Context: an optimization exercise on an open-source flow, tuned for small area, a short achievable clock period and few clock cycles per item. The choices shown serve that exercise and are no tape-out recipe.
RTL that was checked went through simulation tests only; none was proved equivalent to the original.
The series may have gaps, and a smaller design here may also do less where the tests do not look.
Function not checked in runs 2 to 9 and 14: the RTL went through the layout flow alone.

Figure 1. Clock distribution (run 1).
(2 px per µm)
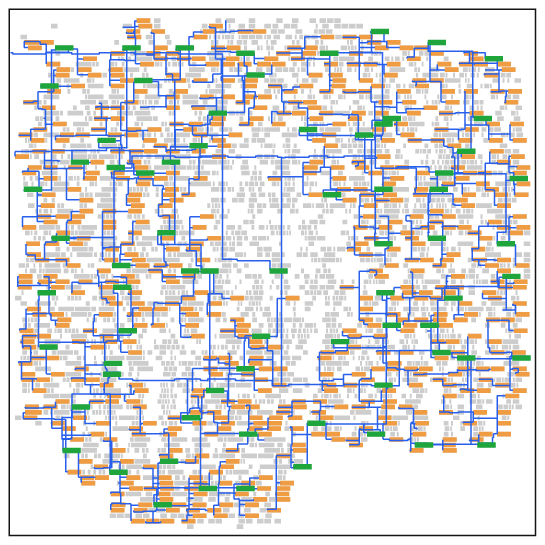
Figure 2. Supply network (run 1).
(2 px per µm) Pins as bars on the die edge.
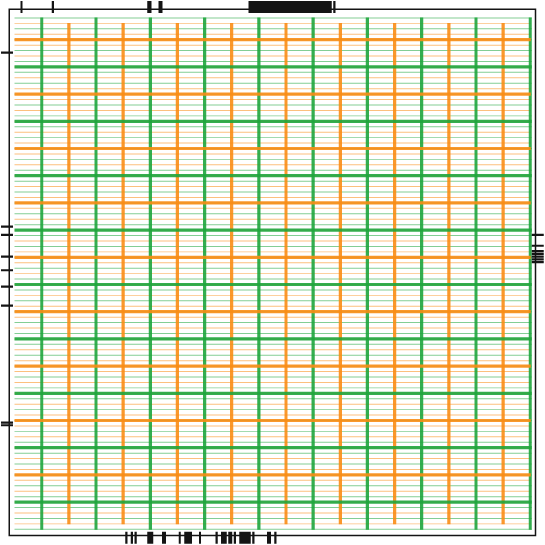
Figure 3. Nets reached from selected ports (run 1).
(2 px per µm)
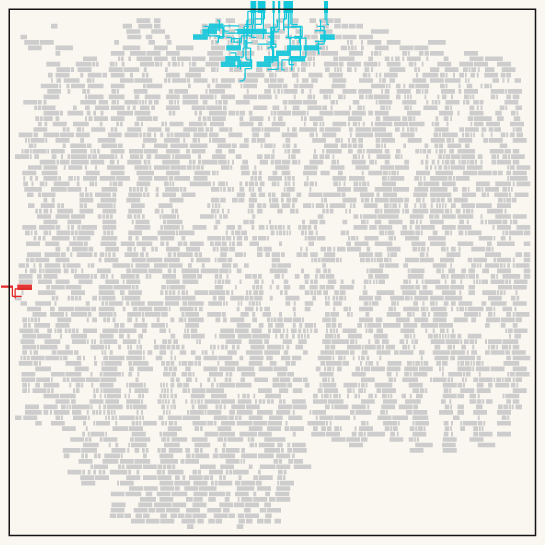
==> design/flow/run.sh <==
#!/bin/bash
# synth_recipe.tcl (not shown) runs the flow's synth.tcl, then flattens the netlist and writes it again
# the make line also repeats each setting of config.mk as NAME=value (left out here)
make -C /OpenROAD-flow-scripts/flow DESIGN_CONFIG=/design/flow/config.mk WORK_HOME=/design/flow/orfs CLKGATE_MAP_FILE= SYNTH_SCRIPT=/design/flow/synth_recipe.tcl finish
==> design/flow/config.mk <==
export PLATFORM = sky130hd
export DESIGN_NAME = Processor
export DESIGN_NICKNAME = Processor
export VERILOG_FILES = /design/flow/design.v
export SDC_FILE = /design/flow/constraint.sdc
export NUM_CORES = 4
export LEC_CHECK = 0
export CAP_MARGIN = 20
export CORE_MARGIN = 2
export CORE_UTILIZATION = 45
export SLEW_MARGIN = 20
==> design/flow/constraint.sdc <==
create_clock -name core_clock -period 6.0 [get_ports {clk}]
set_input_delay 1.2000 -clock core_clock [delete_from_list [all_inputs] [get_ports {clk}]]
set_output_delay 1.2000 -clock core_clock [all_outputs]
set_load 0.01 [all_outputs]
==> design/flow/design.v <==
module Processor(clk , rst , imem_addr , imem_data , IR , Loaded , Stored , Out , valid) ;
	input clk ;
	input rst ;
	input [15:0] imem_data ;
	output [15:0] imem_addr ;
	output reg valid ;
	output reg [15:0] Out , Stored , Loaded ;
	output reg [15:0] IR ;
	localparam [255:0] RINIT = {
		16'h1984, 16'h3994, 16'h0CDE, 16'h1CBA, 16'h0102, 16'h1A32, 16'h0414, 16'h22DA,
		16'h1C86, 16'h22E0, 16'h0001, 16'h1C3A, 16'h00AA, 16'h0030, 16'h0020, 16'h0010 } ;
	localparam [255:0] MINIT = {
		16'h1984, 16'h0000, 16'h0CDE, 16'h0000, 16'h0102, 16'h1A32, 16'h0000, 16'h22DA,
		16'h0000, 16'h0000, 16'h0000, 16'h1C3A, 16'h00AA, 16'h0000, 16'h0020, 16'h0001 } ;
	reg [15:0] pc ;
	assign imem_addr = pc ;
	reg [255:0] rf ;    
	reg [255:0] dm ;    
	reg [15:0] IRd ;
	reg vd ;
	always @(posedge clk) begin
		IRd <= imem_data ;
		if (rst) begin
			pc <= 16'd0 ;
			vd <= 1'b0 ;
		end else begin
			pc <= pc + 16'd1 ;
			vd <= 1'b1 ;
		end
	end
	wire [3:0] d_op  = IRd[15:12] ;
	wire [3:0] d_rd  = IRd[11:8] ;
	wire [3:0] d_rs1 = IRd[7:4] ;
	wire [3:0] d_rs2 = IRd[3:0] ;
	wire d_store = (d_op == 4'd6) ;
	wire [3:0] d_rb = d_store ? d_rd : d_rs2 ;
	reg [15:0] A , B ;
	reg [15:0] IRe ;
	reg ve ;
	reg fa , fb ;         
	wire e_wr ;           
	always @(posedge clk) begin
		A <= rf[{d_rs1, 4'b0} +: 16] ;
		B <= rf[{d_rb, 4'b0} +: 16] ;
		IRe <= IRd ;
		fa <= e_wr && (IRe[11:8] == d_rs1) ;
		fb <= e_wr && (IRe[11:8] == d_rb) ;
		ve <= vd && !rst ;
	end
	wire [3:0] e_op = IRe[15:12] ;
	wire [3:0] e_rd = IRe[11:8] ;
	wire e_sub   = (e_op == 4'd1) ;
	wire e_and   = (e_op == 4'd2) ;
	wire e_or    = (e_op == 4'd3) ;
	wire e_xor   = (e_op == 4'd4) ;
	wire e_load  = (e_op == 4'd5) ;
	wire e_store = (e_op == 4'd6) ;
	assign e_wr = ve && !e_store ;
	wire [15:0] a = fa ? Out : A ;
	wire [15:0] b = fb ? Out : B ;
	wire [15:0] sum = a + (e_sub ? ~b : b) + {15'd0, e_sub} ;
	wire [15:0] mrd = dm[{a[3:0], 4'b0} +: 16] ;
	reg [15:0] res ;
	always @* begin
		if (e_load) res = mrd ;
		else if (e_store) res = b ;
		else if (e_and) res = a & b ;
		else if (e_or) res = a | b ;
		else if (e_xor) res = a ^ b ;
		else res = sum ;
	end
	integer i ;
	always @(posedge clk) begin
		if (rst) begin
			rf <= RINIT ;
			dm <= MINIT ;
			valid <= 1'b0 ;
			Loaded <= 16'd0 ;
			Stored <= 16'd0 ;
		end else begin
			valid <= ve ;
			for (i = 0 ; i < 16 ; i = i + 1) begin
				if (e_wr && e_rd == i) rf[16*i +: 16] <= res ;
				if (ve && e_store && a[3:0] == i) dm[16*i +: 16] <= b ;
			end
			if (ve && e_load) Loaded <= res ;
			if (ve && e_store) Stored <= b ;
		end
		IR <= IRe ;
		Out <= res ;
	end
endmodule
==> metrics.md, run 1 <==
| Metric | Value |
|---|---|
| Minimum clock period | `4580 ps` |
| Commonest non-fill, non-tap cells in the layout | `659 x dfxtp_1, 388 x nor2_1, 323 x a211oi_1` |
| Total length of routed wires | `96.5 mm` |
| Biggest regs | `dm x256, rf x256` |
| R2R Path End | `rf[237]$_SDFFE_PP1P_` |
| Finished Cell Area | `roughly 34000 µm²` |
| Finished Layout Cells | `around 4.0k` |
| CTS tree | `built` |
| Starting Density | `0.455` |
| Post-Synthesis Cells | `~3.1k` |
| WP data required | `approximately 6500 ps` |
| Area share of the largest cell type after synthesis | `0.440` |
| Status | `finished clean` |
| RD Place Congestion | `0.908` |
| Hold path depth | `0` |
| Synth Cell Area | `approximately 30000 µm²` |
| Layout net count | `between 3k and 4k` |
| Clock latency on the worst-skew pair | `about 630 ps` |
| Buffering overhead | `0.0489` |
| Worst setup startpoint | `fb$_DFF_P_` |
| RSZ-0062 raised after global routing | `no` |
| RR Startpoint | `fb$_DFF_P_` |
| Non-CTS buffers | `around 180` |
| Num tapcells | `roughly 860` |
| Post-synthesis xor/xnor area fraction | `0.0128` |
| EDFF count, synth | `0` |
| Row Count | `94` |
| Multi-input gate area | `around 16000 µm²` |
| Wire length on met2 | `44.8 mm` |
| DR WL met3 | `~7 mm` |
| Largest family of logic cells by synthesized area | `compound AO/OA/AOI/OAI gates` |
| Num Clock Sinks | `between 600 and 700` |
| Worst path cell trace | `buf_12 > mux2i_2 > buf_4 > xnor2_1 > ha_1 > a21oi_1 > nor2_1 > a2111oi_0 > o21ai_1 > or4_1 > a31oi_2 > a21oi_1` |
| Sequential cell area share | `0.387` |
| First-pass GRT wire length | `148 mm` |
| Reg2reg path depth | `12` |
| Synth Area in Compound Gates | `0.180` |
| R2r setup slk | `approximately 1400 ps` |
| Multi-input combinational area share | `0.455` |
| Postcts setup bufs | `0` |
| Via density per instance | `6.21` |
| Global route overflow | `0` |
Testbench counts for the RTL of run 1, summed over its fixed seeds: cycles 3,216, instrs 3,200.
-- Figure 1 (at the start) --
- clock wires: blue (length 8230 µm)
- flip-flops: orange (count 661)
- clock drivers: green (count 72)
- routed clock nets: 73
Clock Skew: 26.4 ps

-- Figure 2 (at the start) --
- VSS: green
- VDD: orange
- met5 straps: 18
- met1 rails: 95
- met4 straps: 19
- rows: 94
- signal pins: 99
die height: 262 µm
Die Width: 262 µm
core footprint: 66000 µm²

-- Figure 3 (at the start) --
- valid: red (bits 1; direction output; end cells 1; buffers 1; wire 23.3 µm)
- imem_addr: cyan (bits 16; direction output; end cells 16; buffers 16; wire 636 µm)
Port Buf Inserts: 98
io pins: 99

Figure 4. Where the registers sit (run 1).
(3 px per µm)
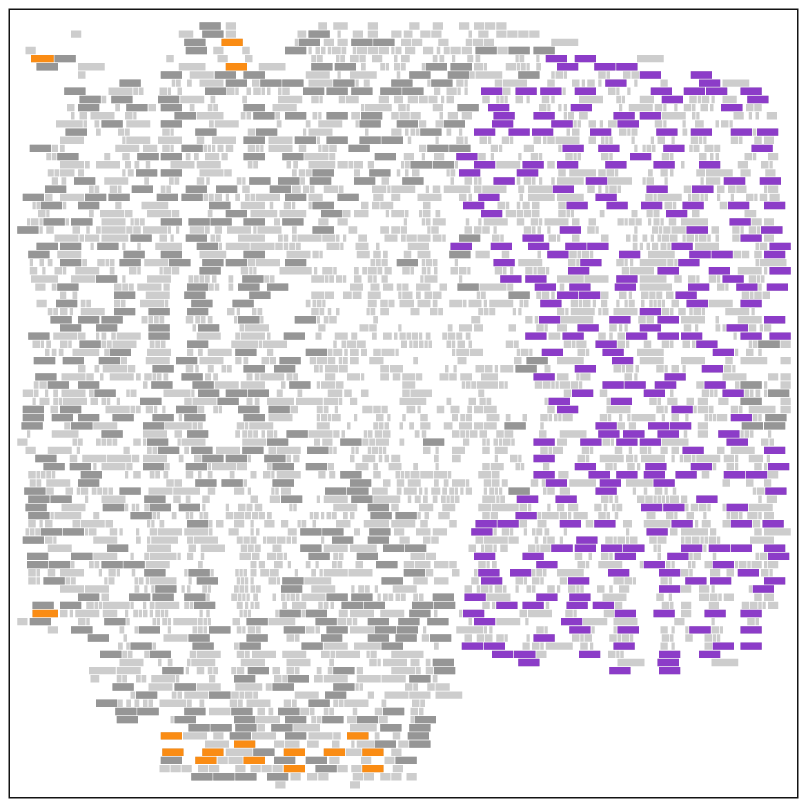

--- run 2 (diff from run 1) ---
--- a/design/flow/design.v
+++ b/design/flow/design.v
@@ -69,20 +69,30 @@
 		else if (e_xor) res = a ^ b ;
 		else res = sum ;
 	end
-	integer i ;
+	wire [15:0] rf_wd_0 = res & {16{~rst}} ;    
+	wire [15:0] rf_wd_1 = res | {16{rst}} ;     
+	wire [15:0] dm_wd_0 = b & {16{~rst}} ;
+	wire [15:0] dm_wd_1 = b | {16{rst}} ;
+	genvar gi , gj ;
+	generate
+		for (gi = 0 ; gi < 16 ; gi = gi + 1) begin : row
+			wire rf_en = rst | (e_wr && e_rd == gi) ;
+			wire dm_en = rst | (ve && e_store && a[3:0] == gi) ;
+			for (gj = 0 ; gj < 16 ; gj = gj + 1) begin : col
+				always @(posedge clk) begin
+					if (rf_en) rf[16*gi + gj] <= RINIT[16*gi + gj] ? rf_wd_1[gj] : rf_wd_0[gj] ;
+					if (dm_en) dm[16*gi + gj] <= MINIT[16*gi + gj] ? dm_wd_1[gj] : dm_wd_0[gj] ;
+				end
+			end
+		end
+	endgenerate
 	always @(posedge clk) begin
 		if (rst) begin
-			rf <= RINIT ;
-			dm <= MINIT ;
 			valid <= 1'b0 ;
 			Loaded <= 16'd0 ;
 			Stored <= 16'd0 ;
 		end else begin
 			valid <= ve ;
-			for (i = 0 ; i < 16 ; i = i + 1) begin
-				if (e_wr && e_rd == i) rf[16*i +: 16] <= res ;
-				if (ve && e_store && a[3:0] == i) dm[16*i +: 16] <= b ;
-			end
 			if (ve && e_load) Loaded <= res ;
 			if (ve && e_store) Stored <= b ;
 		end
--- a/design/flow/config.mk
+++ b/design/flow/config.mk
@@ -7,5 +7,6 @@
 export LEC_CHECK = 0
 export CAP_MARGIN = 20
 export CORE_MARGIN = 2
-export CORE_UTILIZATION = 45
+export CORE_UTILIZATION = 50
+export SETUP_SLACK_MARGIN = 3.2
 export SLEW_MARGIN = 20
Figure 5. Where the registers sit (run 2).
(3 px per µm)
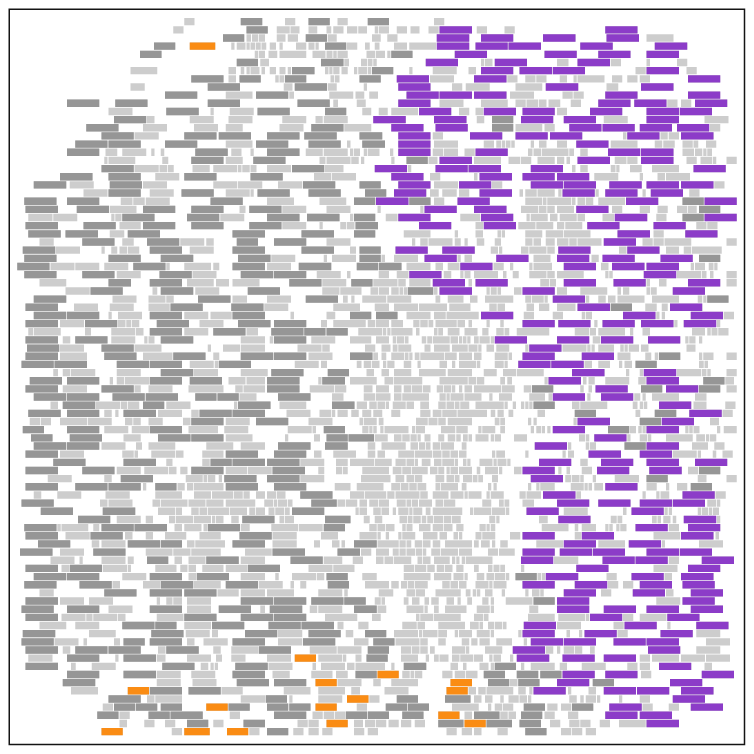
- dm: purple (placed flops 256)
- IRd: orange (placed flops 16)
- not colored: 389

Figure 6. Supply network (run 2).
(2 px per µm) Pins as bars on the die edge.
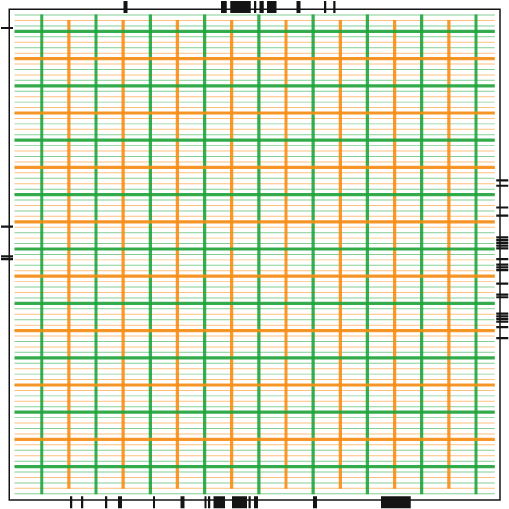
Die Width: 245 µm
core footprint: 57500 µm²

==> metrics.md, run 2 <==
| Metric | Value |
|---|---|
| Multi-input combinational area share | `0.311 (-0.143)` |
| Clock Skew | `24.9 ps (-1.45 ps)` |
| Post-synthesis net count | `between 1.5k and 2k` |
| R2r setup slk | `2740 ps (+1320 ps)` |
| DR WL met3 | `7.07 mm (+0.68%)` |
| Wire length on met2 | `44.8 mm (-0.13%)` |
| Total length of routed wires | `90.3 mm (-6.4%)` |
| Reg2reg path depth | `14 (+2)` |
| RD Place Congestion | `0.873 (-3.9%)` |
| Synthesis Warnings | `1` |
| Worst setup startpoint | `IRe[14]$_DFF_P_` |
| Global route overflow | `0 (unchanged)` |
| Layout net count | `2268 (-27%)` |
| Port Buf Inserts | `98 (unchanged)` |
| Io pins | `99 (unchanged)` |
| Finished Layout Cells | `3022 (-24%)` |
| R2R Path End | `rf[168]$_DFFE_PP_` |
| Minimum clock period | `3260 ps (-1320 ps)` |
| Post-synthesis xor/xnor area fraction | `0.0109 (-0.00194)` |
| Sequential cell area share | `0.499 (+0.112)` |
| Multi-input gate area | `11500 µm² (-26%)` |
| Non-CTS buffers | `348 (+90%)` |
| First-pass GRT wire length | `129 mm (-13%)` |
| Buffering overhead | `0.0966 (+0.0476)` |
| Status | `finished clean` |
| Final Hold Vio Count | `0` |
| RR Startpoint | `IRe[14]$_DFF_P_` |
| Row Count | `88 (-6.4%)` |
| CTS tree | `built` |
| Synth Area in Compound Gates | `0.0626 (-0.117)` |
| Area share of the largest cell type after synthesis | `0.531 (+0.0906)` |
| Worst path cell trace | `nor4b_4 > buf_4 > buf_12 > buf_4 > xnor2_2 > ha_4 > nor2b_4 > o31a_1 > o211a_1 > o211ai_1 > a31o_2 > a21oi_4 > buf_4 > buf_12` |
| Mux cell area share after synthesis | `0.182` |
| RSZ-0062 raised after global routing | `yes` |
| Commonest non-fill, non-tap cells in the layout | `512 x edfxtp_1, 178 x mux4_2, 178 x buf_4` |
| Postcts setup bufs | `111 (+111)` |
| Finished Cell Area | `36900 µm² (+7.8%)` |
| Post-Synthesis Cells | `1895 (-39%)` |
| Synth Cell Area | `28900 µm² (-3.6%)` |
| Num tapcells | `765 (-11%)` |
| WP data required | `6370 ps (-90 ps)` |
| Clock latency on the worst-skew pair | `620 ps (about the same)` |
| Starting Density | `0.504 (+0.0484)` |
| Hold path depth | `0 (unchanged)` |
| Met1 Routed Length | `~36 mm` |
| Via density per instance | `6.33 (+2.0%)` |
| Synthesis-stage register bit count | `661` |
Figure 7. Nets reached from selected ports (run 2).
(2 px per µm)
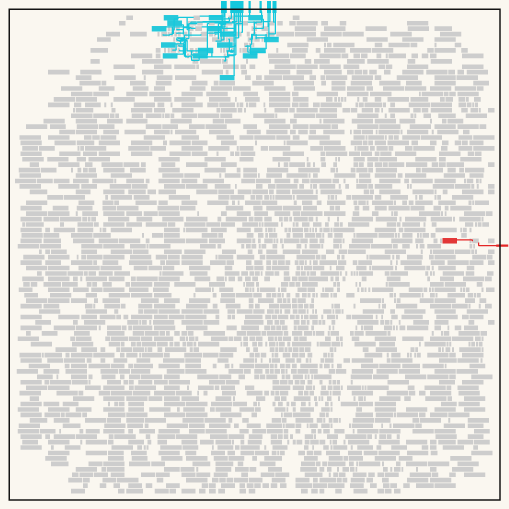
- imem_addr: cyan (bits 16; direction output; end cells 16; buffers 16; wire 656 µm)
- valid: red (bits 1; direction output; end cells 1; buffers 1; wire 19.9 µm)

Figure 8. CTS result over the die (run 2).
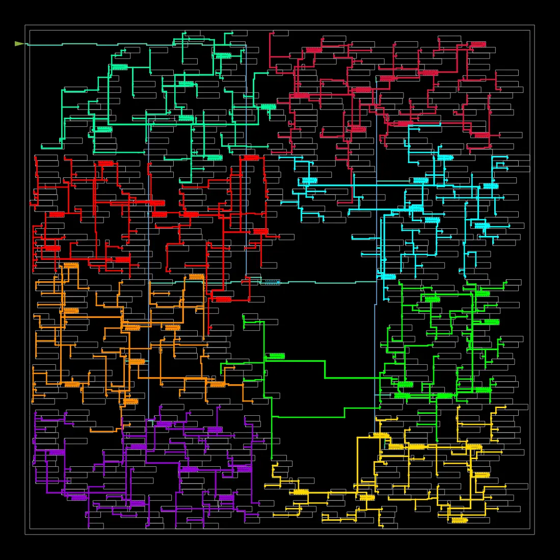

--- run 3 (diff from run 2) ---
--- a/design/flow/config.mk
+++ b/design/flow/config.mk
@@ -5,8 +5,9 @@
 export SDC_FILE = /design/flow/constraint.sdc
 export NUM_CORES = 4
 export LEC_CHECK = 0
+export ABC_CLOCK_PERIOD_IN_PS = 2300
 export CAP_MARGIN = 20
 export CORE_MARGIN = 2
 export CORE_UTILIZATION = 50
-export SETUP_SLACK_MARGIN = 3.2
+export SETUP_SLACK_MARGIN = 3.7
 export SLEW_MARGIN = 20
Figure 9. CTS result over the die (run 3).
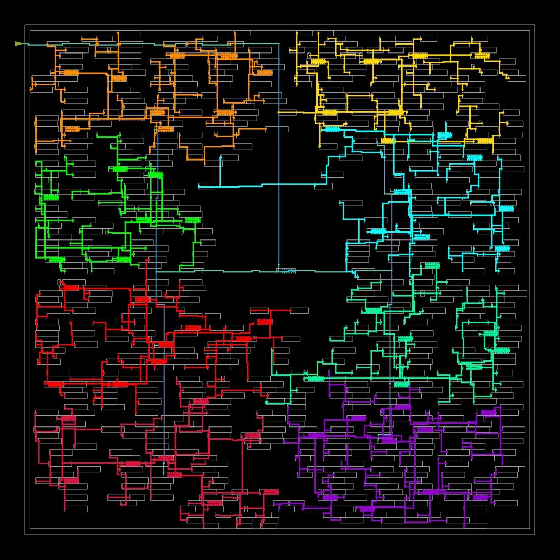
Num CTS Buffers: 69
Num Clock Sinks: 661
Root Driver: clkbuf_16
Seq Cell Count: 661

Figure 10. Nets reached from selected ports (run 3).
(2 px per µm)
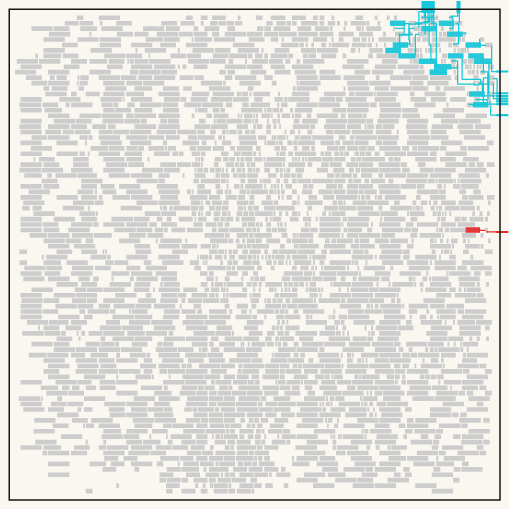

==> metrics.md, run 3 <==
| Metric | Value |
|---|---|
| Synth Cell Area | `28900 µm² (unchanged)` |
| Post-Synthesis Cells | `1895 (unchanged)` |
| Minimum clock period | `3260 ps (+2.23 ps)` |
| Clock Skew | `31.7 ps (+6.79 ps)` |
| Post-synthesis net count | `1963 (unchanged)` |
| R2R Path End | `rf[214]$_DFFE_PP_` |
| Port Buf Inserts | `98 (unchanged)` |
| Multi-input gate area | `12000 µm² (+4.5%)` |
| Postcts setup bufs | `200 (+80%)` |
| Worst path cell trace | `nor4b_4 > buf_4 > clkbuf_16 > xnor2_4 > ha_4 > nor2b_4 > o31a_1 > buf_4 > or3_4 > a31oi_4 > o21ai_4 > or2_1` |
| R2r setup slk | `2740 ps (about the same)` |
| Io pins | `99 (unchanged)` |
| Total length of routed wires | `91.2 mm (+0.96%)` |
| Met1 Routed Length | `36.1 mm (+1.3%)` |
| RR Startpoint | `IRe[13]$_DFF_P_` |
| Synthesis-stage register bit count | `661 (unchanged)` |
| Starting Density | `0.504 (unchanged)` |
| Final Hold Vio Count | `0 (unchanged)` |
| Post-synthesis xor/xnor area fraction | `0.0109 (unchanged)` |
| Non-CTS buffers | `405 (+16%)` |
| Via density per instance | `6.30 (-0.48%)` |
| Worst setup startpoint | `IRe[13]$_DFF_P_` |
| Finished Cell Area | `38400 µm² (+4.1%)` |
| #MultiIn Comb | `roughly 1.1k` |
| RD Place Congestion | `0.893 (+2.3%)` |
| First-pass GRT wire length | `131 mm (+1.7%)` |
| Clock latency on the worst-skew pair | `620 ps (about the same)` |
| Finished Layout Cells | `3076 (+1.8%)` |
| CTS tree | `built` |
| Placed cell area | `between 30000 and 40000 µm²` |
| Num tapcells | `765 (unchanged)` |
| Sequential cell area share | `0.483 (-0.0164)` |
| GRT met1 Usage | `0.409` |
| Hold path depth | `0 (unchanged)` |
| Status | `finished clean` |
| RSZ-0062 raised after global routing | `yes` |
| Layout net count | `2323 (+2.4%)` |
| Die Width | `245 µm (unchanged)` |
| Pin count of the biggest net entering global routing | `between 50 and 60` |
| Utilization after layout | `0.668` |
| Reg2reg path depth | `12 (-2)` |
| Synthesis Warnings | `1 (unchanged)` |
| Global route overflow | `0 (unchanged)` |
| Multi-input combinational area share | `0.313 (+0.00127)` |
| Core footprint | `57500 µm² (unchanged)` |
| Buffering overhead | `0.117 (+0.0204)` |
| Commonest non-fill, non-tap cells in the layout | `512 x edfxtp_1, 178 x mux4_2, 174 x buf_4` |
| Row Count | `88 (unchanged)` |
Figure 11. Where the registers sit (run 3).
(3 px per µm)
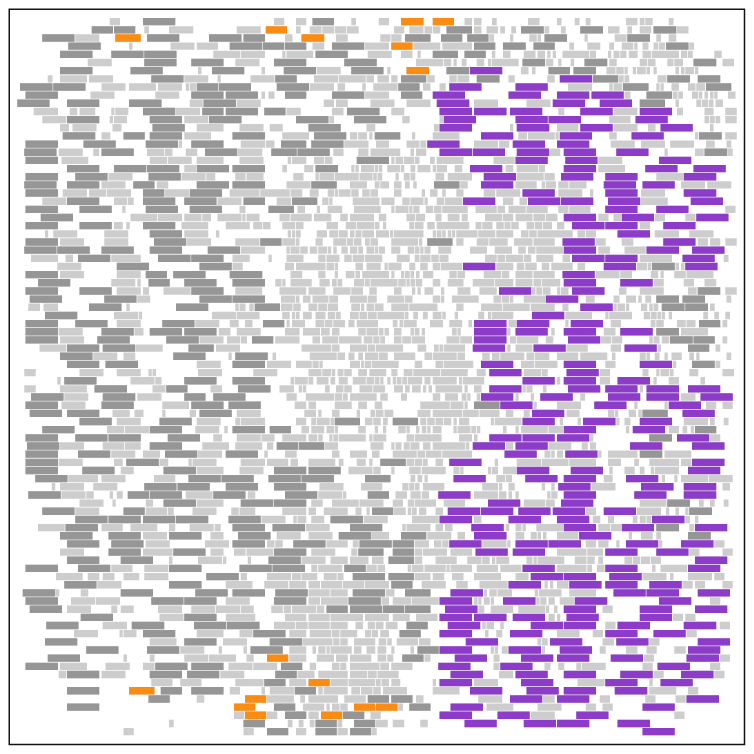
- IRd: orange (placed flops 16)
- dm: purple (placed flops 256)

Figure 12. Supply network (run 3).
(2 px per µm) Pins as bars on the die edge.
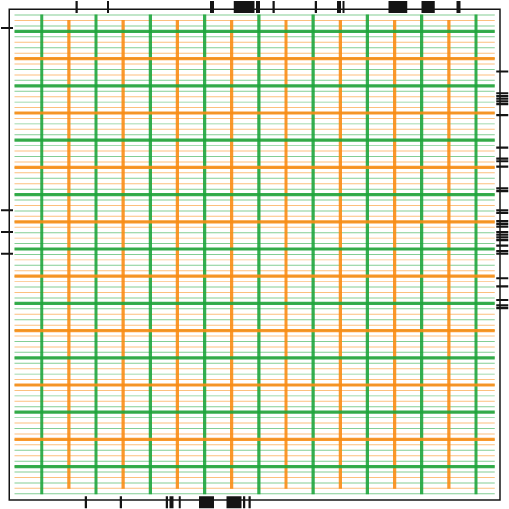

==> run 4: a larger rewrite; changed files in full <==
==> design/flow/design.v <==
module Processor(clk , rst , imem_addr , imem_data , IR , Loaded , Stored , Out , valid) ;
	input clk ;
	input rst ;
	input [15:0] imem_data ;
	output [15:0] imem_addr ;
	output reg valid ;
	output reg [15:0] Out , Stored , Loaded ;
	output reg [15:0] IR ;
	localparam [255:0] RINIT = {
		16'h1984, 16'h3994, 16'h0CDE, 16'h1CBA, 16'h0102, 16'h1A32, 16'h0414, 16'h22DA,
		16'h1C86, 16'h22E0, 16'h0001, 16'h1C3A, 16'h00AA, 16'h0030, 16'h0020, 16'h0010 } ;
	localparam [255:0] MINIT = {
		16'h1984, 16'h0000, 16'h0CDE, 16'h0000, 16'h0102, 16'h1A32, 16'h0000, 16'h22DA,
		16'h0000, 16'h0000, 16'h0000, 16'h1C3A, 16'h00AA, 16'h0000, 16'h0020, 16'h0001 } ;
	reg [15:0] pc ;
	assign imem_addr = pc ;
	reg [255:0] rf ;    
	reg [255:0] dm ;    
	reg rst_q ;
	reg [15:0] IRd ;
	reg vd ;
	always @(posedge clk) begin
		IRd <= imem_data ;
		rst_q <= rst ;
		if (rst) begin
			pc <= 16'd0 ;
			vd <= 1'b0 ;
		end else begin
			pc <= pc + 16'd1 ;
			vd <= 1'b1 ;
		end
	end
	wire [3:0] d_op  = IRd[15:12] ;
	wire [3:0] d_rd  = IRd[11:8] ;
	wire [3:0] d_rs1 = IRd[7:4] ;
	wire [3:0] d_rs2 = IRd[3:0] ;
	wire d_sub   = (d_op == 4'd1) ;
	wire d_and   = (d_op == 4'd2) ;
	wire d_or    = (d_op == 4'd3) ;
	wire d_xor   = (d_op == 4'd4) ;
	wire d_load  = (d_op == 4'd5) ;
	wire d_store = (d_op == 4'd6) ;
	wire d_sum   = !(d_and || d_or || d_xor || d_load || d_store) ;
	wire [3:0] d_rb = d_store ? d_rd : d_rs2 ;
	reg [15:0] A , Bx ;   
	reg [15:0] IRe ;
	reg ve ;
	reg c_sub , c_and , c_or , c_xor , c_ld , c_st , c_sum ;
	reg fa ;              
	reg fbp , fbn ;       
	reg ww ;              
	reg [3:0] wrd ;
	wire e_wr = ve && !c_st ;    
	wire [15:0] rfa = (ww && wrd == d_rs1) ? Out : rf[{d_rs1, 4'b0} +: 16] ;
	wire [15:0] rfb = (ww && wrd == d_rb) ? Out : rf[{d_rb, 4'b0} +: 16] ;
	wire fwa = e_wr && (IRe[11:8] == d_rs1) ;
	wire fwb = e_wr && (IRe[11:8] == d_rb) ;
	always @(posedge clk) begin
		A <= rfa ;
		Bx <= d_sub ? ~rfb : rfb ;
		IRe <= IRd ;
		fa <= fwa ;
		fbp <= fwb && !d_sub ;
		fbn <= fwb && d_sub ;
		c_sub <= d_sub ;
		c_and <= d_and ;
		c_or <= d_or ;
		c_xor <= d_xor ;
		c_sum <= d_sum ;
		c_ld <= d_load && vd && !rst ;
		c_st <= d_store && vd && !rst ;
		ve <= vd && !rst ;
	end
	wire [15:0] a = fa ? Out : A ;
	wire [15:0] b = fbp ? Out : (fbn ? ~Out : Bx) ;    
	wire [15:0] sum = a + b + {15'd0, c_sub} ;
	wire [15:0] mrd = dm[{a[3:0], 4'b0} +: 16] ;
	wire [15:0] res = ({16{c_sum}} & sum) | ({16{c_and}} & (a & b)) | ({16{c_or}} & (a | b)) |
	                  ({16{c_xor}} & (a ^ b)) | ({16{c_ld}} & mrd) | ({16{c_st}} & b) ;
	wire [15:0] rf_wd_0 = Out & {16{~rst_q}} ;    
	wire [15:0] rf_wd_1 = Out | {16{rst_q}} ;     
	wire [15:0] dm_wd_0 = b & {16{~rst_q}} ;
	wire [15:0] dm_wd_1 = b | {16{rst_q}} ;
	genvar gi , gj ;
	generate
		for (gi = 0 ; gi < 16 ; gi = gi + 1) begin : row
			wire rf_en = rst_q | (ww && wrd == gi) ;
			wire dm_en = rst_q | (c_st && a[3:0] == gi) ;
			for (gj = 0 ; gj < 16 ; gj = gj + 1) begin : col
				always @(posedge clk) begin
					if (rf_en) rf[16*gi + gj] <= RINIT[16*gi + gj] ? rf_wd_1[gj] : rf_wd_0[gj] ;
					if (dm_en) dm[16*gi + gj] <= MINIT[16*gi + gj] ? dm_wd_1[gj] : dm_wd_0[gj] ;
				end
			end
		end
	endgenerate
	always @(posedge clk) begin
		if (rst) begin
			valid <= 1'b0 ;
			ww <= 1'b0 ;
		end else begin
			valid <= ve ;
			ww <= e_wr ;
		end
		if (rst_q) begin
			Loaded <= 16'd0 ;
			Stored <= 16'd0 ;
		end else begin
			if (c_ld) Loaded <= res ;
			if (c_st) Stored <= b ;
		end
		wrd <= IRe[11:8] ;
		IR <= IRe ;
		Out <= res ;
	end
endmodule
==> design/flow/config.mk <==
export PLATFORM = sky130hd
export DESIGN_NAME = Processor
export DESIGN_NICKNAME = Processor
export VERILOG_FILES = /design/flow/design.v
export SDC_FILE = /design/flow/constraint.sdc
export NUM_CORES = 4
export LEC_CHECK = 0
export ABC_CLOCK_PERIOD_IN_PS = 2000
export CAP_MARGIN = 20
export CORE_MARGIN = 2
export CORE_UTILIZATION = 50
export SETUP_SLACK_MARGIN = 3.9
export SLEW_MARGIN = 20
Figure 13. Supply network (run 4).
(2 px per µm) Pins as bars on the die edge.
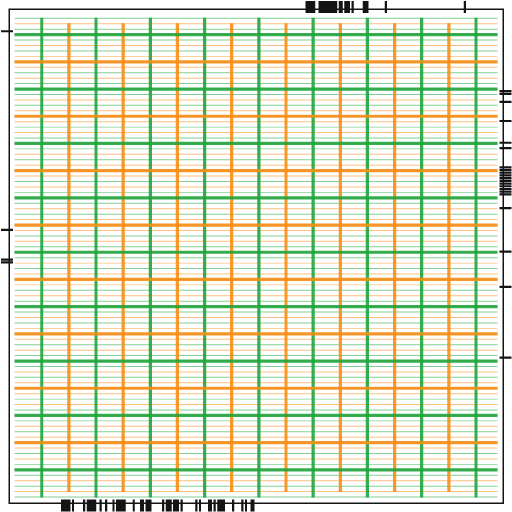
- VSS: green
- VDD: orange
- met4 straps: 17
- met5 straps: 17

Figure 14. Nets reached from selected ports (run 4).
(2 px per µm)
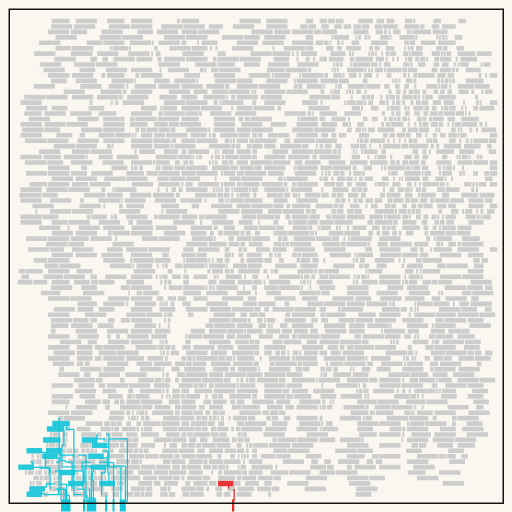

Figure 15. CTS result over the die (run 4).
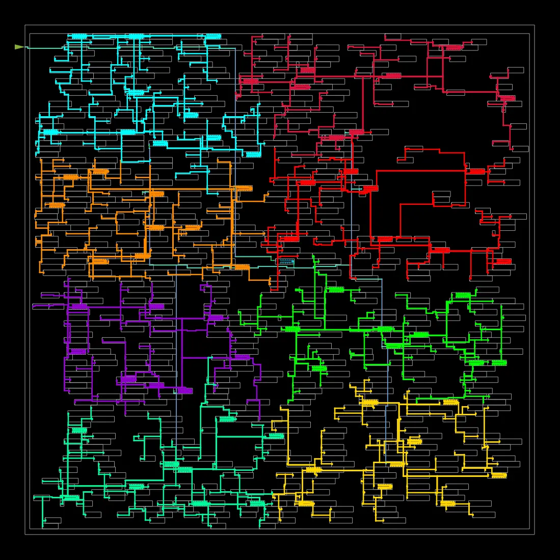
Seq Cell Count: 671
Num CTS Buffers: 72
Num Clock Sinks: 671

==> metrics.md, run 4 <==
| Metric | Value |
|---|---|
| Status | `finished clean` |
| R2r setup slk | `2950 ps (+210 ps)` |
| Post-Synthesis Cells | `2038 (+7.5%)` |
| Post-synthesis xor/xnor area fraction | `0.0152 (+0.00433)` |
| Yosys cell types | `between 60 and 70` |
| Postcts setup bufs | `176 (-12%)` |
| Worst path cell trace | `buf_12 > mux2i_4 > nor2b_4 > a21o_4 > ha_4 > ha_4 > inv_4 > a221o_2 > a211oi_2 > mux2i_1 > a311o_1 > o31a_1` |
| Core footprint | `57800 µm² (+0.57%)` |
| Commonest non-fill, non-tap cells in the layout | `512 x edfxtp_1, 238 x nand2_1, 175 x buf_4` |
| RR Startpoint | `fbn$_DFF_P_` |
| #MultiIn Comb | `1167 (+9.0%)` |
| Buffering overhead | `0.127 (+0.00972)` |
| Clock Skew | `21.4 ps (-10.3 ps)` |
| Reg2reg path depth | `12 (unchanged)` |
| Row Count | `88 (unchanged)` |
| Final Hold Vio Count | `0 (unchanged)` |
| Starting Density | `0.508 (+0.00390)` |
| Port Buf Inserts | `98 (unchanged)` |
| Layout net count | `2453 (+5.6%)` |
| Synthesis-stage register bit count | `671 (+1.5%)` |
| Finished Cell Area | `39000 µm² (+1.5%)` |
| Multi-input gate area | `11600 µm² (-3.0%)` |
| Num tapcells | `765 (unchanged)` |
| Non-CTS buffers | `414 (+2.2%)` |
| Die Width | `246 µm (+0.66%)` |
| Clock latency on the worst-skew pair | `620 ps (about the same)` |
| Total length of routed wires | `100 mm (+9.9%)` |
| R2R Path End | `Loaded[13]$_SDFFE_PP0P_` |
| CTS tree | `built` |
| Io pins | `99 (unchanged)` |
| Root Driver | `clkbuf_16` |
| First-pass GRT wire length | `141 mm (+7.4%)` |
| Met1 Routed Length | `39.3 mm (+8.9%)` |
| Via density per instance | `6.44 (+2.2%)` |
| Utilization after layout | `0.674 (+0.00588)` |
| RD Place Congestion | `0.878 (-1.7%)` |
| RSZ-0062 raised after global routing | `yes` |
| Worst setup startpoint | `fbn$_DFF_P_` |
| Multi-input combinational area share | `0.299 (-0.0138)` |
| Synth Cell Area | `29300 µm² (+1.4%)` |
| Post-synthesis net count | `2089 (+6.4%)` |
| GRT met1 Usage | `0.462 (+0.0525)` |
| Minimum clock period | `3050 ps (-213 ps)` |
Figure 16. Clock distribution (run 4).
(2 px per µm)
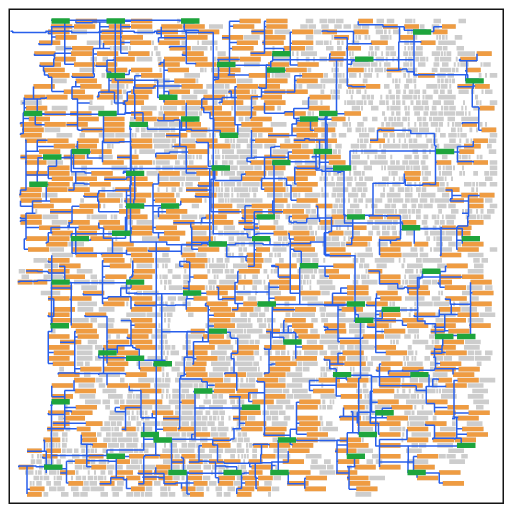

--- run 5 (diff from run 4) ---
==> design/flow/config.mk (replaced) <==
export PLATFORM = sky130hd
export DESIGN_NAME = Processor
export DESIGN_NICKNAME = Processor
export VERILOG_FILES = /design/flow/design.v
export SDC_FILE = /design/flow/constraint.sdc
export NUM_CORES = 4
export LEC_CHECK = 0
export ABC_CLOCK_PERIOD_IN_PS = 2500
export CAP_MARGIN = 20
export CORE_MARGIN = 2
export CORE_UTILIZATION = 50
export SETUP_SLACK_MARGIN = 3.5
export SLEW_MARGIN = 20
Figure 17. Clock distribution (run 5).
(2 px per µm)
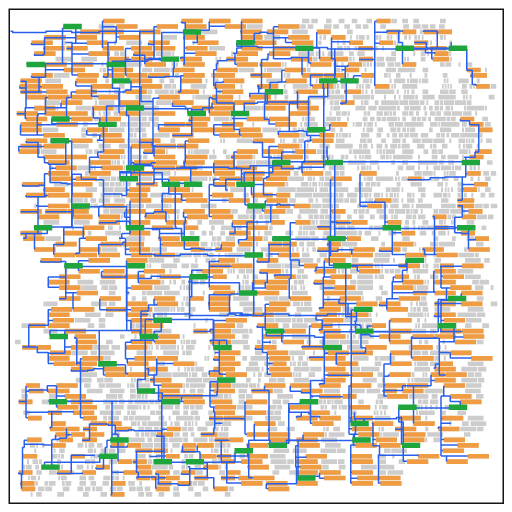
- clock drivers: green (count 73)
- flip-flops: orange (count 671)
- clock wires: blue (length 7910 µm)
- flops lie: all over the die
clock latency on the worst-skew pair: 620 ps
Clock Skew: 24.0 ps

Figure 18. Nets reached from selected ports (run 5).
(2 px per µm)
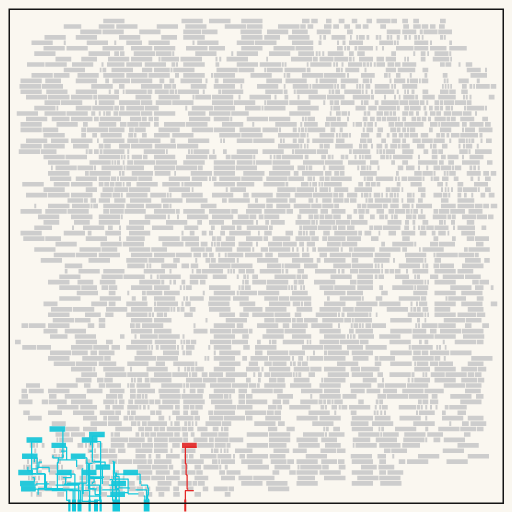

Figure 19. CTS result over the die (run 5).
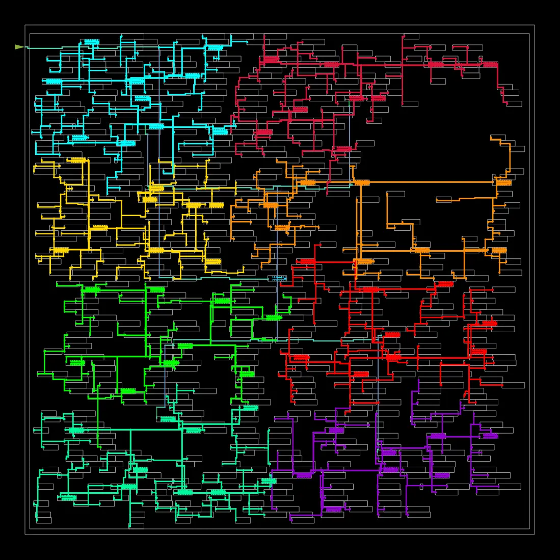
Num CTS Buffers: 73
H-tree depth: 3

==> metrics.md, run 5 <==
| Metric | Value |
|---|---|
| Multi-input gate area | `11300 µm² (-2.9%)` |
| Num Clock Sinks | `671 (unchanged)` |
| Worst path cell trace | `buf_12 > mux2i_4 > nor2b_4 > a21o_4 > ha_4 > ha_4 > inv_2 > buf_6 > o21ai_4 > ha_4 > nor2_4 > o221ai_4 > a221oi_2 > mux2_4 > a211oi_2` |
| #MultiIn Comb | `1162 (-0.43%)` |
| Reg2reg path depth | `15 (+3)` |
| Root Driver | `clkbuf_16` |
| Multi-input combinational area share | `0.308 (+0.00924)` |
| Synth Cell Area | `29300 µm² (unchanged)` |
| Finished Cell Area | `36700 µm² (-5.8%)` |
| Met1 Routed Length | `37.6 mm (-4.4%)` |
| Io pins | `99 (unchanged)` |
| Worst setup startpoint | `fbn$_DFF_P_` |
| RSZ-0062 raised after global routing | `yes` |
| Seq Cell Count | `671 (unchanged)` |
| Core footprint | `57800 µm² (unchanged)` |
| Postcts setup bufs | `99 (-44%)` |
| Post-Synthesis Cells | `2038 (unchanged)` |
| Port Buf Inserts | `98 (unchanged)` |
| Layout net count | `2345 (-4.4%)` |
| Via density per instance | `6.36 (-1.2%)` |
| Synthesis-stage register bit count | `671 (unchanged)` |
| CP bufs+invs | `3` |
| R2R Path End | `Loaded[12]$_SDFFE_PP0P_` |
| Minimum clock period | `2990 ps (-60.5 ps)` |
| Yosys cell types | `69 (unchanged)` |
| Utilization after layout | `0.635 (-0.0389)` |
| Status | `finished clean` |
| Post-synthesis xor/xnor area fraction | `0.0152 (unchanged)` |
| Final Hold Vio Count | `0 (unchanged)` |
| Non-CTS buffers | `310 (-25%)` |
| Starting Density | `0.508 (unchanged)` |
| RD Place Congestion | `0.889 (+1.4%)` |
| Die Width | `246 µm (unchanged)` |
| Area share of the largest cell type after synthesis | `0.524` |
| First-pass GRT wire length | `133 mm (-5.1%)` |
| Post-synthesis net count | `2089 (unchanged)` |
| Buffering overhead | `0.0874 (-0.0393)` |
| Row Count | `88 (unchanged)` |
| GRT met1 Usage | `0.438 (-0.0236)` |
| Total length of routed wires | `93.4 mm (-6.8%)` |
| Least-Margin Pin Slew | `between 1000 and 1500 ps` |
Figure 20. Where the registers sit (run 5).
(3 px per µm)
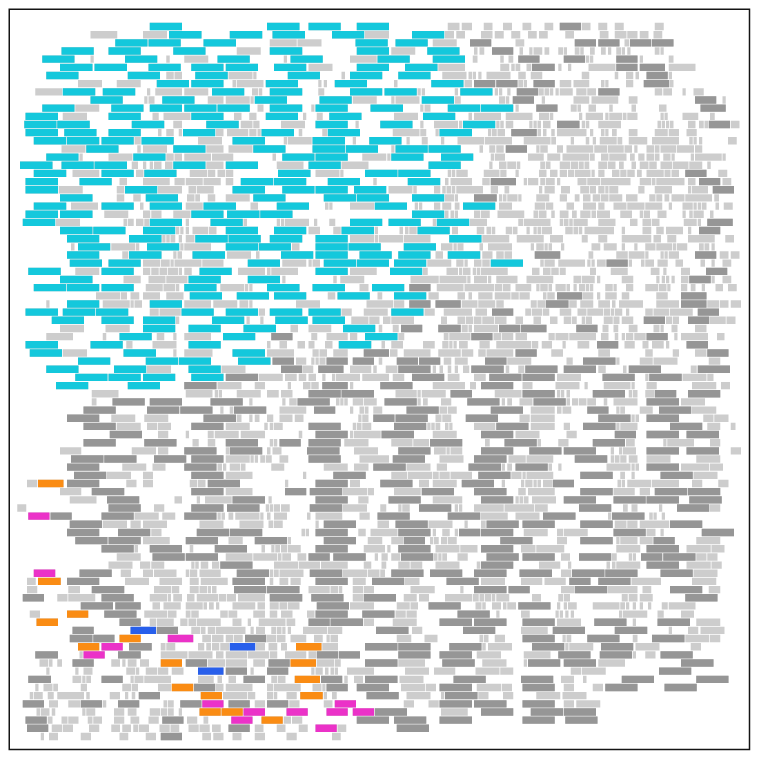

--- run 6 (diff from run 5) ---
--- a/design/flow/design.v
+++ b/design/flow/design.v
@@ -46,22 +46,21 @@
 	reg [15:0] IRe ;
 	reg ve ;
 	reg c_sub , c_and , c_or , c_xor , c_ld , c_st , c_sum ;
-	reg fa ;              
-	reg fbp , fbn ;       
 	reg ww ;              
 	reg [3:0] wrd ;
+	wire [15:0] res ;     
+	reg [3:0] Am ;        
 	wire e_wr = ve && !c_st ;    
+	wire fwa = e_wr && (IRe[11:8] == d_rs1) ;
+	wire fwb = e_wr && (IRe[11:8] == d_rb) ;
 	wire [15:0] rfa = (ww && wrd == d_rs1) ? Out : rf[{d_rs1, 4'b0} +: 16] ;
 	wire [15:0] rfb = (ww && wrd == d_rb) ? Out : rf[{d_rb, 4'b0} +: 16] ;
-	wire fwa = e_wr && (IRe[11:8] == d_rs1) ;
-	wire fwb = e_wr && (IRe[11:8] == d_rb) ;
+	wire [15:0] opb = fwb ? res : rfb ;
 	always @(posedge clk) begin
-		A <= rfa ;
-		Bx <= d_sub ? ~rfb : rfb ;
+		A <= fwa ? res : rfa ;
+		if (d_load || d_store) Am <= fwa ? res[3:0] : rfa[3:0] ;
+		Bx <= d_sub ? ~opb : opb ;
 		IRe <= IRd ;
-		fa <= fwa ;
-		fbp <= fwb && !d_sub ;
-		fbn <= fwb && d_sub ;
 		c_sub <= d_sub ;
 		c_and <= d_and ;
 		c_or <= d_or ;
@@ -71,21 +70,19 @@
 		c_st <= d_store && vd && !rst ;
 		ve <= vd && !rst ;
 	end
-	wire [15:0] a = fa ? Out : A ;
-	wire [15:0] b = fbp ? Out : (fbn ? ~Out : Bx) ;    
-	wire [15:0] sum = a + b + {15'd0, c_sub} ;
-	wire [15:0] mrd = dm[{a[3:0], 4'b0} +: 16] ;
-	wire [15:0] res = ({16{c_sum}} & sum) | ({16{c_and}} & (a & b)) | ({16{c_or}} & (a | b)) |
-	                  ({16{c_xor}} & (a ^ b)) | ({16{c_ld}} & mrd) | ({16{c_st}} & b) ;
+	wire [15:0] sum = A + Bx + {15'd0, c_sub} ;
+	wire [15:0] mrd = dm[{Am, 4'b0} +: 16] ;
+	assign res = ({16{c_sum}} & sum) | ({16{c_and}} & (A & Bx)) | ({16{c_or}} & (A | Bx)) |
+	             ({16{c_xor}} & (A ^ Bx)) | ({16{c_ld}} & mrd) | ({16{c_st}} & Bx) ;
 	wire [15:0] rf_wd_0 = Out & {16{~rst_q}} ;    
 	wire [15:0] rf_wd_1 = Out | {16{rst_q}} ;     
-	wire [15:0] dm_wd_0 = b & {16{~rst_q}} ;
-	wire [15:0] dm_wd_1 = b | {16{rst_q}} ;
+	wire [15:0] dm_wd_0 = Bx & {16{~rst_q}} ;
+	wire [15:0] dm_wd_1 = Bx | {16{rst_q}} ;
 	genvar gi , gj ;
 	generate
 		for (gi = 0 ; gi < 16 ; gi = gi + 1) begin : row
 			wire rf_en = rst_q | (ww && wrd == gi) ;
-			wire dm_en = rst_q | (c_st && a[3:0] == gi) ;
+			wire dm_en = rst_q | (c_st && Am == gi) ;
 			for (gj = 0 ; gj < 16 ; gj = gj + 1) begin : col
 				always @(posedge clk) begin
 					if (rf_en) rf[16*gi + gj] <= RINIT[16*gi + gj] ? rf_wd_1[gj] : rf_wd_0[gj] ;
@@ -106,8 +103,8 @@
 			Loaded <= 16'd0 ;
 			Stored <= 16'd0 ;
 		end else begin
-			if (c_ld) Loaded <= res ;
-			if (c_st) Stored <= b ;
+			if (c_ld) Loaded <= mrd ;
+			if (c_st) Stored <= Bx ;
 		end
 		wrd <= IRe[11:8] ;
 		IR <= IRe ;
--- a/design/flow/config.mk
+++ b/design/flow/config.mk
@@ -5,7 +5,6 @@
 export SDC_FILE = /design/flow/constraint.sdc
 export NUM_CORES = 4
 export LEC_CHECK = 0
-export ABC_CLOCK_PERIOD_IN_PS = 2500
 export CAP_MARGIN = 20
 export CORE_MARGIN = 2
 export CORE_UTILIZATION = 50
Figure 21. Where the registers sit (run 6).
(3 px per µm)
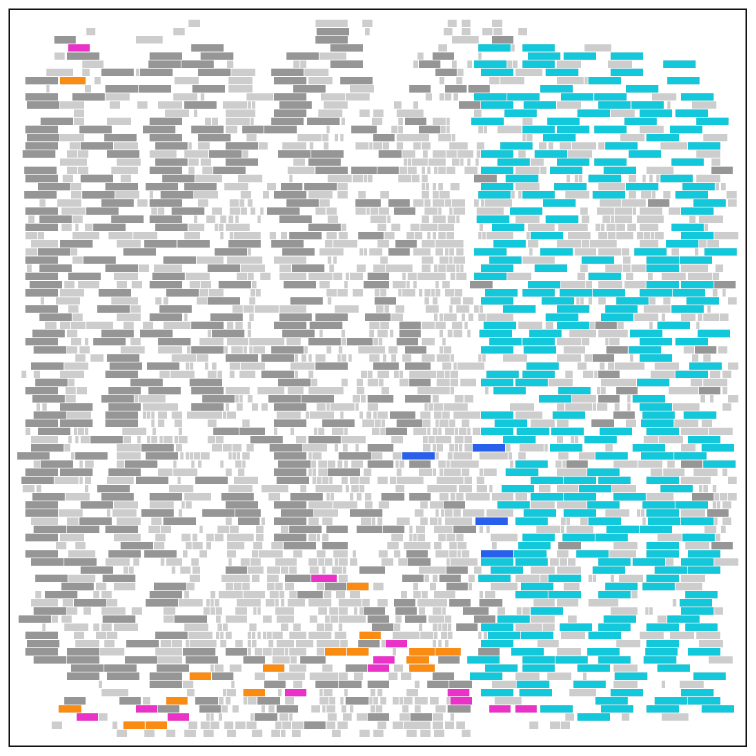
utilization after layout: 0.620
sequential cell area share: 0.526
Reg area: 18800 µm²

Figure 22. CTS result over the die (run 6).
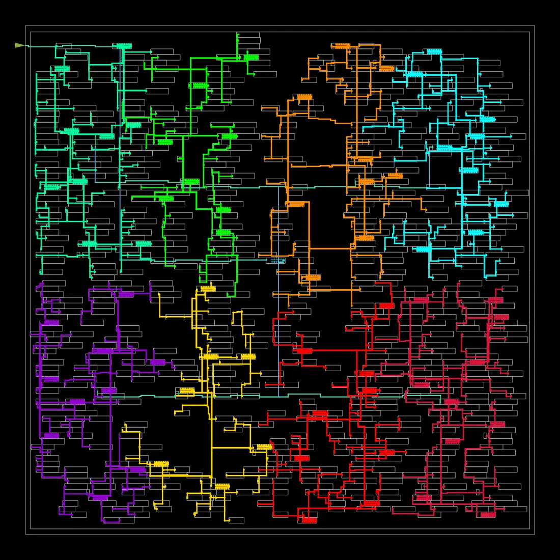
Seq Cell Count: 672
Num Clock Sinks: 672
Num CTS Buffers: 72

==> metrics.md, run 6 <==
| Metric | Value |
|---|---|
| Status | `finished clean` |
| Synthesis-stage register bit count | `672 (+0.15%)` |
| Multi-input gate area | `10700 µm² (-5.4%)` |
| Starting Density | `0.505 (-0.00240)` |
| Row Count | `88 (unchanged)` |
| Total length of routed wires | `86.1 mm (-7.8%)` |
| Post-synthesis xor/xnor area fraction | `0.0148 (-0.000471)` |
| Met1 Routed Length | `32.7 mm (-13%)` |
| Minimum clock period | `2870 ps (-119 ps)` |
| Worst setup startpoint | `IRd[12]$_DFF_P_` |
| Non-CTS buffers | `252 (-19%)` |
| R2R Path End | `Bx[5]$_DFF_P_` |
| Postcts setup bufs | `72 (-27%)` |
| Buffering overhead | `0.0756 (-0.0117)` |
| Yosys cell types | `80 (+16%)` |
| Synth Cell Area | `29100 µm² (-0.85%)` |
| RD Place Congestion | `0.856 (-3.8%)` |
| H-tree depth | `3 (unchanged)` |
| Finished Cell Area | `35700 µm² (-2.8%)` |
| CP bufs+invs | `2 (-1)` |
| Io pins | `99 (unchanged)` |
| GRT met1 Usage | `0.368 (-0.0702)` |
| RSZ-0062 raised after global routing | `yes` |
| Layout net count | `2175 (-7.2%)` |
| Reg2reg path depth | `10 (-5)` |
| First-pass GRT wire length | `125 mm (-6.2%)` |
| Via density per instance | `6.26 (-1.6%)` |
| Final Hold Vio Count | `0 (unchanged)` |
| Clock latency on the worst-skew pair | `620 ps (about the same)` |
| Worst path cell trace | `nand4bb_4 > buf_12 > mux2i_4 > buf_4 > nor2_1 > a32oi_1 > a31oi_1 > a21o_1 > a22o_1 > a221o_1` |
| Port Buf Inserts | `98 (unchanged)` |
| Multi-input combinational area share | `0.300 (-0.00809)` |
| Clock Skew | `23.3 ps (-0.686 ps)` |
Figure 23. Supply network (run 6).
(2 px per µm) Pins as bars on the die edge.
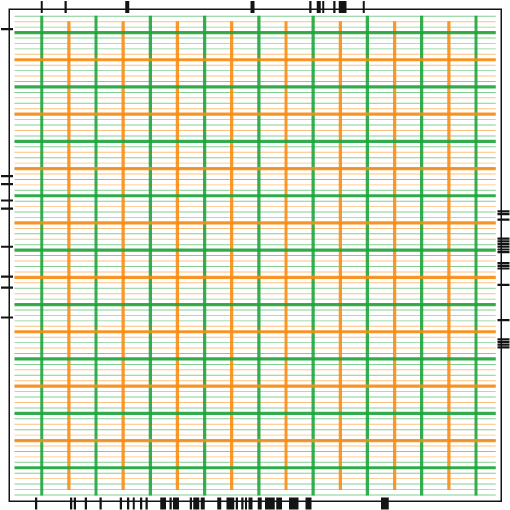
die height: 245 µm
core footprint: 57600 µm²
Die Width: 245 µm

Figure 24. Nets reached from selected ports (run 6).
(2 px per µm)
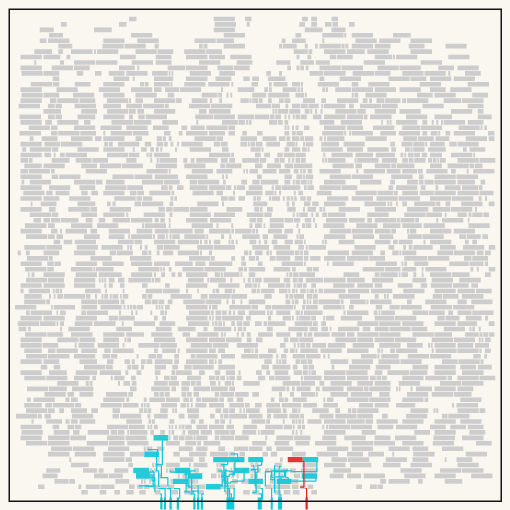

--- run 7 (diff from run 6) ---
--- a/design/flow/config.mk
+++ b/design/flow/config.mk
@@ -7,6 +7,7 @@
 export LEC_CHECK = 0
 export CAP_MARGIN = 20
 export CORE_MARGIN = 2
-export CORE_UTILIZATION = 50
-export SETUP_SLACK_MARGIN = 3.5
+export CORE_UTILIZATION = 55
+export SETUP_SLACK_MARGIN = 3.8
 export SLEW_MARGIN = 20
+export TNS_END_PERCENT = 100
Figure 25. Nets reached from selected ports (run 7).
(2 px per µm)
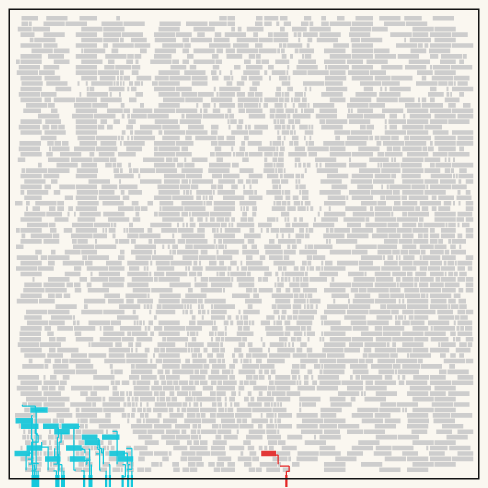
- imem_addr: cyan (bits 16; direction output; end cells 16; buffers 16; wire 399 µm)
- valid: red (bits 1; direction output; end cells 1; buffers 1; wire 17.4 µm)

Figure 26. CTS result over the die (run 7).
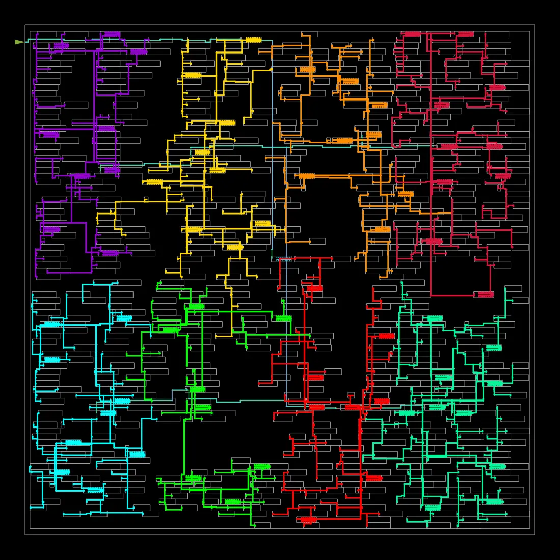

Figure 27. Where the registers sit (run 7).
(3 px per µm)
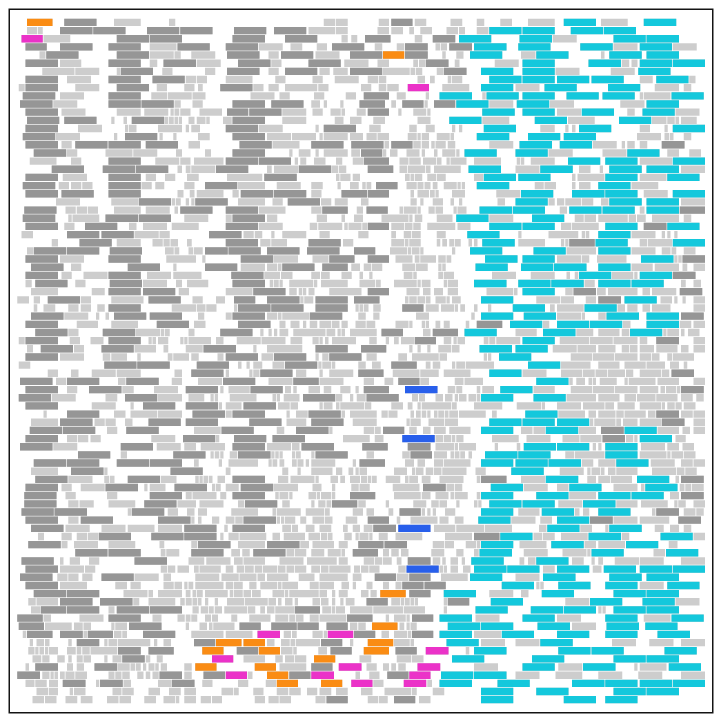
- Am: blue (placed flops 4)
- IR: magenta (placed flops 13)
- IRd: orange (placed flops 16)
- dm: cyan (placed flops 256; where a column on the right)
- not colored: 383

==> metrics.md, run 7 <==
| Metric | Value |
|---|---|
| Io pins | `99 (unchanged)` |
| Minimum clock period | `2860 ps (-15.1 ps)` |
| Num CTS Buffers | `72 (unchanged)` |
| Max transition margin | `0.274` |
| Worst setup startpoint | `Bx[0]$_DFF_P_` |
| Clock Skew | `21.9 ps (-1.39 ps)` |
| Clock latency on the worst-skew pair | `610 ps (about the same)` |
| Starting Density | `0.555 (+0.0495)` |
| Die Width | `234 µm (-4.6%)` |
| Via density per instance | `6.41 (+2.3%)` |
| Row Count | `84 (-4.5%)` |
| First-pass GRT wire length | `127 mm (+1.9%)` |
| Yosys cell types | `80 (unchanged)` |
| Buffering overhead | `0.110 (+0.0347)` |
| Postcts setup bufs | `147 (+100%)` |
| Area contributors post-synth | `edfxtp_1 53%, mux4_2 13%, dfxtp_1 11%` |
| Die height | `234 µm (-4.6%)` |
| Non-CTS buffers | `365 (+45%)` |
| RSZ-0062 raised after global routing | `yes` |
| Vias in the first global route | `roughly 19k` |
| Total length of routed wires | `89.1 mm (+3.5%)` |
| Synth Cell Area | `29100 µm² (unchanged)` |
| Layout net count | `2297 (+5.6%)` |
| GRT met1 Usage | `0.422 (+0.0542)` |
| RD Place Congestion | `0.825 (-3.6%)` |
| Multi-input combinational area share | `0.296 (-0.00436)` |
| Post-synthesis xor/xnor area fraction | `0.0148 (unchanged)` |
| H-tree depth | `3 (unchanged)` |
| Max Cap Viol | `0` |
| Met1 Routed Length | `32.8 mm (+0.31%)` |
| Commonest non-fill, non-tap cell in the layout | `edfxtp_1` |
| Synthesis-stage register bit count | `672 (unchanged)` |
| CP bufs+invs | `1 (-1)` |
| Reg area | `18800 µm² (+0.46%)` |
| Utilization after layout | `0.717 (+0.0975)` |
| Final Hold Vio Count | `0 (unchanged)` |
| Sequential cell area share | `0.501 (-0.0246)` |
| Status | `finished clean` |
| Reg2reg path depth | `11 (+1)` |
| Port Buf Inserts | `98 (unchanged)` |
| Seq Cell Count | `672 (unchanged)` |
| Core footprint | `52400 µm² (-8.9%)` |
| Crit Path Class | `register to register` |
| Worst path cell trace | `fa_2 > inv_2 > fa_2 > nor2b_2 > o2111ai_2 > nand3_2 > a311o_1 > o31a_1 > o311a_4 > mux2i_1 > xor2_1` |
| WP data required | `~6500 ps` |
| Multi-input gate area | `11100 µm² (+3.9%)` |
Figure 28. Clock distribution (run 7).
(2 px per µm)
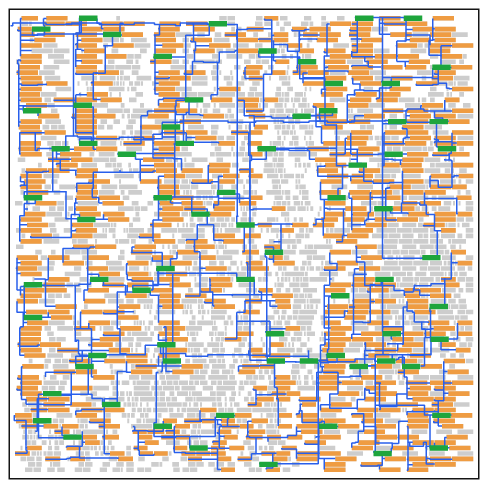

--- run 8 (diff from run 7) ---
--- a/design/flow/design.v
+++ b/design/flow/design.v
@@ -18,9 +18,13 @@
 	reg [255:0] dm ;    
 	reg rst_q ;
 	reg [15:0] IRd ;
+	reg [3:0] d_rb ;      
+	reg d_sub ;
 	reg vd ;
 	always @(posedge clk) begin
 		IRd <= imem_data ;
+		d_rb <= (imem_data[15:12] == 4'd6) ? imem_data[11:8] : imem_data[3:0] ;
+		d_sub <= (imem_data[15:12] == 4'd1) ;
 		rst_q <= rst ;
 		if (rst) begin
 			pc <= 16'd0 ;
@@ -31,17 +35,13 @@
 		end
 	end
 	wire [3:0] d_op  = IRd[15:12] ;
-	wire [3:0] d_rd  = IRd[11:8] ;
 	wire [3:0] d_rs1 = IRd[7:4] ;
-	wire [3:0] d_rs2 = IRd[3:0] ;
-	wire d_sub   = (d_op == 4'd1) ;
 	wire d_and   = (d_op == 4'd2) ;
 	wire d_or    = (d_op == 4'd3) ;
 	wire d_xor   = (d_op == 4'd4) ;
 	wire d_load  = (d_op == 4'd5) ;
 	wire d_store = (d_op == 4'd6) ;
 	wire d_sum   = !(d_and || d_or || d_xor || d_load || d_store) ;
-	wire [3:0] d_rb = d_store ? d_rd : d_rs2 ;
 	reg [15:0] A , Bx ;   
 	reg [15:0] IRe ;
 	reg ve ;
@@ -70,9 +70,9 @@
 		c_st <= d_store && vd && !rst ;
 		ve <= vd && !rst ;
 	end
-	wire [15:0] sum = A + Bx + {15'd0, c_sub} ;
+	wire [16:0] sum = {A, 1'b1} + {Bx, c_sub} ;    
 	wire [15:0] mrd = dm[{Am, 4'b0} +: 16] ;
-	assign res = ({16{c_sum}} & sum) | ({16{c_and}} & (A & Bx)) | ({16{c_or}} & (A | Bx)) |
+	assign res = ({16{c_sum}} & sum[16:1]) | ({16{c_and}} & (A & Bx)) | ({16{c_or}} & (A | Bx)) |
 	             ({16{c_xor}} & (A ^ Bx)) | ({16{c_ld}} & mrd) | ({16{c_st}} & Bx) ;
 	wire [15:0] rf_wd_0 = Out & {16{~rst_q}} ;    
 	wire [15:0] rf_wd_1 = Out | {16{rst_q}} ;     
--- a/design/flow/config.mk
+++ b/design/flow/config.mk
@@ -7,7 +7,8 @@
 export LEC_CHECK = 0
 export CAP_MARGIN = 20
 export CORE_MARGIN = 2
-export CORE_UTILIZATION = 55
-export SETUP_SLACK_MARGIN = 3.8
+export CORE_UTILIZATION = 50
+export CTS_CLUSTER_DIAMETER = 60
+export CTS_CLUSTER_SIZE = 30
+export SETUP_SLACK_MARGIN = 3.7
 export SLEW_MARGIN = 20
-export TNS_END_PERCENT = 100
Figure 29. Clock distribution (run 8).
(2 px per µm)
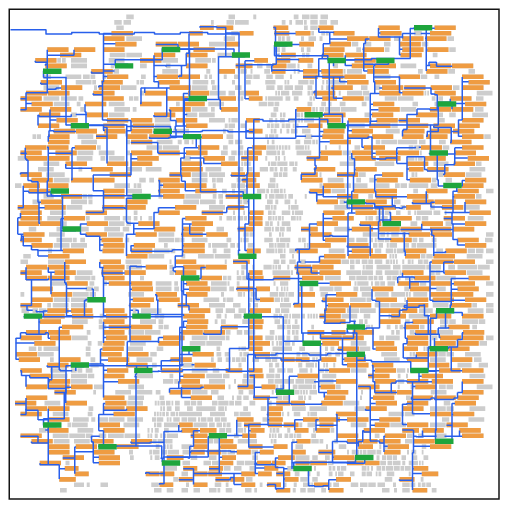
- clock wires: blue (length 7300 µm)
- clock drivers: green (count 47)
- flip-flops: orange (count 677)
- routed clock nets: 48

Figure 30. Supply network (run 8).
(2 px per µm) Pins as bars on the die edge.
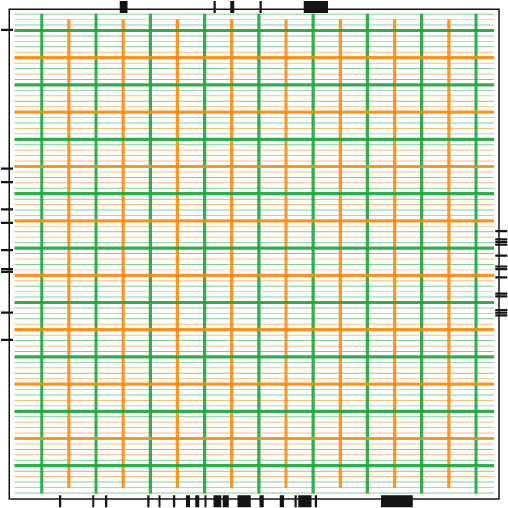
- VDD: orange
- VSS: green
- met1 rails: 89
- rows: 88
die height: 244 µm
core footprint: 57400 µm²
Die Width: 244 µm

==> metrics.md, run 8 <==
| Metric | Value |
|---|---|
| Num CTS Buffers | `47 (-35%)` |
| Max transition margin | `0.295 (+0.0207)` |
| Port Buf Inserts | `98 (unchanged)` |
| Layout net count | `2067 (-10%)` |
| Via density per instance | `6.16 (-3.9%)` |
| Sequential cell area share | `0.548 (+0.0466)` |
| Worst setup startpoint | `Am[0]$_DFFE_PP_` |
| Met1 Routed Length | `31.4 mm (-4.2%)` |
| Utilization after layout | `0.602 (-0.115)` |
| Area contributors post-synth | `edfxtp_1 54%, mux4_2 14%, dfxtp_1 11%` |
| RSZ-0062 raised after global routing | `yes` |
| Max Cap Viol | `0 (unchanged)` |
| Postcts setup bufs | `95 (-35%)` |
| Post-synthesis xor/xnor area fraction | `0.0152 (+0.000429)` |
| Final Hold Vio Count | `0 (unchanged)` |
| Starting Density | `0.503 (-0.0518)` |
| Synth Cell Area | `28800 µm² (-0.84%)` |
| Clock latency on the worst-skew pair | `610 ps (about the same)` |
| Crit Path Class | `register to register` |
| GRT met1 Usage | `0.357 (-0.0651)` |
| Multi-input gate area | `10000 µm² (-9.8%)` |
| Total length of routed wires | `78.6 mm (-12%)` |
| Reg2reg path depth | `10 (-1)` |
| Vias in the first global route | `17.3k (-8.2%)` |
| Yosys cell types | `69 (-14%)` |
| Commonest non-fill, non-tap cell in the layout | `edfxtp_1` |
| Worst path cell trace | `buf_12 > buf_12 > buf_16 > mux4_2 > a22o_1 > a31oi_4 > o2111a_1 > o211ai_2 > a21oi_2 > xnor2_1` |
| Multi-input combinational area share | `0.290 (-0.00524)` |
| Non-CTS buffers | `268 (-27%)` |
| Seq Cell Count | `677 (+0.74%)` |
| Minimum clock period | `2540 ps (-315 ps)` |
| Status | `finished clean` |
Figure 31. Nets reached from selected ports (run 8).
(2 px per µm)
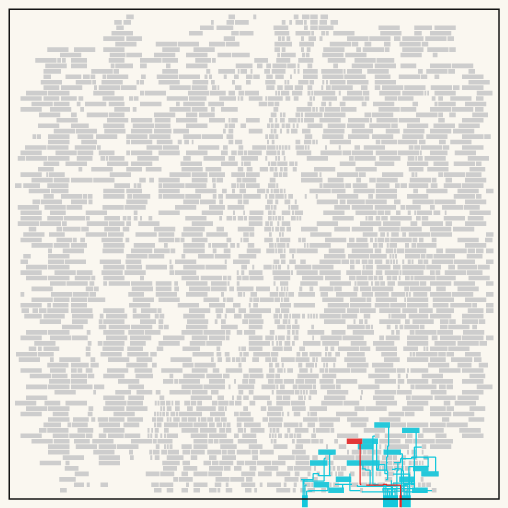

Figure 32. Where the registers sit (run 8).
(3 px per µm)
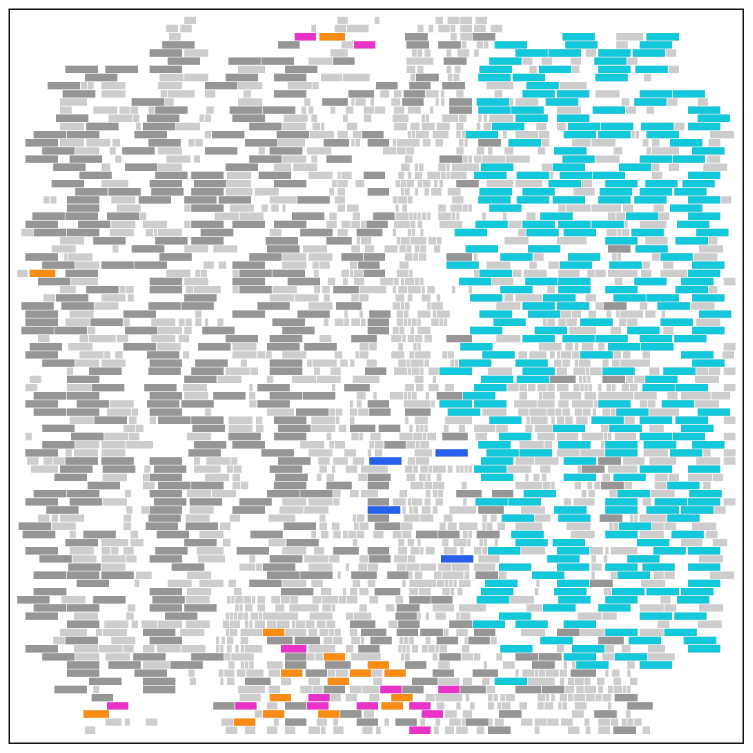

--- run 9 (diff from run 8) ---
--- a/design/flow/config.mk
+++ b/design/flow/config.mk
@@ -8,7 +8,5 @@
 export CAP_MARGIN = 20
 export CORE_MARGIN = 2
 export CORE_UTILIZATION = 50
-export CTS_CLUSTER_DIAMETER = 60
-export CTS_CLUSTER_SIZE = 30
-export SETUP_SLACK_MARGIN = 3.7
+export SETUP_SLACK_MARGIN = 3.5
 export SLEW_MARGIN = 20
Figure 33. Where the registers sit (run 9).
(3 px per µm)
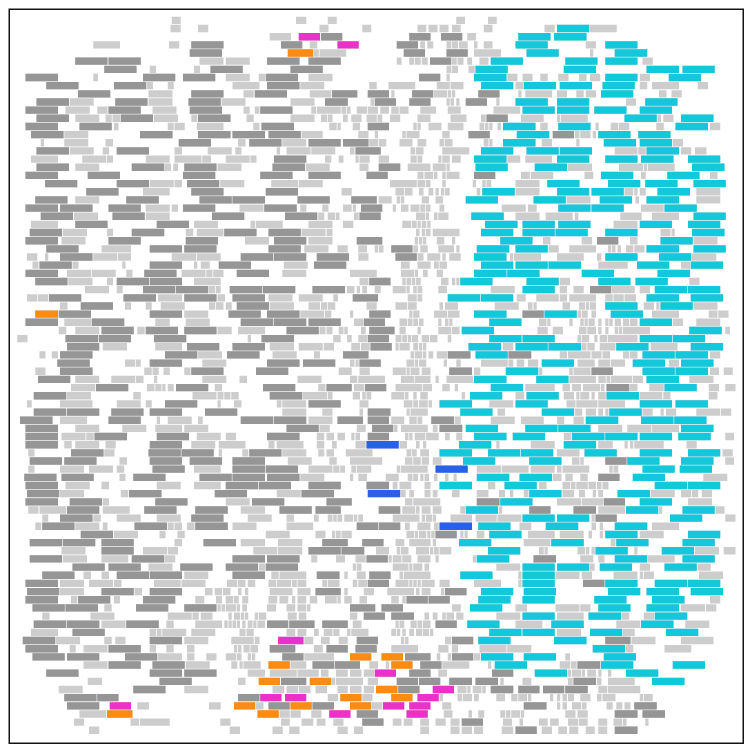
- dm: cyan (placed flops 256)
- IRd: orange (placed flops 16)
- IR: magenta (placed flops 13)
- Am: blue (placed flops 4)

Figure 34. CTS result over the die (run 9).
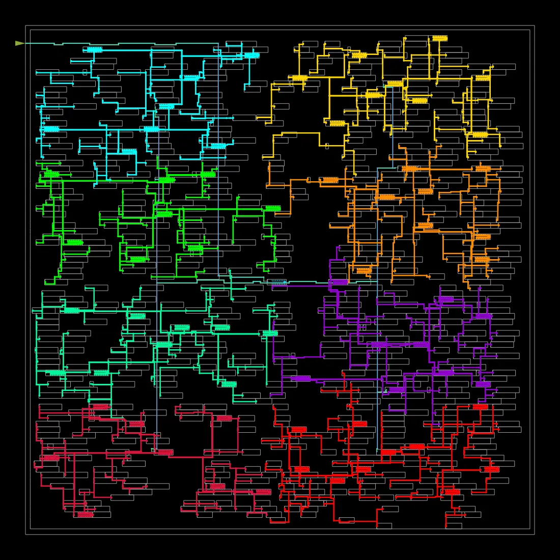
Num CTS Buffers: 71
Num Clock Sinks: 677
Seq Cell Count: 677

==> metrics.md, run 9 <==
| Metric | Value |
|---|---|
| Max Cap Viol | `0 (unchanged)` |
| Worst path cell trace | `and3b_1 > a22o_1 > a31oi_4 > o2111ai_2 > a31o_1 > buf_4 > nor2_1 > a21oi_1` |
| Met1 Routed Length | `30.3 mm (-3.6%)` |
| Synthesis Warnings | `1` |
| RR Startpoint | `Am[2]$_DFFE_PP_` |
| Multi-input gate area | `9870 µm² (-1.6%)` |
| Total length of routed wires | `77.0 mm (-2.1%)` |
| Synth Cell Area | `28800 µm² (unchanged)` |
| Max transition margin | `0.301 (+0.00682)` |
| Worst path arrival time | `2990 ps` |
| Initial antenna violation count | `0` |
| Sequential cell area share | `0.552 (+0.00434)` |
| Commonest non-fill, non-tap cell in the layout | `edfxtp_1` |
| Multi-input combinational area share | `0.289 (-0.00137)` |
| Worst setup startpoint | `Am[2]$_DFFE_PP_` |
| Postcts setup bufs | `24 (-75%)` |
| Port Buf Inserts | `98 (unchanged)` |
| Via density per instance | `6.12 (-0.55%)` |
| Die Width | `244 µm (unchanged)` |
| Layout net count | `2017 (-2.4%)` |
| Post-synthesis xor/xnor area fraction | `0.0152 (unchanged)` |
| Reg2reg path depth | `8 (-2)` |
| RSZ-0062 raised after global routing | `yes` |
| Yosys cell types | `69 (unchanged)` |
| Die height | `244 µm (unchanged)` |
| Post-cts sizing count | `approximately 240` |
| Minimum clock period | `2510 ps (-26.2 ps)` |
| GRT met1 Usage | `0.339 (-0.0179)` |
| Clock latency on the worst-skew pair | `620 ps (about the same)` |
| Starting Density | `0.503 (unchanged)` |
| Core footprint | `57400 µm² (unchanged)` |
| Global Route met3 Usage | `0.0478` |
| Crit path max fanout | `11` |
| Status | `finished clean` |
| Final Hold Vio Count | `0 (unchanged)` |
| Utilization after layout | `0.595 (-0.00702)` |
| Area contributors post-synth | `edfxtp_1 54%, mux4_2 14%, dfxtp_1 11%` |
Figure 35. Supply network (run 9).
(2 px per µm) Pins as bars on the die edge.
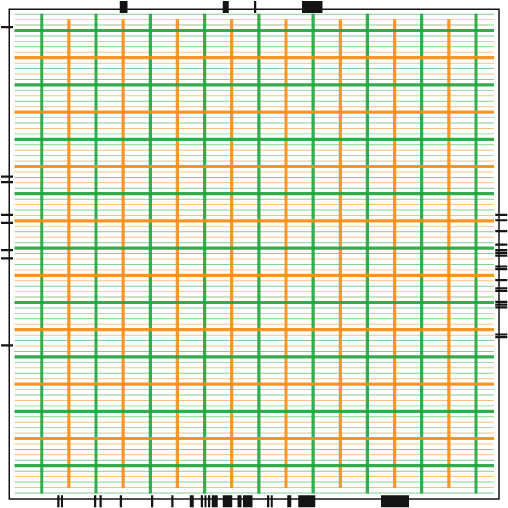

Figure 36. Clock distribution (run 9).
(2 px per µm)
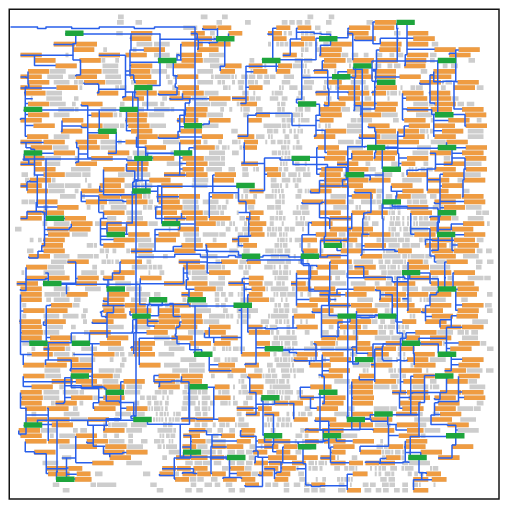

--- run 10 (diff from run 9) ---
--- a/design/flow/design.v
+++ b/design/flow/design.v
@@ -49,7 +49,8 @@
 	reg ww ;              
 	reg [3:0] wrd ;
 	wire [15:0] res ;     
-	reg [3:0] Am ;        
+	reg [15:0] Am ;       
+	reg [15:0] wen ;      
 	wire e_wr = ve && !c_st ;    
 	wire fwa = e_wr && (IRe[11:8] == d_rs1) ;
 	wire fwb = e_wr && (IRe[11:8] == d_rb) ;
@@ -58,7 +59,8 @@
 	wire [15:0] opb = fwb ? res : rfb ;
 	always @(posedge clk) begin
 		A <= fwa ? res : rfa ;
-		if (d_load || d_store) Am <= fwa ? res[3:0] : rfa[3:0] ;
+		Am <= 16'd1 << (fwa ? res[3:0] : rfa[3:0]) ;
+		wen <= {16{rst}} | ({16{e_wr}} & (16'd1 << IRe[11:8])) ;
 		Bx <= d_sub ? ~opb : opb ;
 		IRe <= IRd ;
 		c_sub <= d_sub ;
@@ -71,7 +73,12 @@
 		ve <= vd && !rst ;
 	end
 	wire [16:0] sum = {A, 1'b1} + {Bx, c_sub} ;    
-	wire [15:0] mrd = dm[{Am, 4'b0} +: 16] ;
+	reg [15:0] mrd ;
+	integer k ;
+	always @* begin
+		mrd = 16'd0 ;
+		for (k = 0 ; k < 16 ; k = k + 1) mrd = mrd | ({16{Am[k]}} & dm[16*k +: 16]) ;
+	end
 	assign res = ({16{c_sum}} & sum[16:1]) | ({16{c_and}} & (A & Bx)) | ({16{c_or}} & (A | Bx)) |
 	             ({16{c_xor}} & (A ^ Bx)) | ({16{c_ld}} & mrd) | ({16{c_st}} & Bx) ;
 	wire [15:0] rf_wd_0 = Out & {16{~rst_q}} ;    
@@ -81,8 +88,8 @@
 	genvar gi , gj ;
 	generate
 		for (gi = 0 ; gi < 16 ; gi = gi + 1) begin : row
-			wire rf_en = rst_q | (ww && wrd == gi) ;
-			wire dm_en = rst_q | (c_st && Am == gi) ;
+			wire rf_en = wen[gi] ;
+			wire dm_en = rst_q | (c_st && Am[gi]) ;
 			for (gj = 0 ; gj < 16 ; gj = gj + 1) begin : col
 				always @(posedge clk) begin
 					if (rf_en) rf[16*gi + gj] <= RINIT[16*gi + gj] ? rf_wd_1[gj] : rf_wd_0[gj] ;
--- a/design/flow/config.mk
+++ b/design/flow/config.mk
@@ -8,5 +8,6 @@
 export CAP_MARGIN = 20
 export CORE_MARGIN = 2
 export CORE_UTILIZATION = 50
-export SETUP_SLACK_MARGIN = 3.5
+export SETUP_SLACK_MARGIN = 3.8
 export SLEW_MARGIN = 20
+export TNS_END_PERCENT = 20
Figure 37. Clock distribution (run 10).
(2 px per µm)
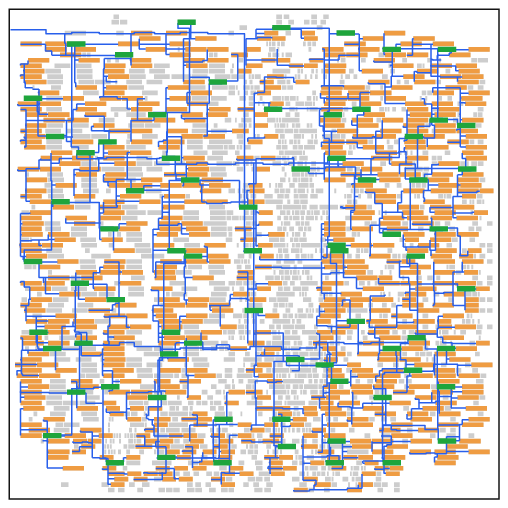
- flip-flops: orange (count 705)
- clock wires: blue (length 8160 µm)
- clock drivers: green (count 73)
- flops lie: all over the die
clock latency on the worst-skew pair: 610 ps
Clock Skew: 15.6 ps

Figure 38. Nets reached from selected ports (run 10).
(2 px per µm)
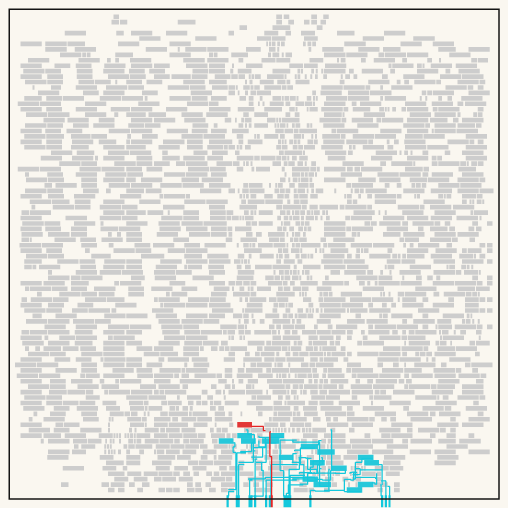
- imem_addr: cyan (bits 16; direction output; end cells 16; buffers 16; wire 793 µm)
- valid: red (bits 1; direction output; end cells 1; buffers 1; wire 43.1 µm)

Figure 39. Supply network (run 10).
(2 px per µm) Pins as bars on the die edge.
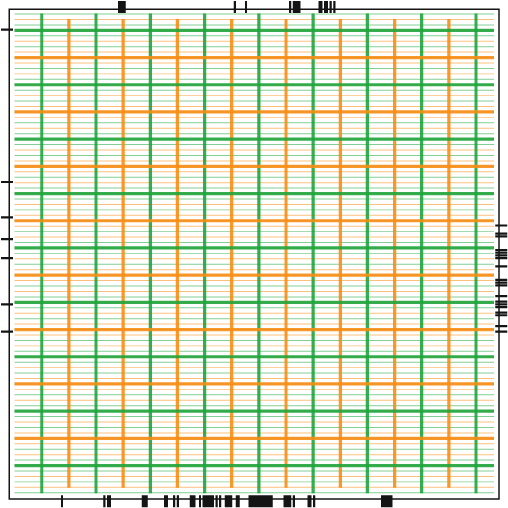
- VDD: orange
- VSS: green
- met4 straps: 17
- met1 rails: 89
- met5 straps: 17
- rows: 88

==> metrics.md, run 10 <==
| Metric | Value |
|---|---|
| Status | `finished clean` |
| Sequential cell area share | `0.552 (about the same)` |
| Met1 Routed Length | `32.2 mm (+6.3%)` |
| Synth Cell Area | `28800 µm² (about the same)` |
| Num Clock Sinks | `705 (+4.1%)` |
| Minimum clock period | `2500 ps (-17.3 ps)` |
| Final Hold Vio Count | `0 (unchanged)` |
| Post-cts sizing count | `289 (+22%)` |
| Starting Density | `0.502 (about the same)` |
| Die Width | `244 µm (about the same)` |
| Worst setup startpoint | `A[0]$_DFF_P_` |
| Multi-input combinational area share | `0.270 (-0.0189)` |
| Max transition margin | `0.203 (-0.0982)` |
| Die height | `244 µm (about the same)` |
| Initial antenna violation count | `0 (unchanged)` |
| GRT met1 Usage | `0.360 (+0.0206)` |
| Utilization after layout | `0.613 (+0.0175)` |
| Total length of routed wires | `81.3 mm (+5.5%)` |
| Port Buf Inserts | `98 (unchanged)` |
| Yosys cell types | `72 (+4.3%)` |
| Via density per instance | `6.19 (+1.0%)` |
| Crit path max fanout | `3 (-8)` |
| Synthesis Warnings | `1 (unchanged)` |
| Postcts setup bufs | `76 (+220%)` |
| RSZ-0062 raised after global routing | `yes` |
| Layout net count | `2068 (+2.5%)` |
| Num CTS Buffers | `73 (+2.8%)` |
| Commonest non-fill, non-tap cell in the layout | `edfxtp_1` |
| Reg2reg path depth | `9 (+1)` |
| RR Startpoint | `A[0]$_DFF_P_` |
| Multi-input gate area | `9500 µm² (-3.8%)` |
Testbench counts for the RTL of run 10, summed over its fixed seeds: cycles 3,216, instrs 3,200.
Figure 40. Where the registers sit (run 10).
(3 px per µm)
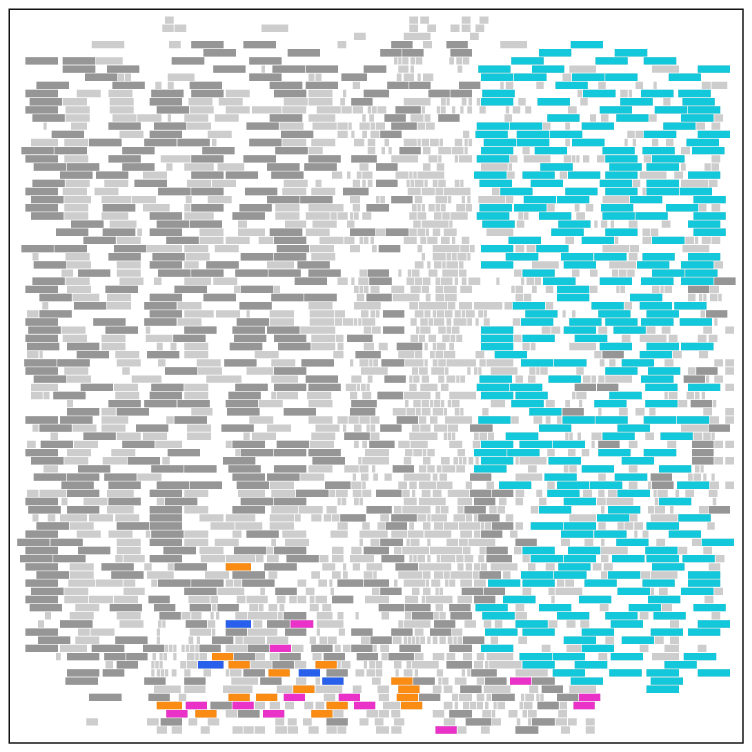

--- run 11 (diff from run 10) ---
--- a/design/flow/config.mk
+++ b/design/flow/config.mk
@@ -8,6 +8,5 @@
 export CAP_MARGIN = 20
 export CORE_MARGIN = 2
 export CORE_UTILIZATION = 50
-export SETUP_SLACK_MARGIN = 3.8
+export SETUP_SLACK_MARGIN = 3.6
 export SLEW_MARGIN = 20
-export TNS_END_PERCENT = 20
Figure 41. Where the registers sit (run 11).
(3 px per µm)
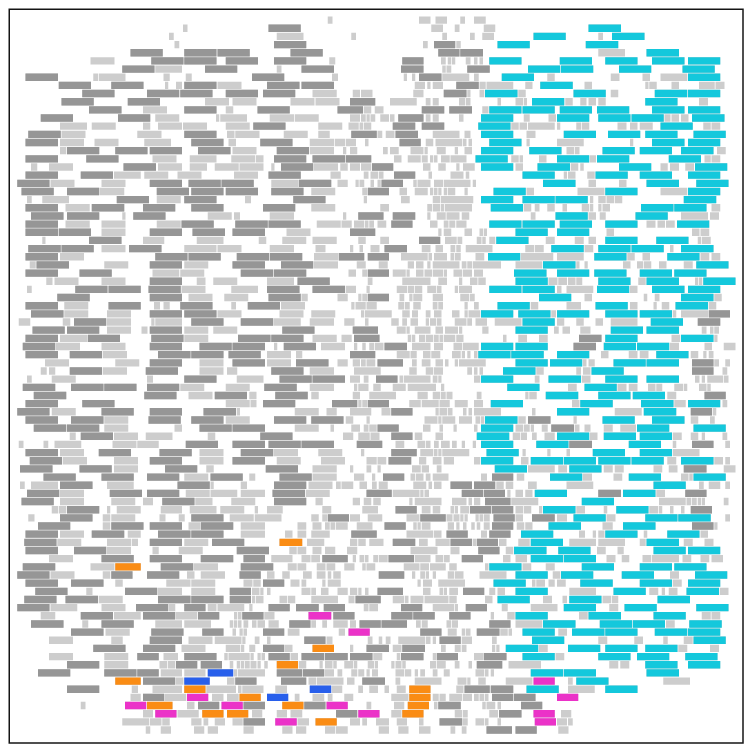
- d_rb: blue (placed flops 4)
- IR: magenta (placed flops 13)
- IRd: orange (placed flops 16)
- dm: cyan (placed flops 256)
- not colored: 416

Figure 42. Clock distribution (run 11).
(2 px per µm)
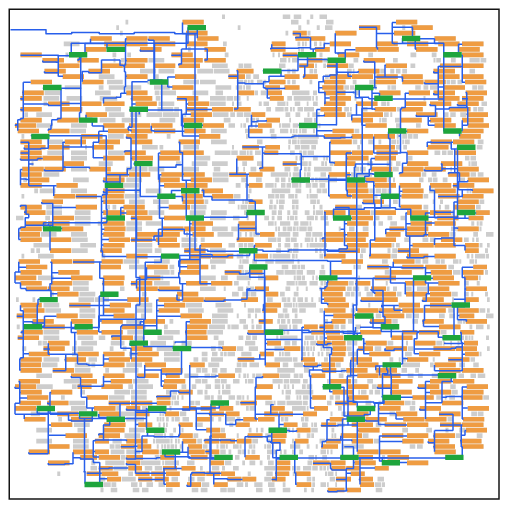
Clock Skew: 19.1 ps
clock latency on the worst-skew pair: 620 ps

==> metrics.md, run 11 <==
| Metric | Value |
|---|---|
| Worst path cell trace | `inv_1 > ha_4 > nand4_1 > or4_4 > and3_4 > or4_4 > buf_4 > nor2_4 > a21oi_1` |
| Synth Cell Area | `28800 µm² (unchanged)` |
| Commonest non-fill, non-tap cell in the layout | `edfxtp_1` |
| Reg2reg path depth | `9 (unchanged)` |
| Fmax | `between 0.3 and 0.4 GHz` |
| Utilization after layout | `0.596 (-0.0172)` |
| RR Startpoint | `Bx[6]$_DFF_P_` |
| Status | `finished clean` |
| Yosys cell types | `72 (unchanged)` |
| CTS tree | `built` |
| Gr usage total | `0.274` |
| Layout net count | `2045 (-1.1%)` |
| Die height | `244 µm (unchanged)` |
| Worst setup startpoint | `Bx[6]$_DFF_P_` |
| Num Clock Sinks | `705 (unchanged)` |
| Total length of routed wires | `80.8 mm (-0.56%)` |
| Min-delay src | `IRe[13]$_DFF_P_` |
| Crit path max fanout | `4 (+1)` |
| Postcts setup bufs | `54 (-29%)` |
| Reg area | `19400 µm²` |
| Met1 Routed Length | `31.8 mm (-1.2%)` |
| Post-cts sizing count | `428 (+48%)` |
| Area contributors post-synth | `edfxtp_1 53%, dfxtp_1 13%, mux4_2 12%` |
| Multi-input combinational area share | `0.274 (+0.00398)` |
| Clock Pin Slew Worst Setup and Hold Paths | `approximately 60 ps` |
| Clkbuf count | `between 90 and 100` |
| Multi-input gate area | `9370 µm² (-1.4%)` |
| Final Hold Vio Count | `0 (unchanged)` |
| Minimum clock period | `2570 ps (+68.7 ps)` |
| Sequential cell area share | `0.568 (+0.0167)` |
| Final count of pins violating max slew | `0` |
| Via density per instance | `6.13 (-0.84%)` |
| Max transition margin | `0.196 (-0.00709)` |
| Num CTS Buffers | `73 (unchanged)` |
Figure 43. Nets reached from selected ports (run 11).
(2 px per µm)
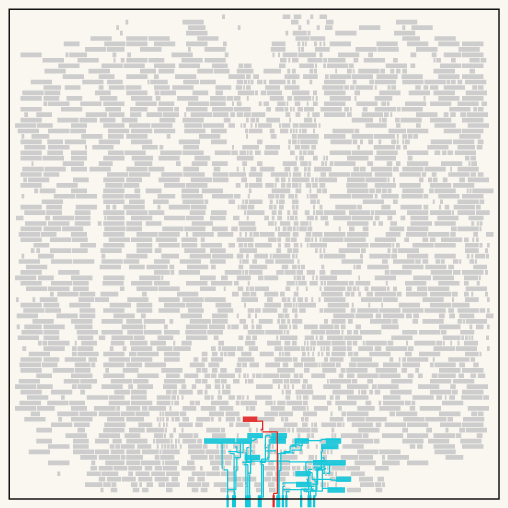
- valid: red (bits 1; direction output; end cells 1; buffers 1; wire 50.1 µm)
- imem_addr: cyan (bits 16; direction output; end cells 16; buffers 16; wire 683 µm)

Figure 44. Supply network (run 11).
(2 px per µm) Pins as bars on the die edge.
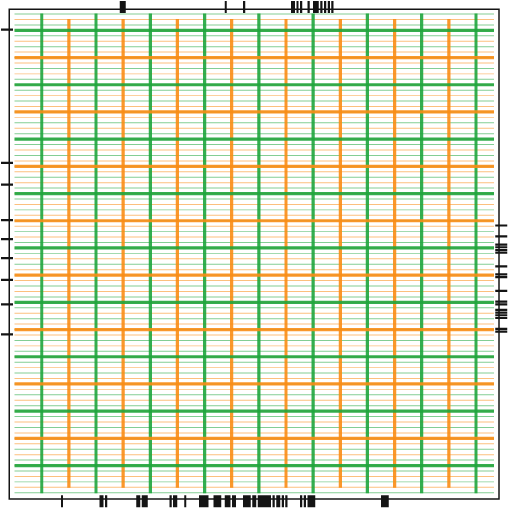

--- run 12 (diff from run 11) ---
--- a/design/flow/config.mk
+++ b/design/flow/config.mk
@@ -7,6 +7,6 @@
 export LEC_CHECK = 0
 export CAP_MARGIN = 20
 export CORE_MARGIN = 2
-export CORE_UTILIZATION = 50
-export SETUP_SLACK_MARGIN = 3.6
+export CORE_UTILIZATION = 65
+export SETUP_SLACK_MARGIN = 3.7
 export SLEW_MARGIN = 20
Figure 45. Supply network (run 12).
(2 px per µm) Pins as bars on the die edge.
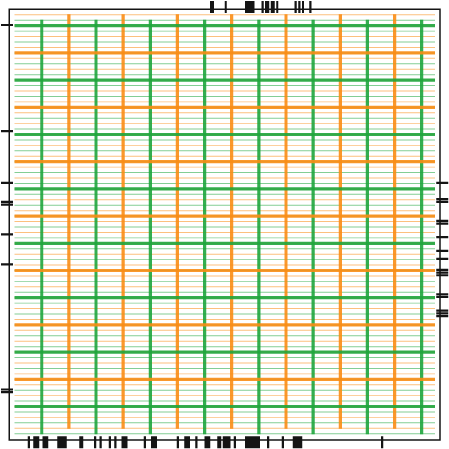
Die Width: 215 µm
die height: 215 µm
core footprint: 44000 µm²

Figure 46. CTS result over the die (run 12).
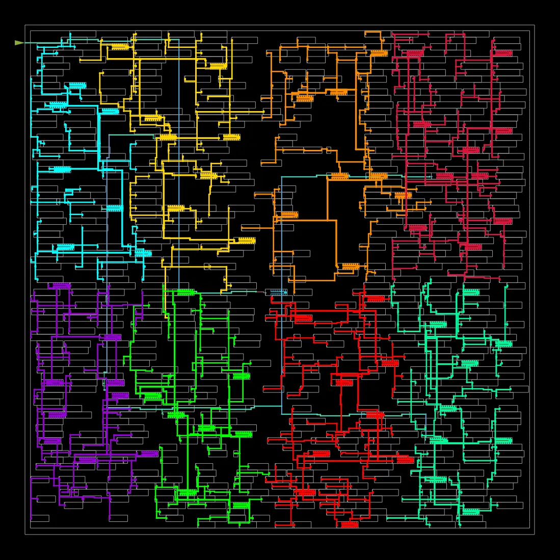
Seq Cell Count: 705
Num Clock Sinks: 705
Num CTS Buffers: 69

==> metrics.md, run 12 <==
| Metric | Value |
|---|---|
| Status | `finished clean` |
| Layout net count | `2057 (+0.59%)` |
| Fmax | `0.390 GHz (about the same)` |
| Postcts setup bufs | `79 (+46%)` |
| Reg2reg path depth | `8 (-1)` |
| Final Hold Vio Count | `0 (unchanged)` |
| Commonest non-fill, non-tap cell in the layout | `edfxtp_1` |
| Final count of pins violating max slew | `0 (unchanged)` |
| Multi-input gate area | `9530 µm² (+1.8%)` |
| Max transition margin | `0.201 (+0.00529)` |
| Gr usage total | `0.346 (+0.0726)` |
| Met1 Routed Length | `27.4 mm (-14%)` |
| Clock latency on the worst-skew pair | `620 ps (about the same)` |
| Crit path max fanout | `8 (+4)` |
| Clkbuf count | `94 (-2.1%)` |
| Worst path cell trace | `inv_1 > ha_4 > clkinvlp_4 > or4_4 > and3_4 > or4_4 > o22ai_4 > xnor2_1` |
| Clock Pin Slew Worst Setup and Hold Paths | `70 ps (about the same)` |
| CTS tree | `built` |
| Yosys cell types | `72 (unchanged)` |
| Worst setup startpoint | `Bx[5]$_DFF_P_` |
| RR Startpoint | `Bx[5]$_DFF_P_` |
| Via density per instance | `6.76 (+10%)` |
| Utilization after layout | `0.780 (+0.184)` |
| Area contributors post-synth | `edfxtp_1 53%, dfxtp_1 13%, mux4_2 12%` |
Figure 47. Clock distribution (run 12).
(2 px per µm)
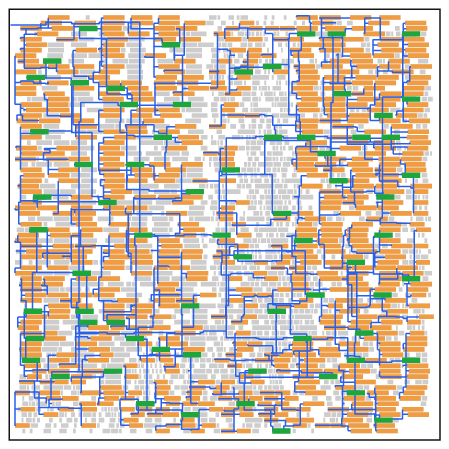

Figure 48. Nets reached from selected ports (run 12).
(3 px per µm)
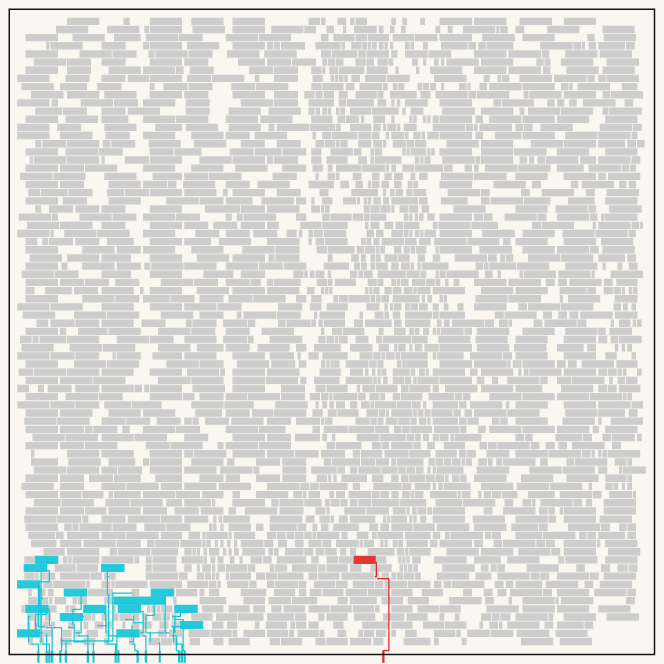

--- run 13 (diff from run 12) ---
--- a/design/flow/config.mk
+++ b/design/flow/config.mk
@@ -8,5 +8,7 @@
 export CAP_MARGIN = 20
 export CORE_MARGIN = 2
 export CORE_UTILIZATION = 65
+export CTS_CLUSTER_DIAMETER = 70
+export CTS_CLUSTER_SIZE = 20
 export SETUP_SLACK_MARGIN = 3.7
 export SLEW_MARGIN = 20
Figure 49. Nets reached from selected ports (run 13).
(3 px per µm)
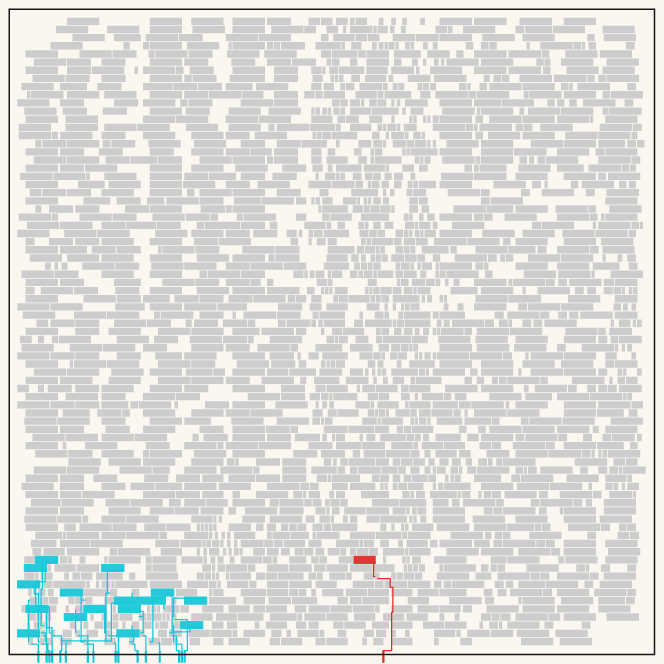
- imem_addr: cyan (bits 16; direction output; end cells 16; buffers 16; wire 414 µm)
- valid: red (bits 1; direction output; end cells 1; buffers 1; wire 38.6 µm)

Figure 50. Clock distribution (run 13).
(2 px per µm)
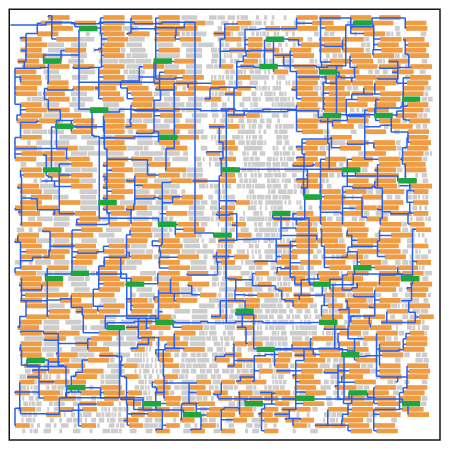
- clock wires: blue (length 6820 µm)
- flip-flops: orange (count 705)
- clock drivers: green (count 42)
- flops lie: all over the die
clock latency on the worst-skew pair: 610 ps
Clock Skew: 29.7 ps

Figure 51. Where the registers sit (run 13).
(4 px per µm)
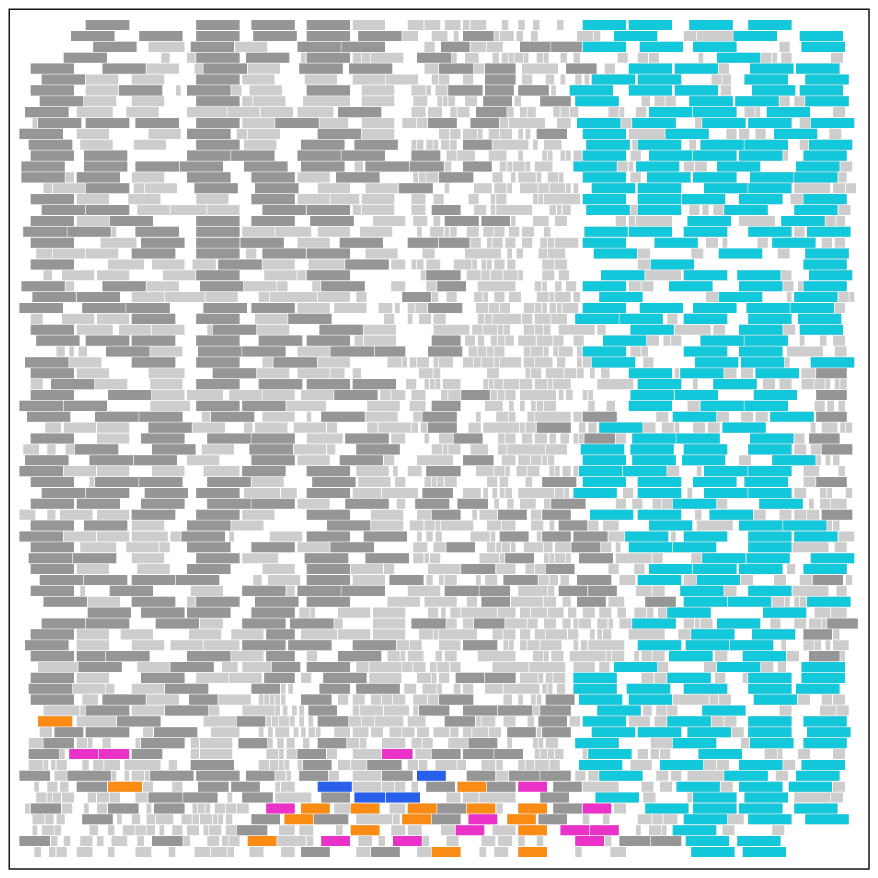
- dm: cyan (placed flops 256)
- d_rb: blue (placed flops 4; where bottom middle)
- IRd: orange (placed flops 16; where bottom middle)
- IR: magenta (placed flops 13)
- not colored: 416

==> metrics.md, run 13 <==
| Metric | Value |
|---|---|
| Num CTS Buffers | `42 (-39%)` |
| Reg2reg path depth | `9 (+1)` |
| Finished Cell Area | `~34000 µm²` |
| Num Clock Sinks | `705 (unchanged)` |
| Gr usage total | `0.329 (-0.0173)` |
| Utilization after layout | `0.761 (-0.0187)` |
| Die Width | `215 µm (unchanged)` |
| Clock Pin Slew Worst Setup and Hold Paths | `80 ps (about the same)` |
| Status | `finished clean` |
| Final Hold Vio Count | `0 (unchanged)` |
| Met1 Routed Length | `27.1 mm (-1.0%)` |
| Layout net count | `2041 (-0.78%)` |
| Postcts setup bufs | `76 (-3.8%)` |
| Multi-input gate area | `9440 µm² (-1.0%)` |
| Crit path max fanout | `5 (-3)` |
| Via density per instance | `6.74 (-0.30%)` |
| Worst setup startpoint | `Bx[4]$_DFF_P_` |
| Post-synthesis net count | `1863` |
| Max transition margin | `0.211 (+0.00965)` |
| Yosys cell types | `72 (unchanged)` |
| Core footprint | `44000 µm² (unchanged)` |
| Commonest non-fill, non-tap cell in the layout | `edfxtp_1` |
| CTS tree | `built` |
Figure 52. CTS result over the die (run 13).
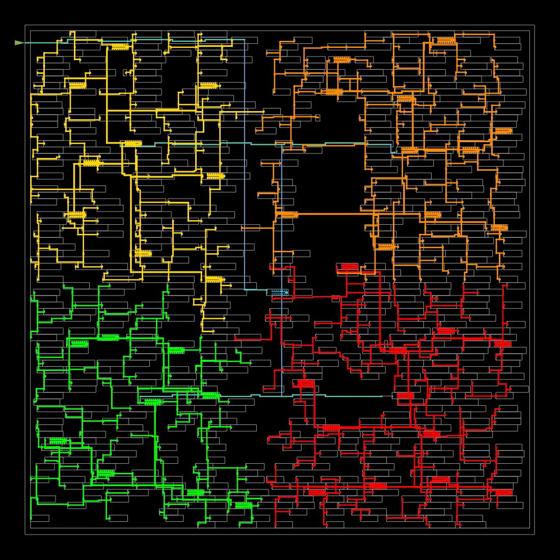

--- run 14 (diff from run 13) ---
--- a/design/flow/design.v
+++ b/design/flow/design.v
@@ -56,12 +56,12 @@
 	wire fwb = e_wr && (IRe[11:8] == d_rb) ;
 	wire [15:0] rfa = (ww && wrd == d_rs1) ? Out : rf[{d_rs1, 4'b0} +: 16] ;
 	wire [15:0] rfb = (ww && wrd == d_rb) ? Out : rf[{d_rb, 4'b0} +: 16] ;
-	wire [15:0] opb = fwb ? res : rfb ;
+	wire [15:0] nA , nBx , nAm ;
 	always @(posedge clk) begin
-		A <= fwa ? res : rfa ;
-		Am <= 16'd1 << (fwa ? res[3:0] : rfa[3:0]) ;
+		A <= nA ;
+		Am <= nAm ;
 		wen <= {16{rst}} | ({16{e_wr}} & (16'd1 << IRe[11:8])) ;
-		Bx <= d_sub ? ~opb : opb ;
+		Bx <= nBx ;
 		IRe <= IRd ;
 		c_sub <= d_sub ;
 		c_and <= d_and ;
@@ -72,15 +72,10 @@
 		c_st <= d_store && vd && !rst ;
 		ve <= vd && !rst ;
 	end
-	wire [16:0] sum = {A, 1'b1} + {Bx, c_sub} ;    
-	reg [15:0] mrd ;
-	integer k ;
-	always @* begin
-		mrd = 16'd0 ;
-		for (k = 0 ; k < 16 ; k = k + 1) mrd = mrd | ({16{Am[k]}} & dm[16*k +: 16]) ;
-	end
-	assign res = ({16{c_sum}} & sum[16:1]) | ({16{c_and}} & (A & Bx)) | ({16{c_or}} & (A | Bx)) |
-	             ({16{c_xor}} & (A ^ Bx)) | ({16{c_ld}} & mrd) | ({16{c_st}} & Bx) ;
+	wire [15:0] mrd ;
+	Alu alu (.A(A), .Bx(Bx), .Am(Am), .dm(dm), .c_sub(c_sub), .c_sum(c_sum), .c_and(c_and), .c_or(c_or),
+	         .c_xor(c_xor), .c_ld(c_ld), .c_st(c_st), .rfa(rfa), .rfb(rfb), .fwa(fwa), .fwb(fwb), .d_sub(d_sub),
+	         .mrd(mrd), .res(res), .nA(nA), .nBx(nBx), .nAm(nAm)) ;
 	wire [15:0] rf_wd_0 = Out & {16{~rst_q}} ;    
 	wire [15:0] rf_wd_1 = Out | {16{rst_q}} ;     
 	wire [15:0] dm_wd_0 = Bx & {16{~rst_q}} ;
@@ -118,3 +113,23 @@
 		Out <= res ;
 	end
 endmodule
+module Alu(A , Bx , Am , dm , c_sub , c_sum , c_and , c_or , c_xor , c_ld , c_st , rfa , rfb , fwa , fwb , d_sub ,
+           mrd , res , nA , nBx , nAm) ;
+	input [15:0] A , Bx , Am , rfa , rfb ;
+	input [255:0] dm ;
+	input c_sub , c_sum , c_and , c_or , c_xor , c_ld , c_st , fwa , fwb , d_sub ;
+	output reg [15:0] mrd ;
+	output [15:0] res , nA , nBx , nAm ;
+	integer k ;
+	always @* begin
+		mrd = 16'd0 ;
+		for (k = 0 ; k < 16 ; k = k + 1) mrd = mrd | ({16{Am[k]}} & dm[16*k +: 16]) ;
+	end
+	wire [16:0] sum = {A, 1'b1} + {Bx, c_sub} ;    
+	assign res = ({16{c_sum}} & sum[16:1]) | ({16{c_and}} & (A & Bx)) | ({16{c_or}} & (A | Bx)) |
+	             ({16{c_xor}} & (A ^ Bx)) | ({16{c_ld}} & mrd) | ({16{c_st}} & Bx) ;
+	assign nA = fwa ? res : rfa ;
+	assign nAm = 16'd1 << nA[3:0] ;
+	wire [15:0] opb = fwb ? res : rfb ;
+	assign nBx = d_sub ? ~opb : opb ;
+endmodule
--- a/design/flow/config.mk
+++ b/design/flow/config.mk
@@ -8,7 +8,9 @@
 export CAP_MARGIN = 20
 export CORE_MARGIN = 2
 export CORE_UTILIZATION = 65
-export CTS_CLUSTER_DIAMETER = 70
-export CTS_CLUSTER_SIZE = 20
+export CTS_CLUSTER_DIAMETER = 80
+export CTS_CLUSTER_SIZE = 25
 export SETUP_SLACK_MARGIN = 3.7
 export SLEW_MARGIN = 20
+export SYNTH_HIERARCHICAL = 1
+export SYNTH_MINIMUM_KEEP_SIZE = 0
Figure 53. CTS result over the die (run 14).
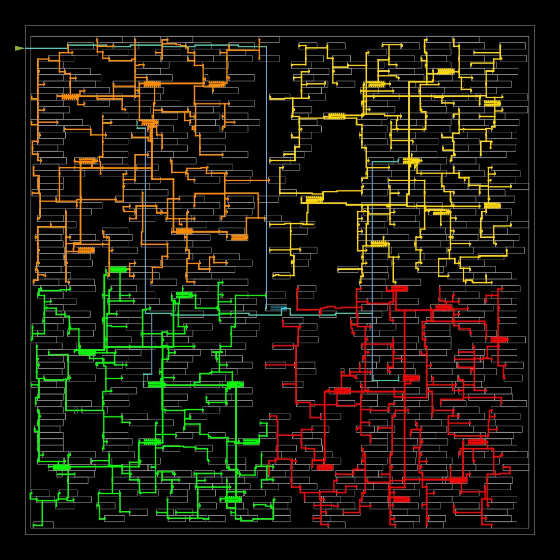
Num CTS Buffers: 36
H-tree depth: 2

Figure 54. Where the registers sit (run 14).
(4 px per µm)
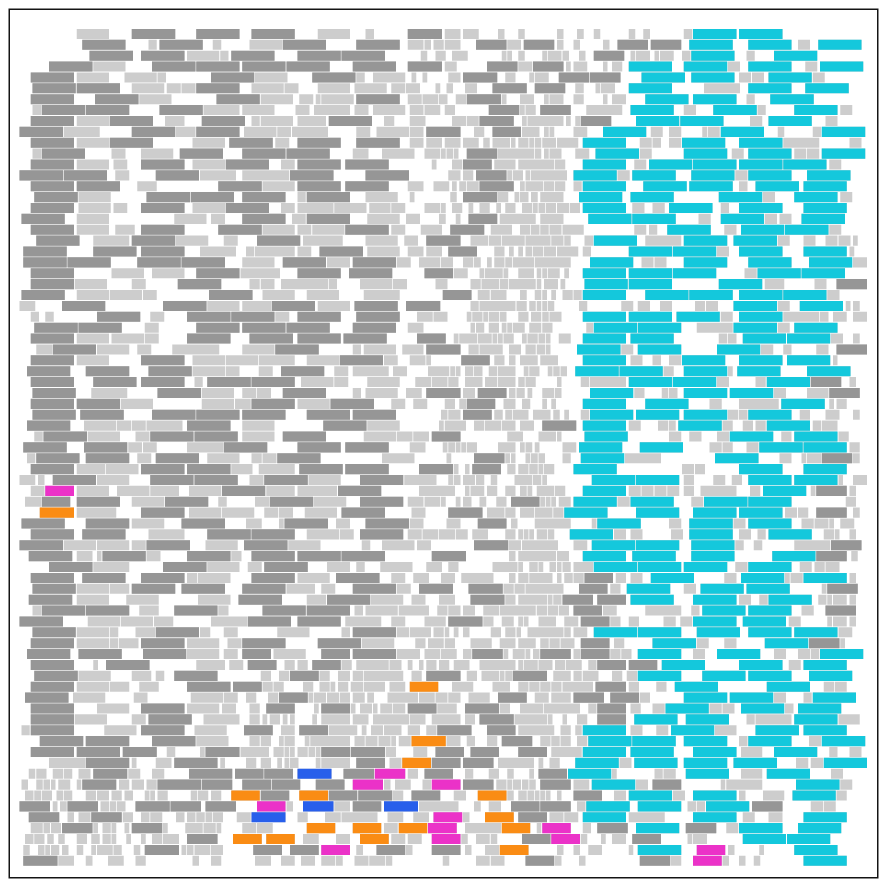
utilization after layout: 0.766

Figure 55. Nets reached from selected ports (run 14).
(3 px per µm)
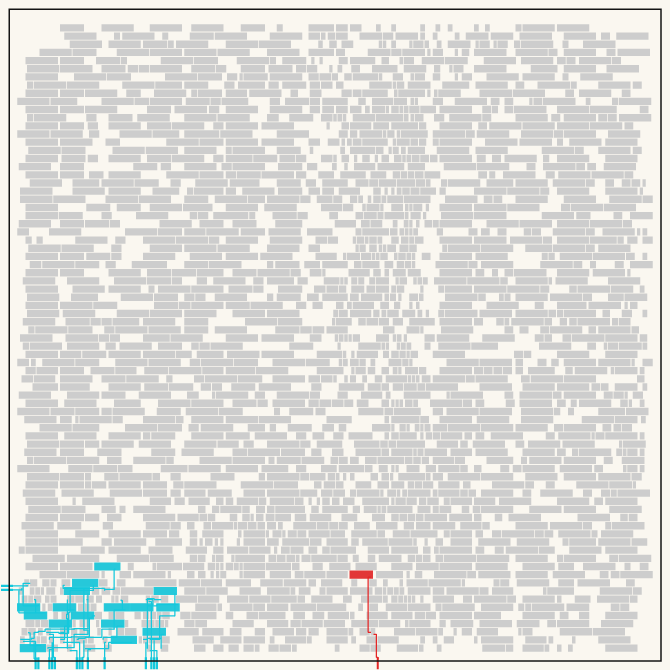
- imem_addr: cyan (bits 16; direction output; end cells 16; buffers 16; wire 475 µm)
- valid: red (bits 1; direction output; end cells 1; buffers 1; wire 29.9 µm)

==> metrics.md, run 14 <==
| Metric | Value |
|---|---|
| Status | `finished clean` |
| Die Width | `217 µm (+1.0%)` |
| Clock Pin Slew Worst Setup and Hold Paths | `100 ps (+20 ps)` |
| Buffering overhead | `0.0736` |
| Worst hold path class | `register to register` |
| Met1 Routed Length | `27.7 mm (+2.2%)` |
| Area contributors post-synth | `edfxtp_1 52%, dfxtp_1 13%, mux4_2 9.8%` |
| Commonest non-fill, non-tap cell in the layout | `edfxtp_1` |
| Post-Synthesis Cells | `~1.9k` |
| Post-route setup TNS | `0 ps` |
| Finished Cell Area | `34000 µm² (+1.4%)` |
| Dpl ws | `about 2800 ps` |
| Final Hold Vio Count | `0 (unchanged)` |
| Met2 GRT Util | `0.574` |
| Post-synthesis net count | `1902 (+2.1%)` |
| Num tapcells | `592` |
| Clkbuf count | `51` |
| RSZ-0062 raised after global routing | `yes` |
| Gr usage total | `0.330 (+0.000824)` |
| Core footprint | `44400 µm² (+0.88%)` |
| Layout net count | `2087 (+2.3%)` |
| Total length of routed wires | `about 78 mm` |
| CTS tree | `built` |
| Hold Buf Count CTS | `0` |
| Clock Network Area Fraction | `0.0318` |
| Hold path depth | `0` |
| Crit path largest cell delay | `roughly 510 ps` |
| Initial drt markers | `around 1.7k` |
| Max transition margin | `0.257 (+0.0456)` |
| Critical Path Slowest Stage Cell | `mux4_2` |
| Seq Cell Count | `705` |
| Crit path max fanout | `9 (+4)` |
| Reg2reg path depth | `8 (-1)` |
| Io pins | `99` |
| Commonest non-fill, non-tap cells in the layout | `512 x edfxtp_1, 128 x mux4_2, 124 x buf_4` |
| Share of layout cells above drive strength 1 | `0.342` |
| Worst setup startpoint | `IRd[4]$_DFF_P_` |
| Via density per instance | `6.78 (+0.71%)` |
| Multi-input gate area | `9990 µm² (+5.8%)` |
| Pin count of the biggest net entering global routing | `60` |
| CP bufs+invs | `2` |
| Clock Skew | `28.0 ps (-1.76 ps)` |
| Post-synthesis xor/xnor area fraction | `0.0134` |
| Yosys cell types | `72 (unchanged)` |
| Global route overflow | `0` |
| Fmax | `approximately 0.38 GHz` |
| Num Clock Sinks | `705 (unchanged)` |
| Postcts setup bufs | `87 (+14%)` |
| Clock latency on the worst-skew pair | `590 ps (-20 ps)` |

==> notes/layouts.md <==
Pictures saved along the way, in no particular order.

Supply network.
(2 px per µm) Pins as bars on the die edge.
(a)
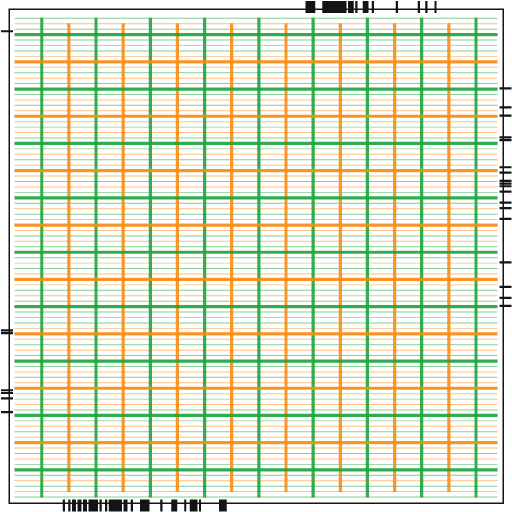
(b)
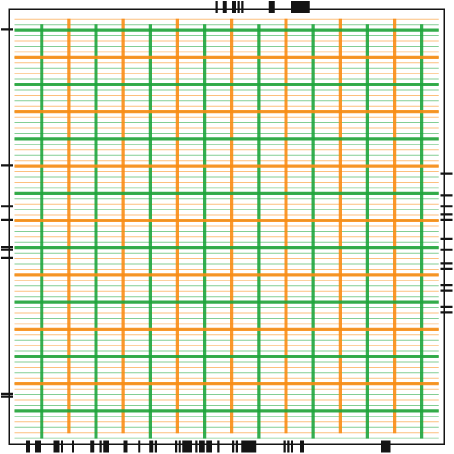
(c)
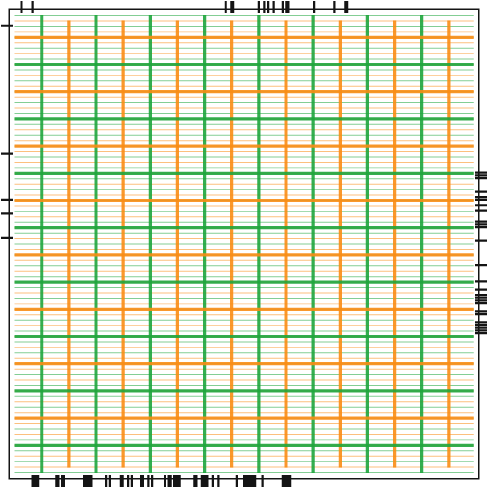
(c): run 7
(a): run 5
(b): run 14
Of these, smallest die: (b)

Key to (b):
- VSS: green
- VDD: orange
- rows: 77
- met1 rails: 78


==> notes/layouts.md <==
Pictures saved along the way, in no particular order.

CTS result over the die.
Plate I
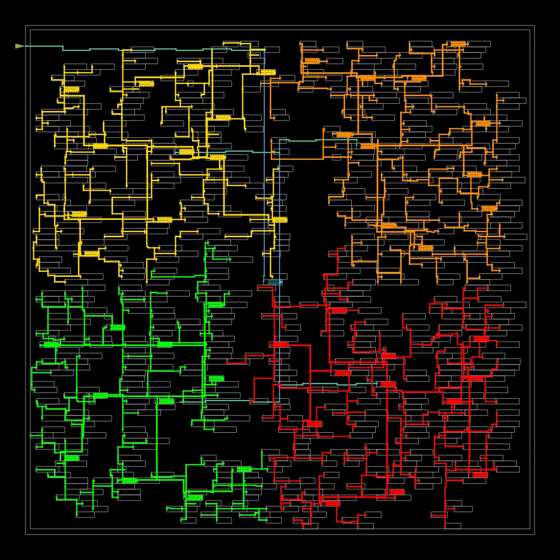
Plate II
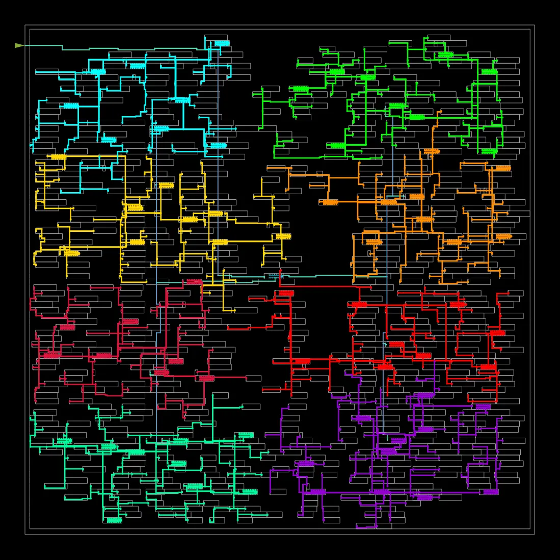
Plate III
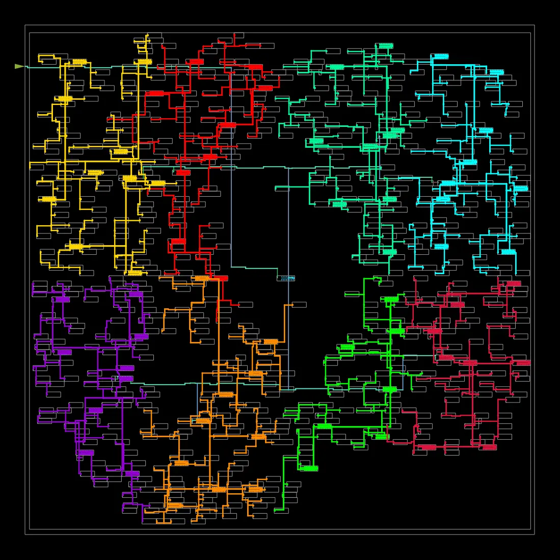
- Plate II = run 11
- Plate III = run 1
- Plate I = run 8

-- what the ideal ports hide --
In the flow no input, the clock included, has a driving cell. The finished layouts below were timed again as built, in two steps. Step 1: set_driving_cell puts a clkbuf_16 on clk and a buf_2 on each other input, an assumption about the parent block. Step 2, shift: input delay + t, output delay - t, t = (earliest + latest rising clock arrival at the registers) / 2. This alone moves slack from input paths to output paths. a / b / c = ideal ports / drivers / drivers and shift; a / b = the first two.
run | shift t [ns] | slack for setup (ns) | hold WS [ns] | worst setup path at the end | worst register clock-pin slew, ns
run 1 | 0.678 | 1.420 / 1.420 / 1.420 | 0.324 / 0.324 / 0.324 | register to register | 0.07 / 0.07
run 2 | 0.667 | 2.740 / 2.740 / 2.528 | 0.323 / 0.323 / 0.323 | input to register | 0.07 / 0.07
run 3 | 0.663 | 2.737 / 2.737 / 2.737 | 0.323 / 0.323 / 0.323 | register to register | 0.07 / 0.07
run 4 | 0.673 | 2.950 / 2.950 / 2.950 | 0.322 / 0.322 / 0.322 | register to register | 0.07 / 0.07
run 5 | 0.667 | 3.010 / 3.010 / 3.010 | 0.326 / 0.326 / 0.326 | register to register | 0.06 / 0.06
run 6 | 0.672 | 3.129 / 3.129 / 3.129 | 0.313 / 0.313 / 0.313 | register to register | 0.06 / 0.06
run 7 | 0.663 | 3.145 / 3.145 / 3.145 | 0.325 / 0.325 / 0.325 | register to register | 0.07 / 0.07
run 8 | 0.659 | 3.460 / 3.460 / 3.205 | 0.328 / 0.328 / 0.328 | input to register | 0.10 / 0.10
run 9 | 0.664 | 3.486 / 3.471 / 3.030 | 0.323 / 0.323 / 0.323 | input to register | 0.06 / 0.06
run 10 | 0.663 | 3.504 / 3.449 / 3.070 | 0.325 / 0.325 / 0.325 | input to register | 0.06 / 0.06
run 11 | 0.669 | 3.435 / 3.435 / 3.140 | 0.322 / 0.322 / 0.322 | input to register | 0.06 / 0.06
run 12 | 0.665 | 3.434 / 3.423 / 3.266 | 0.323 / 0.323 / 0.323 | input to register | 0.07 / 0.07
run 13 | 0.659 | 3.451 / 3.414 / 3.148 | 0.311 / 0.311 / 0.311 | input to register | 0.09 / 0.09
run 14 | 0.645 | 3.374 / 3.374 / 3.328 | 0.333 / 0.333 / 0.333 | input to register | 0.10 / 0.10
After both steps setup and hold are still met in every run listed. The setup slack of run 9, which loses most, moves by -0.015 ns with the drivers and by -0.456 ns with both steps.
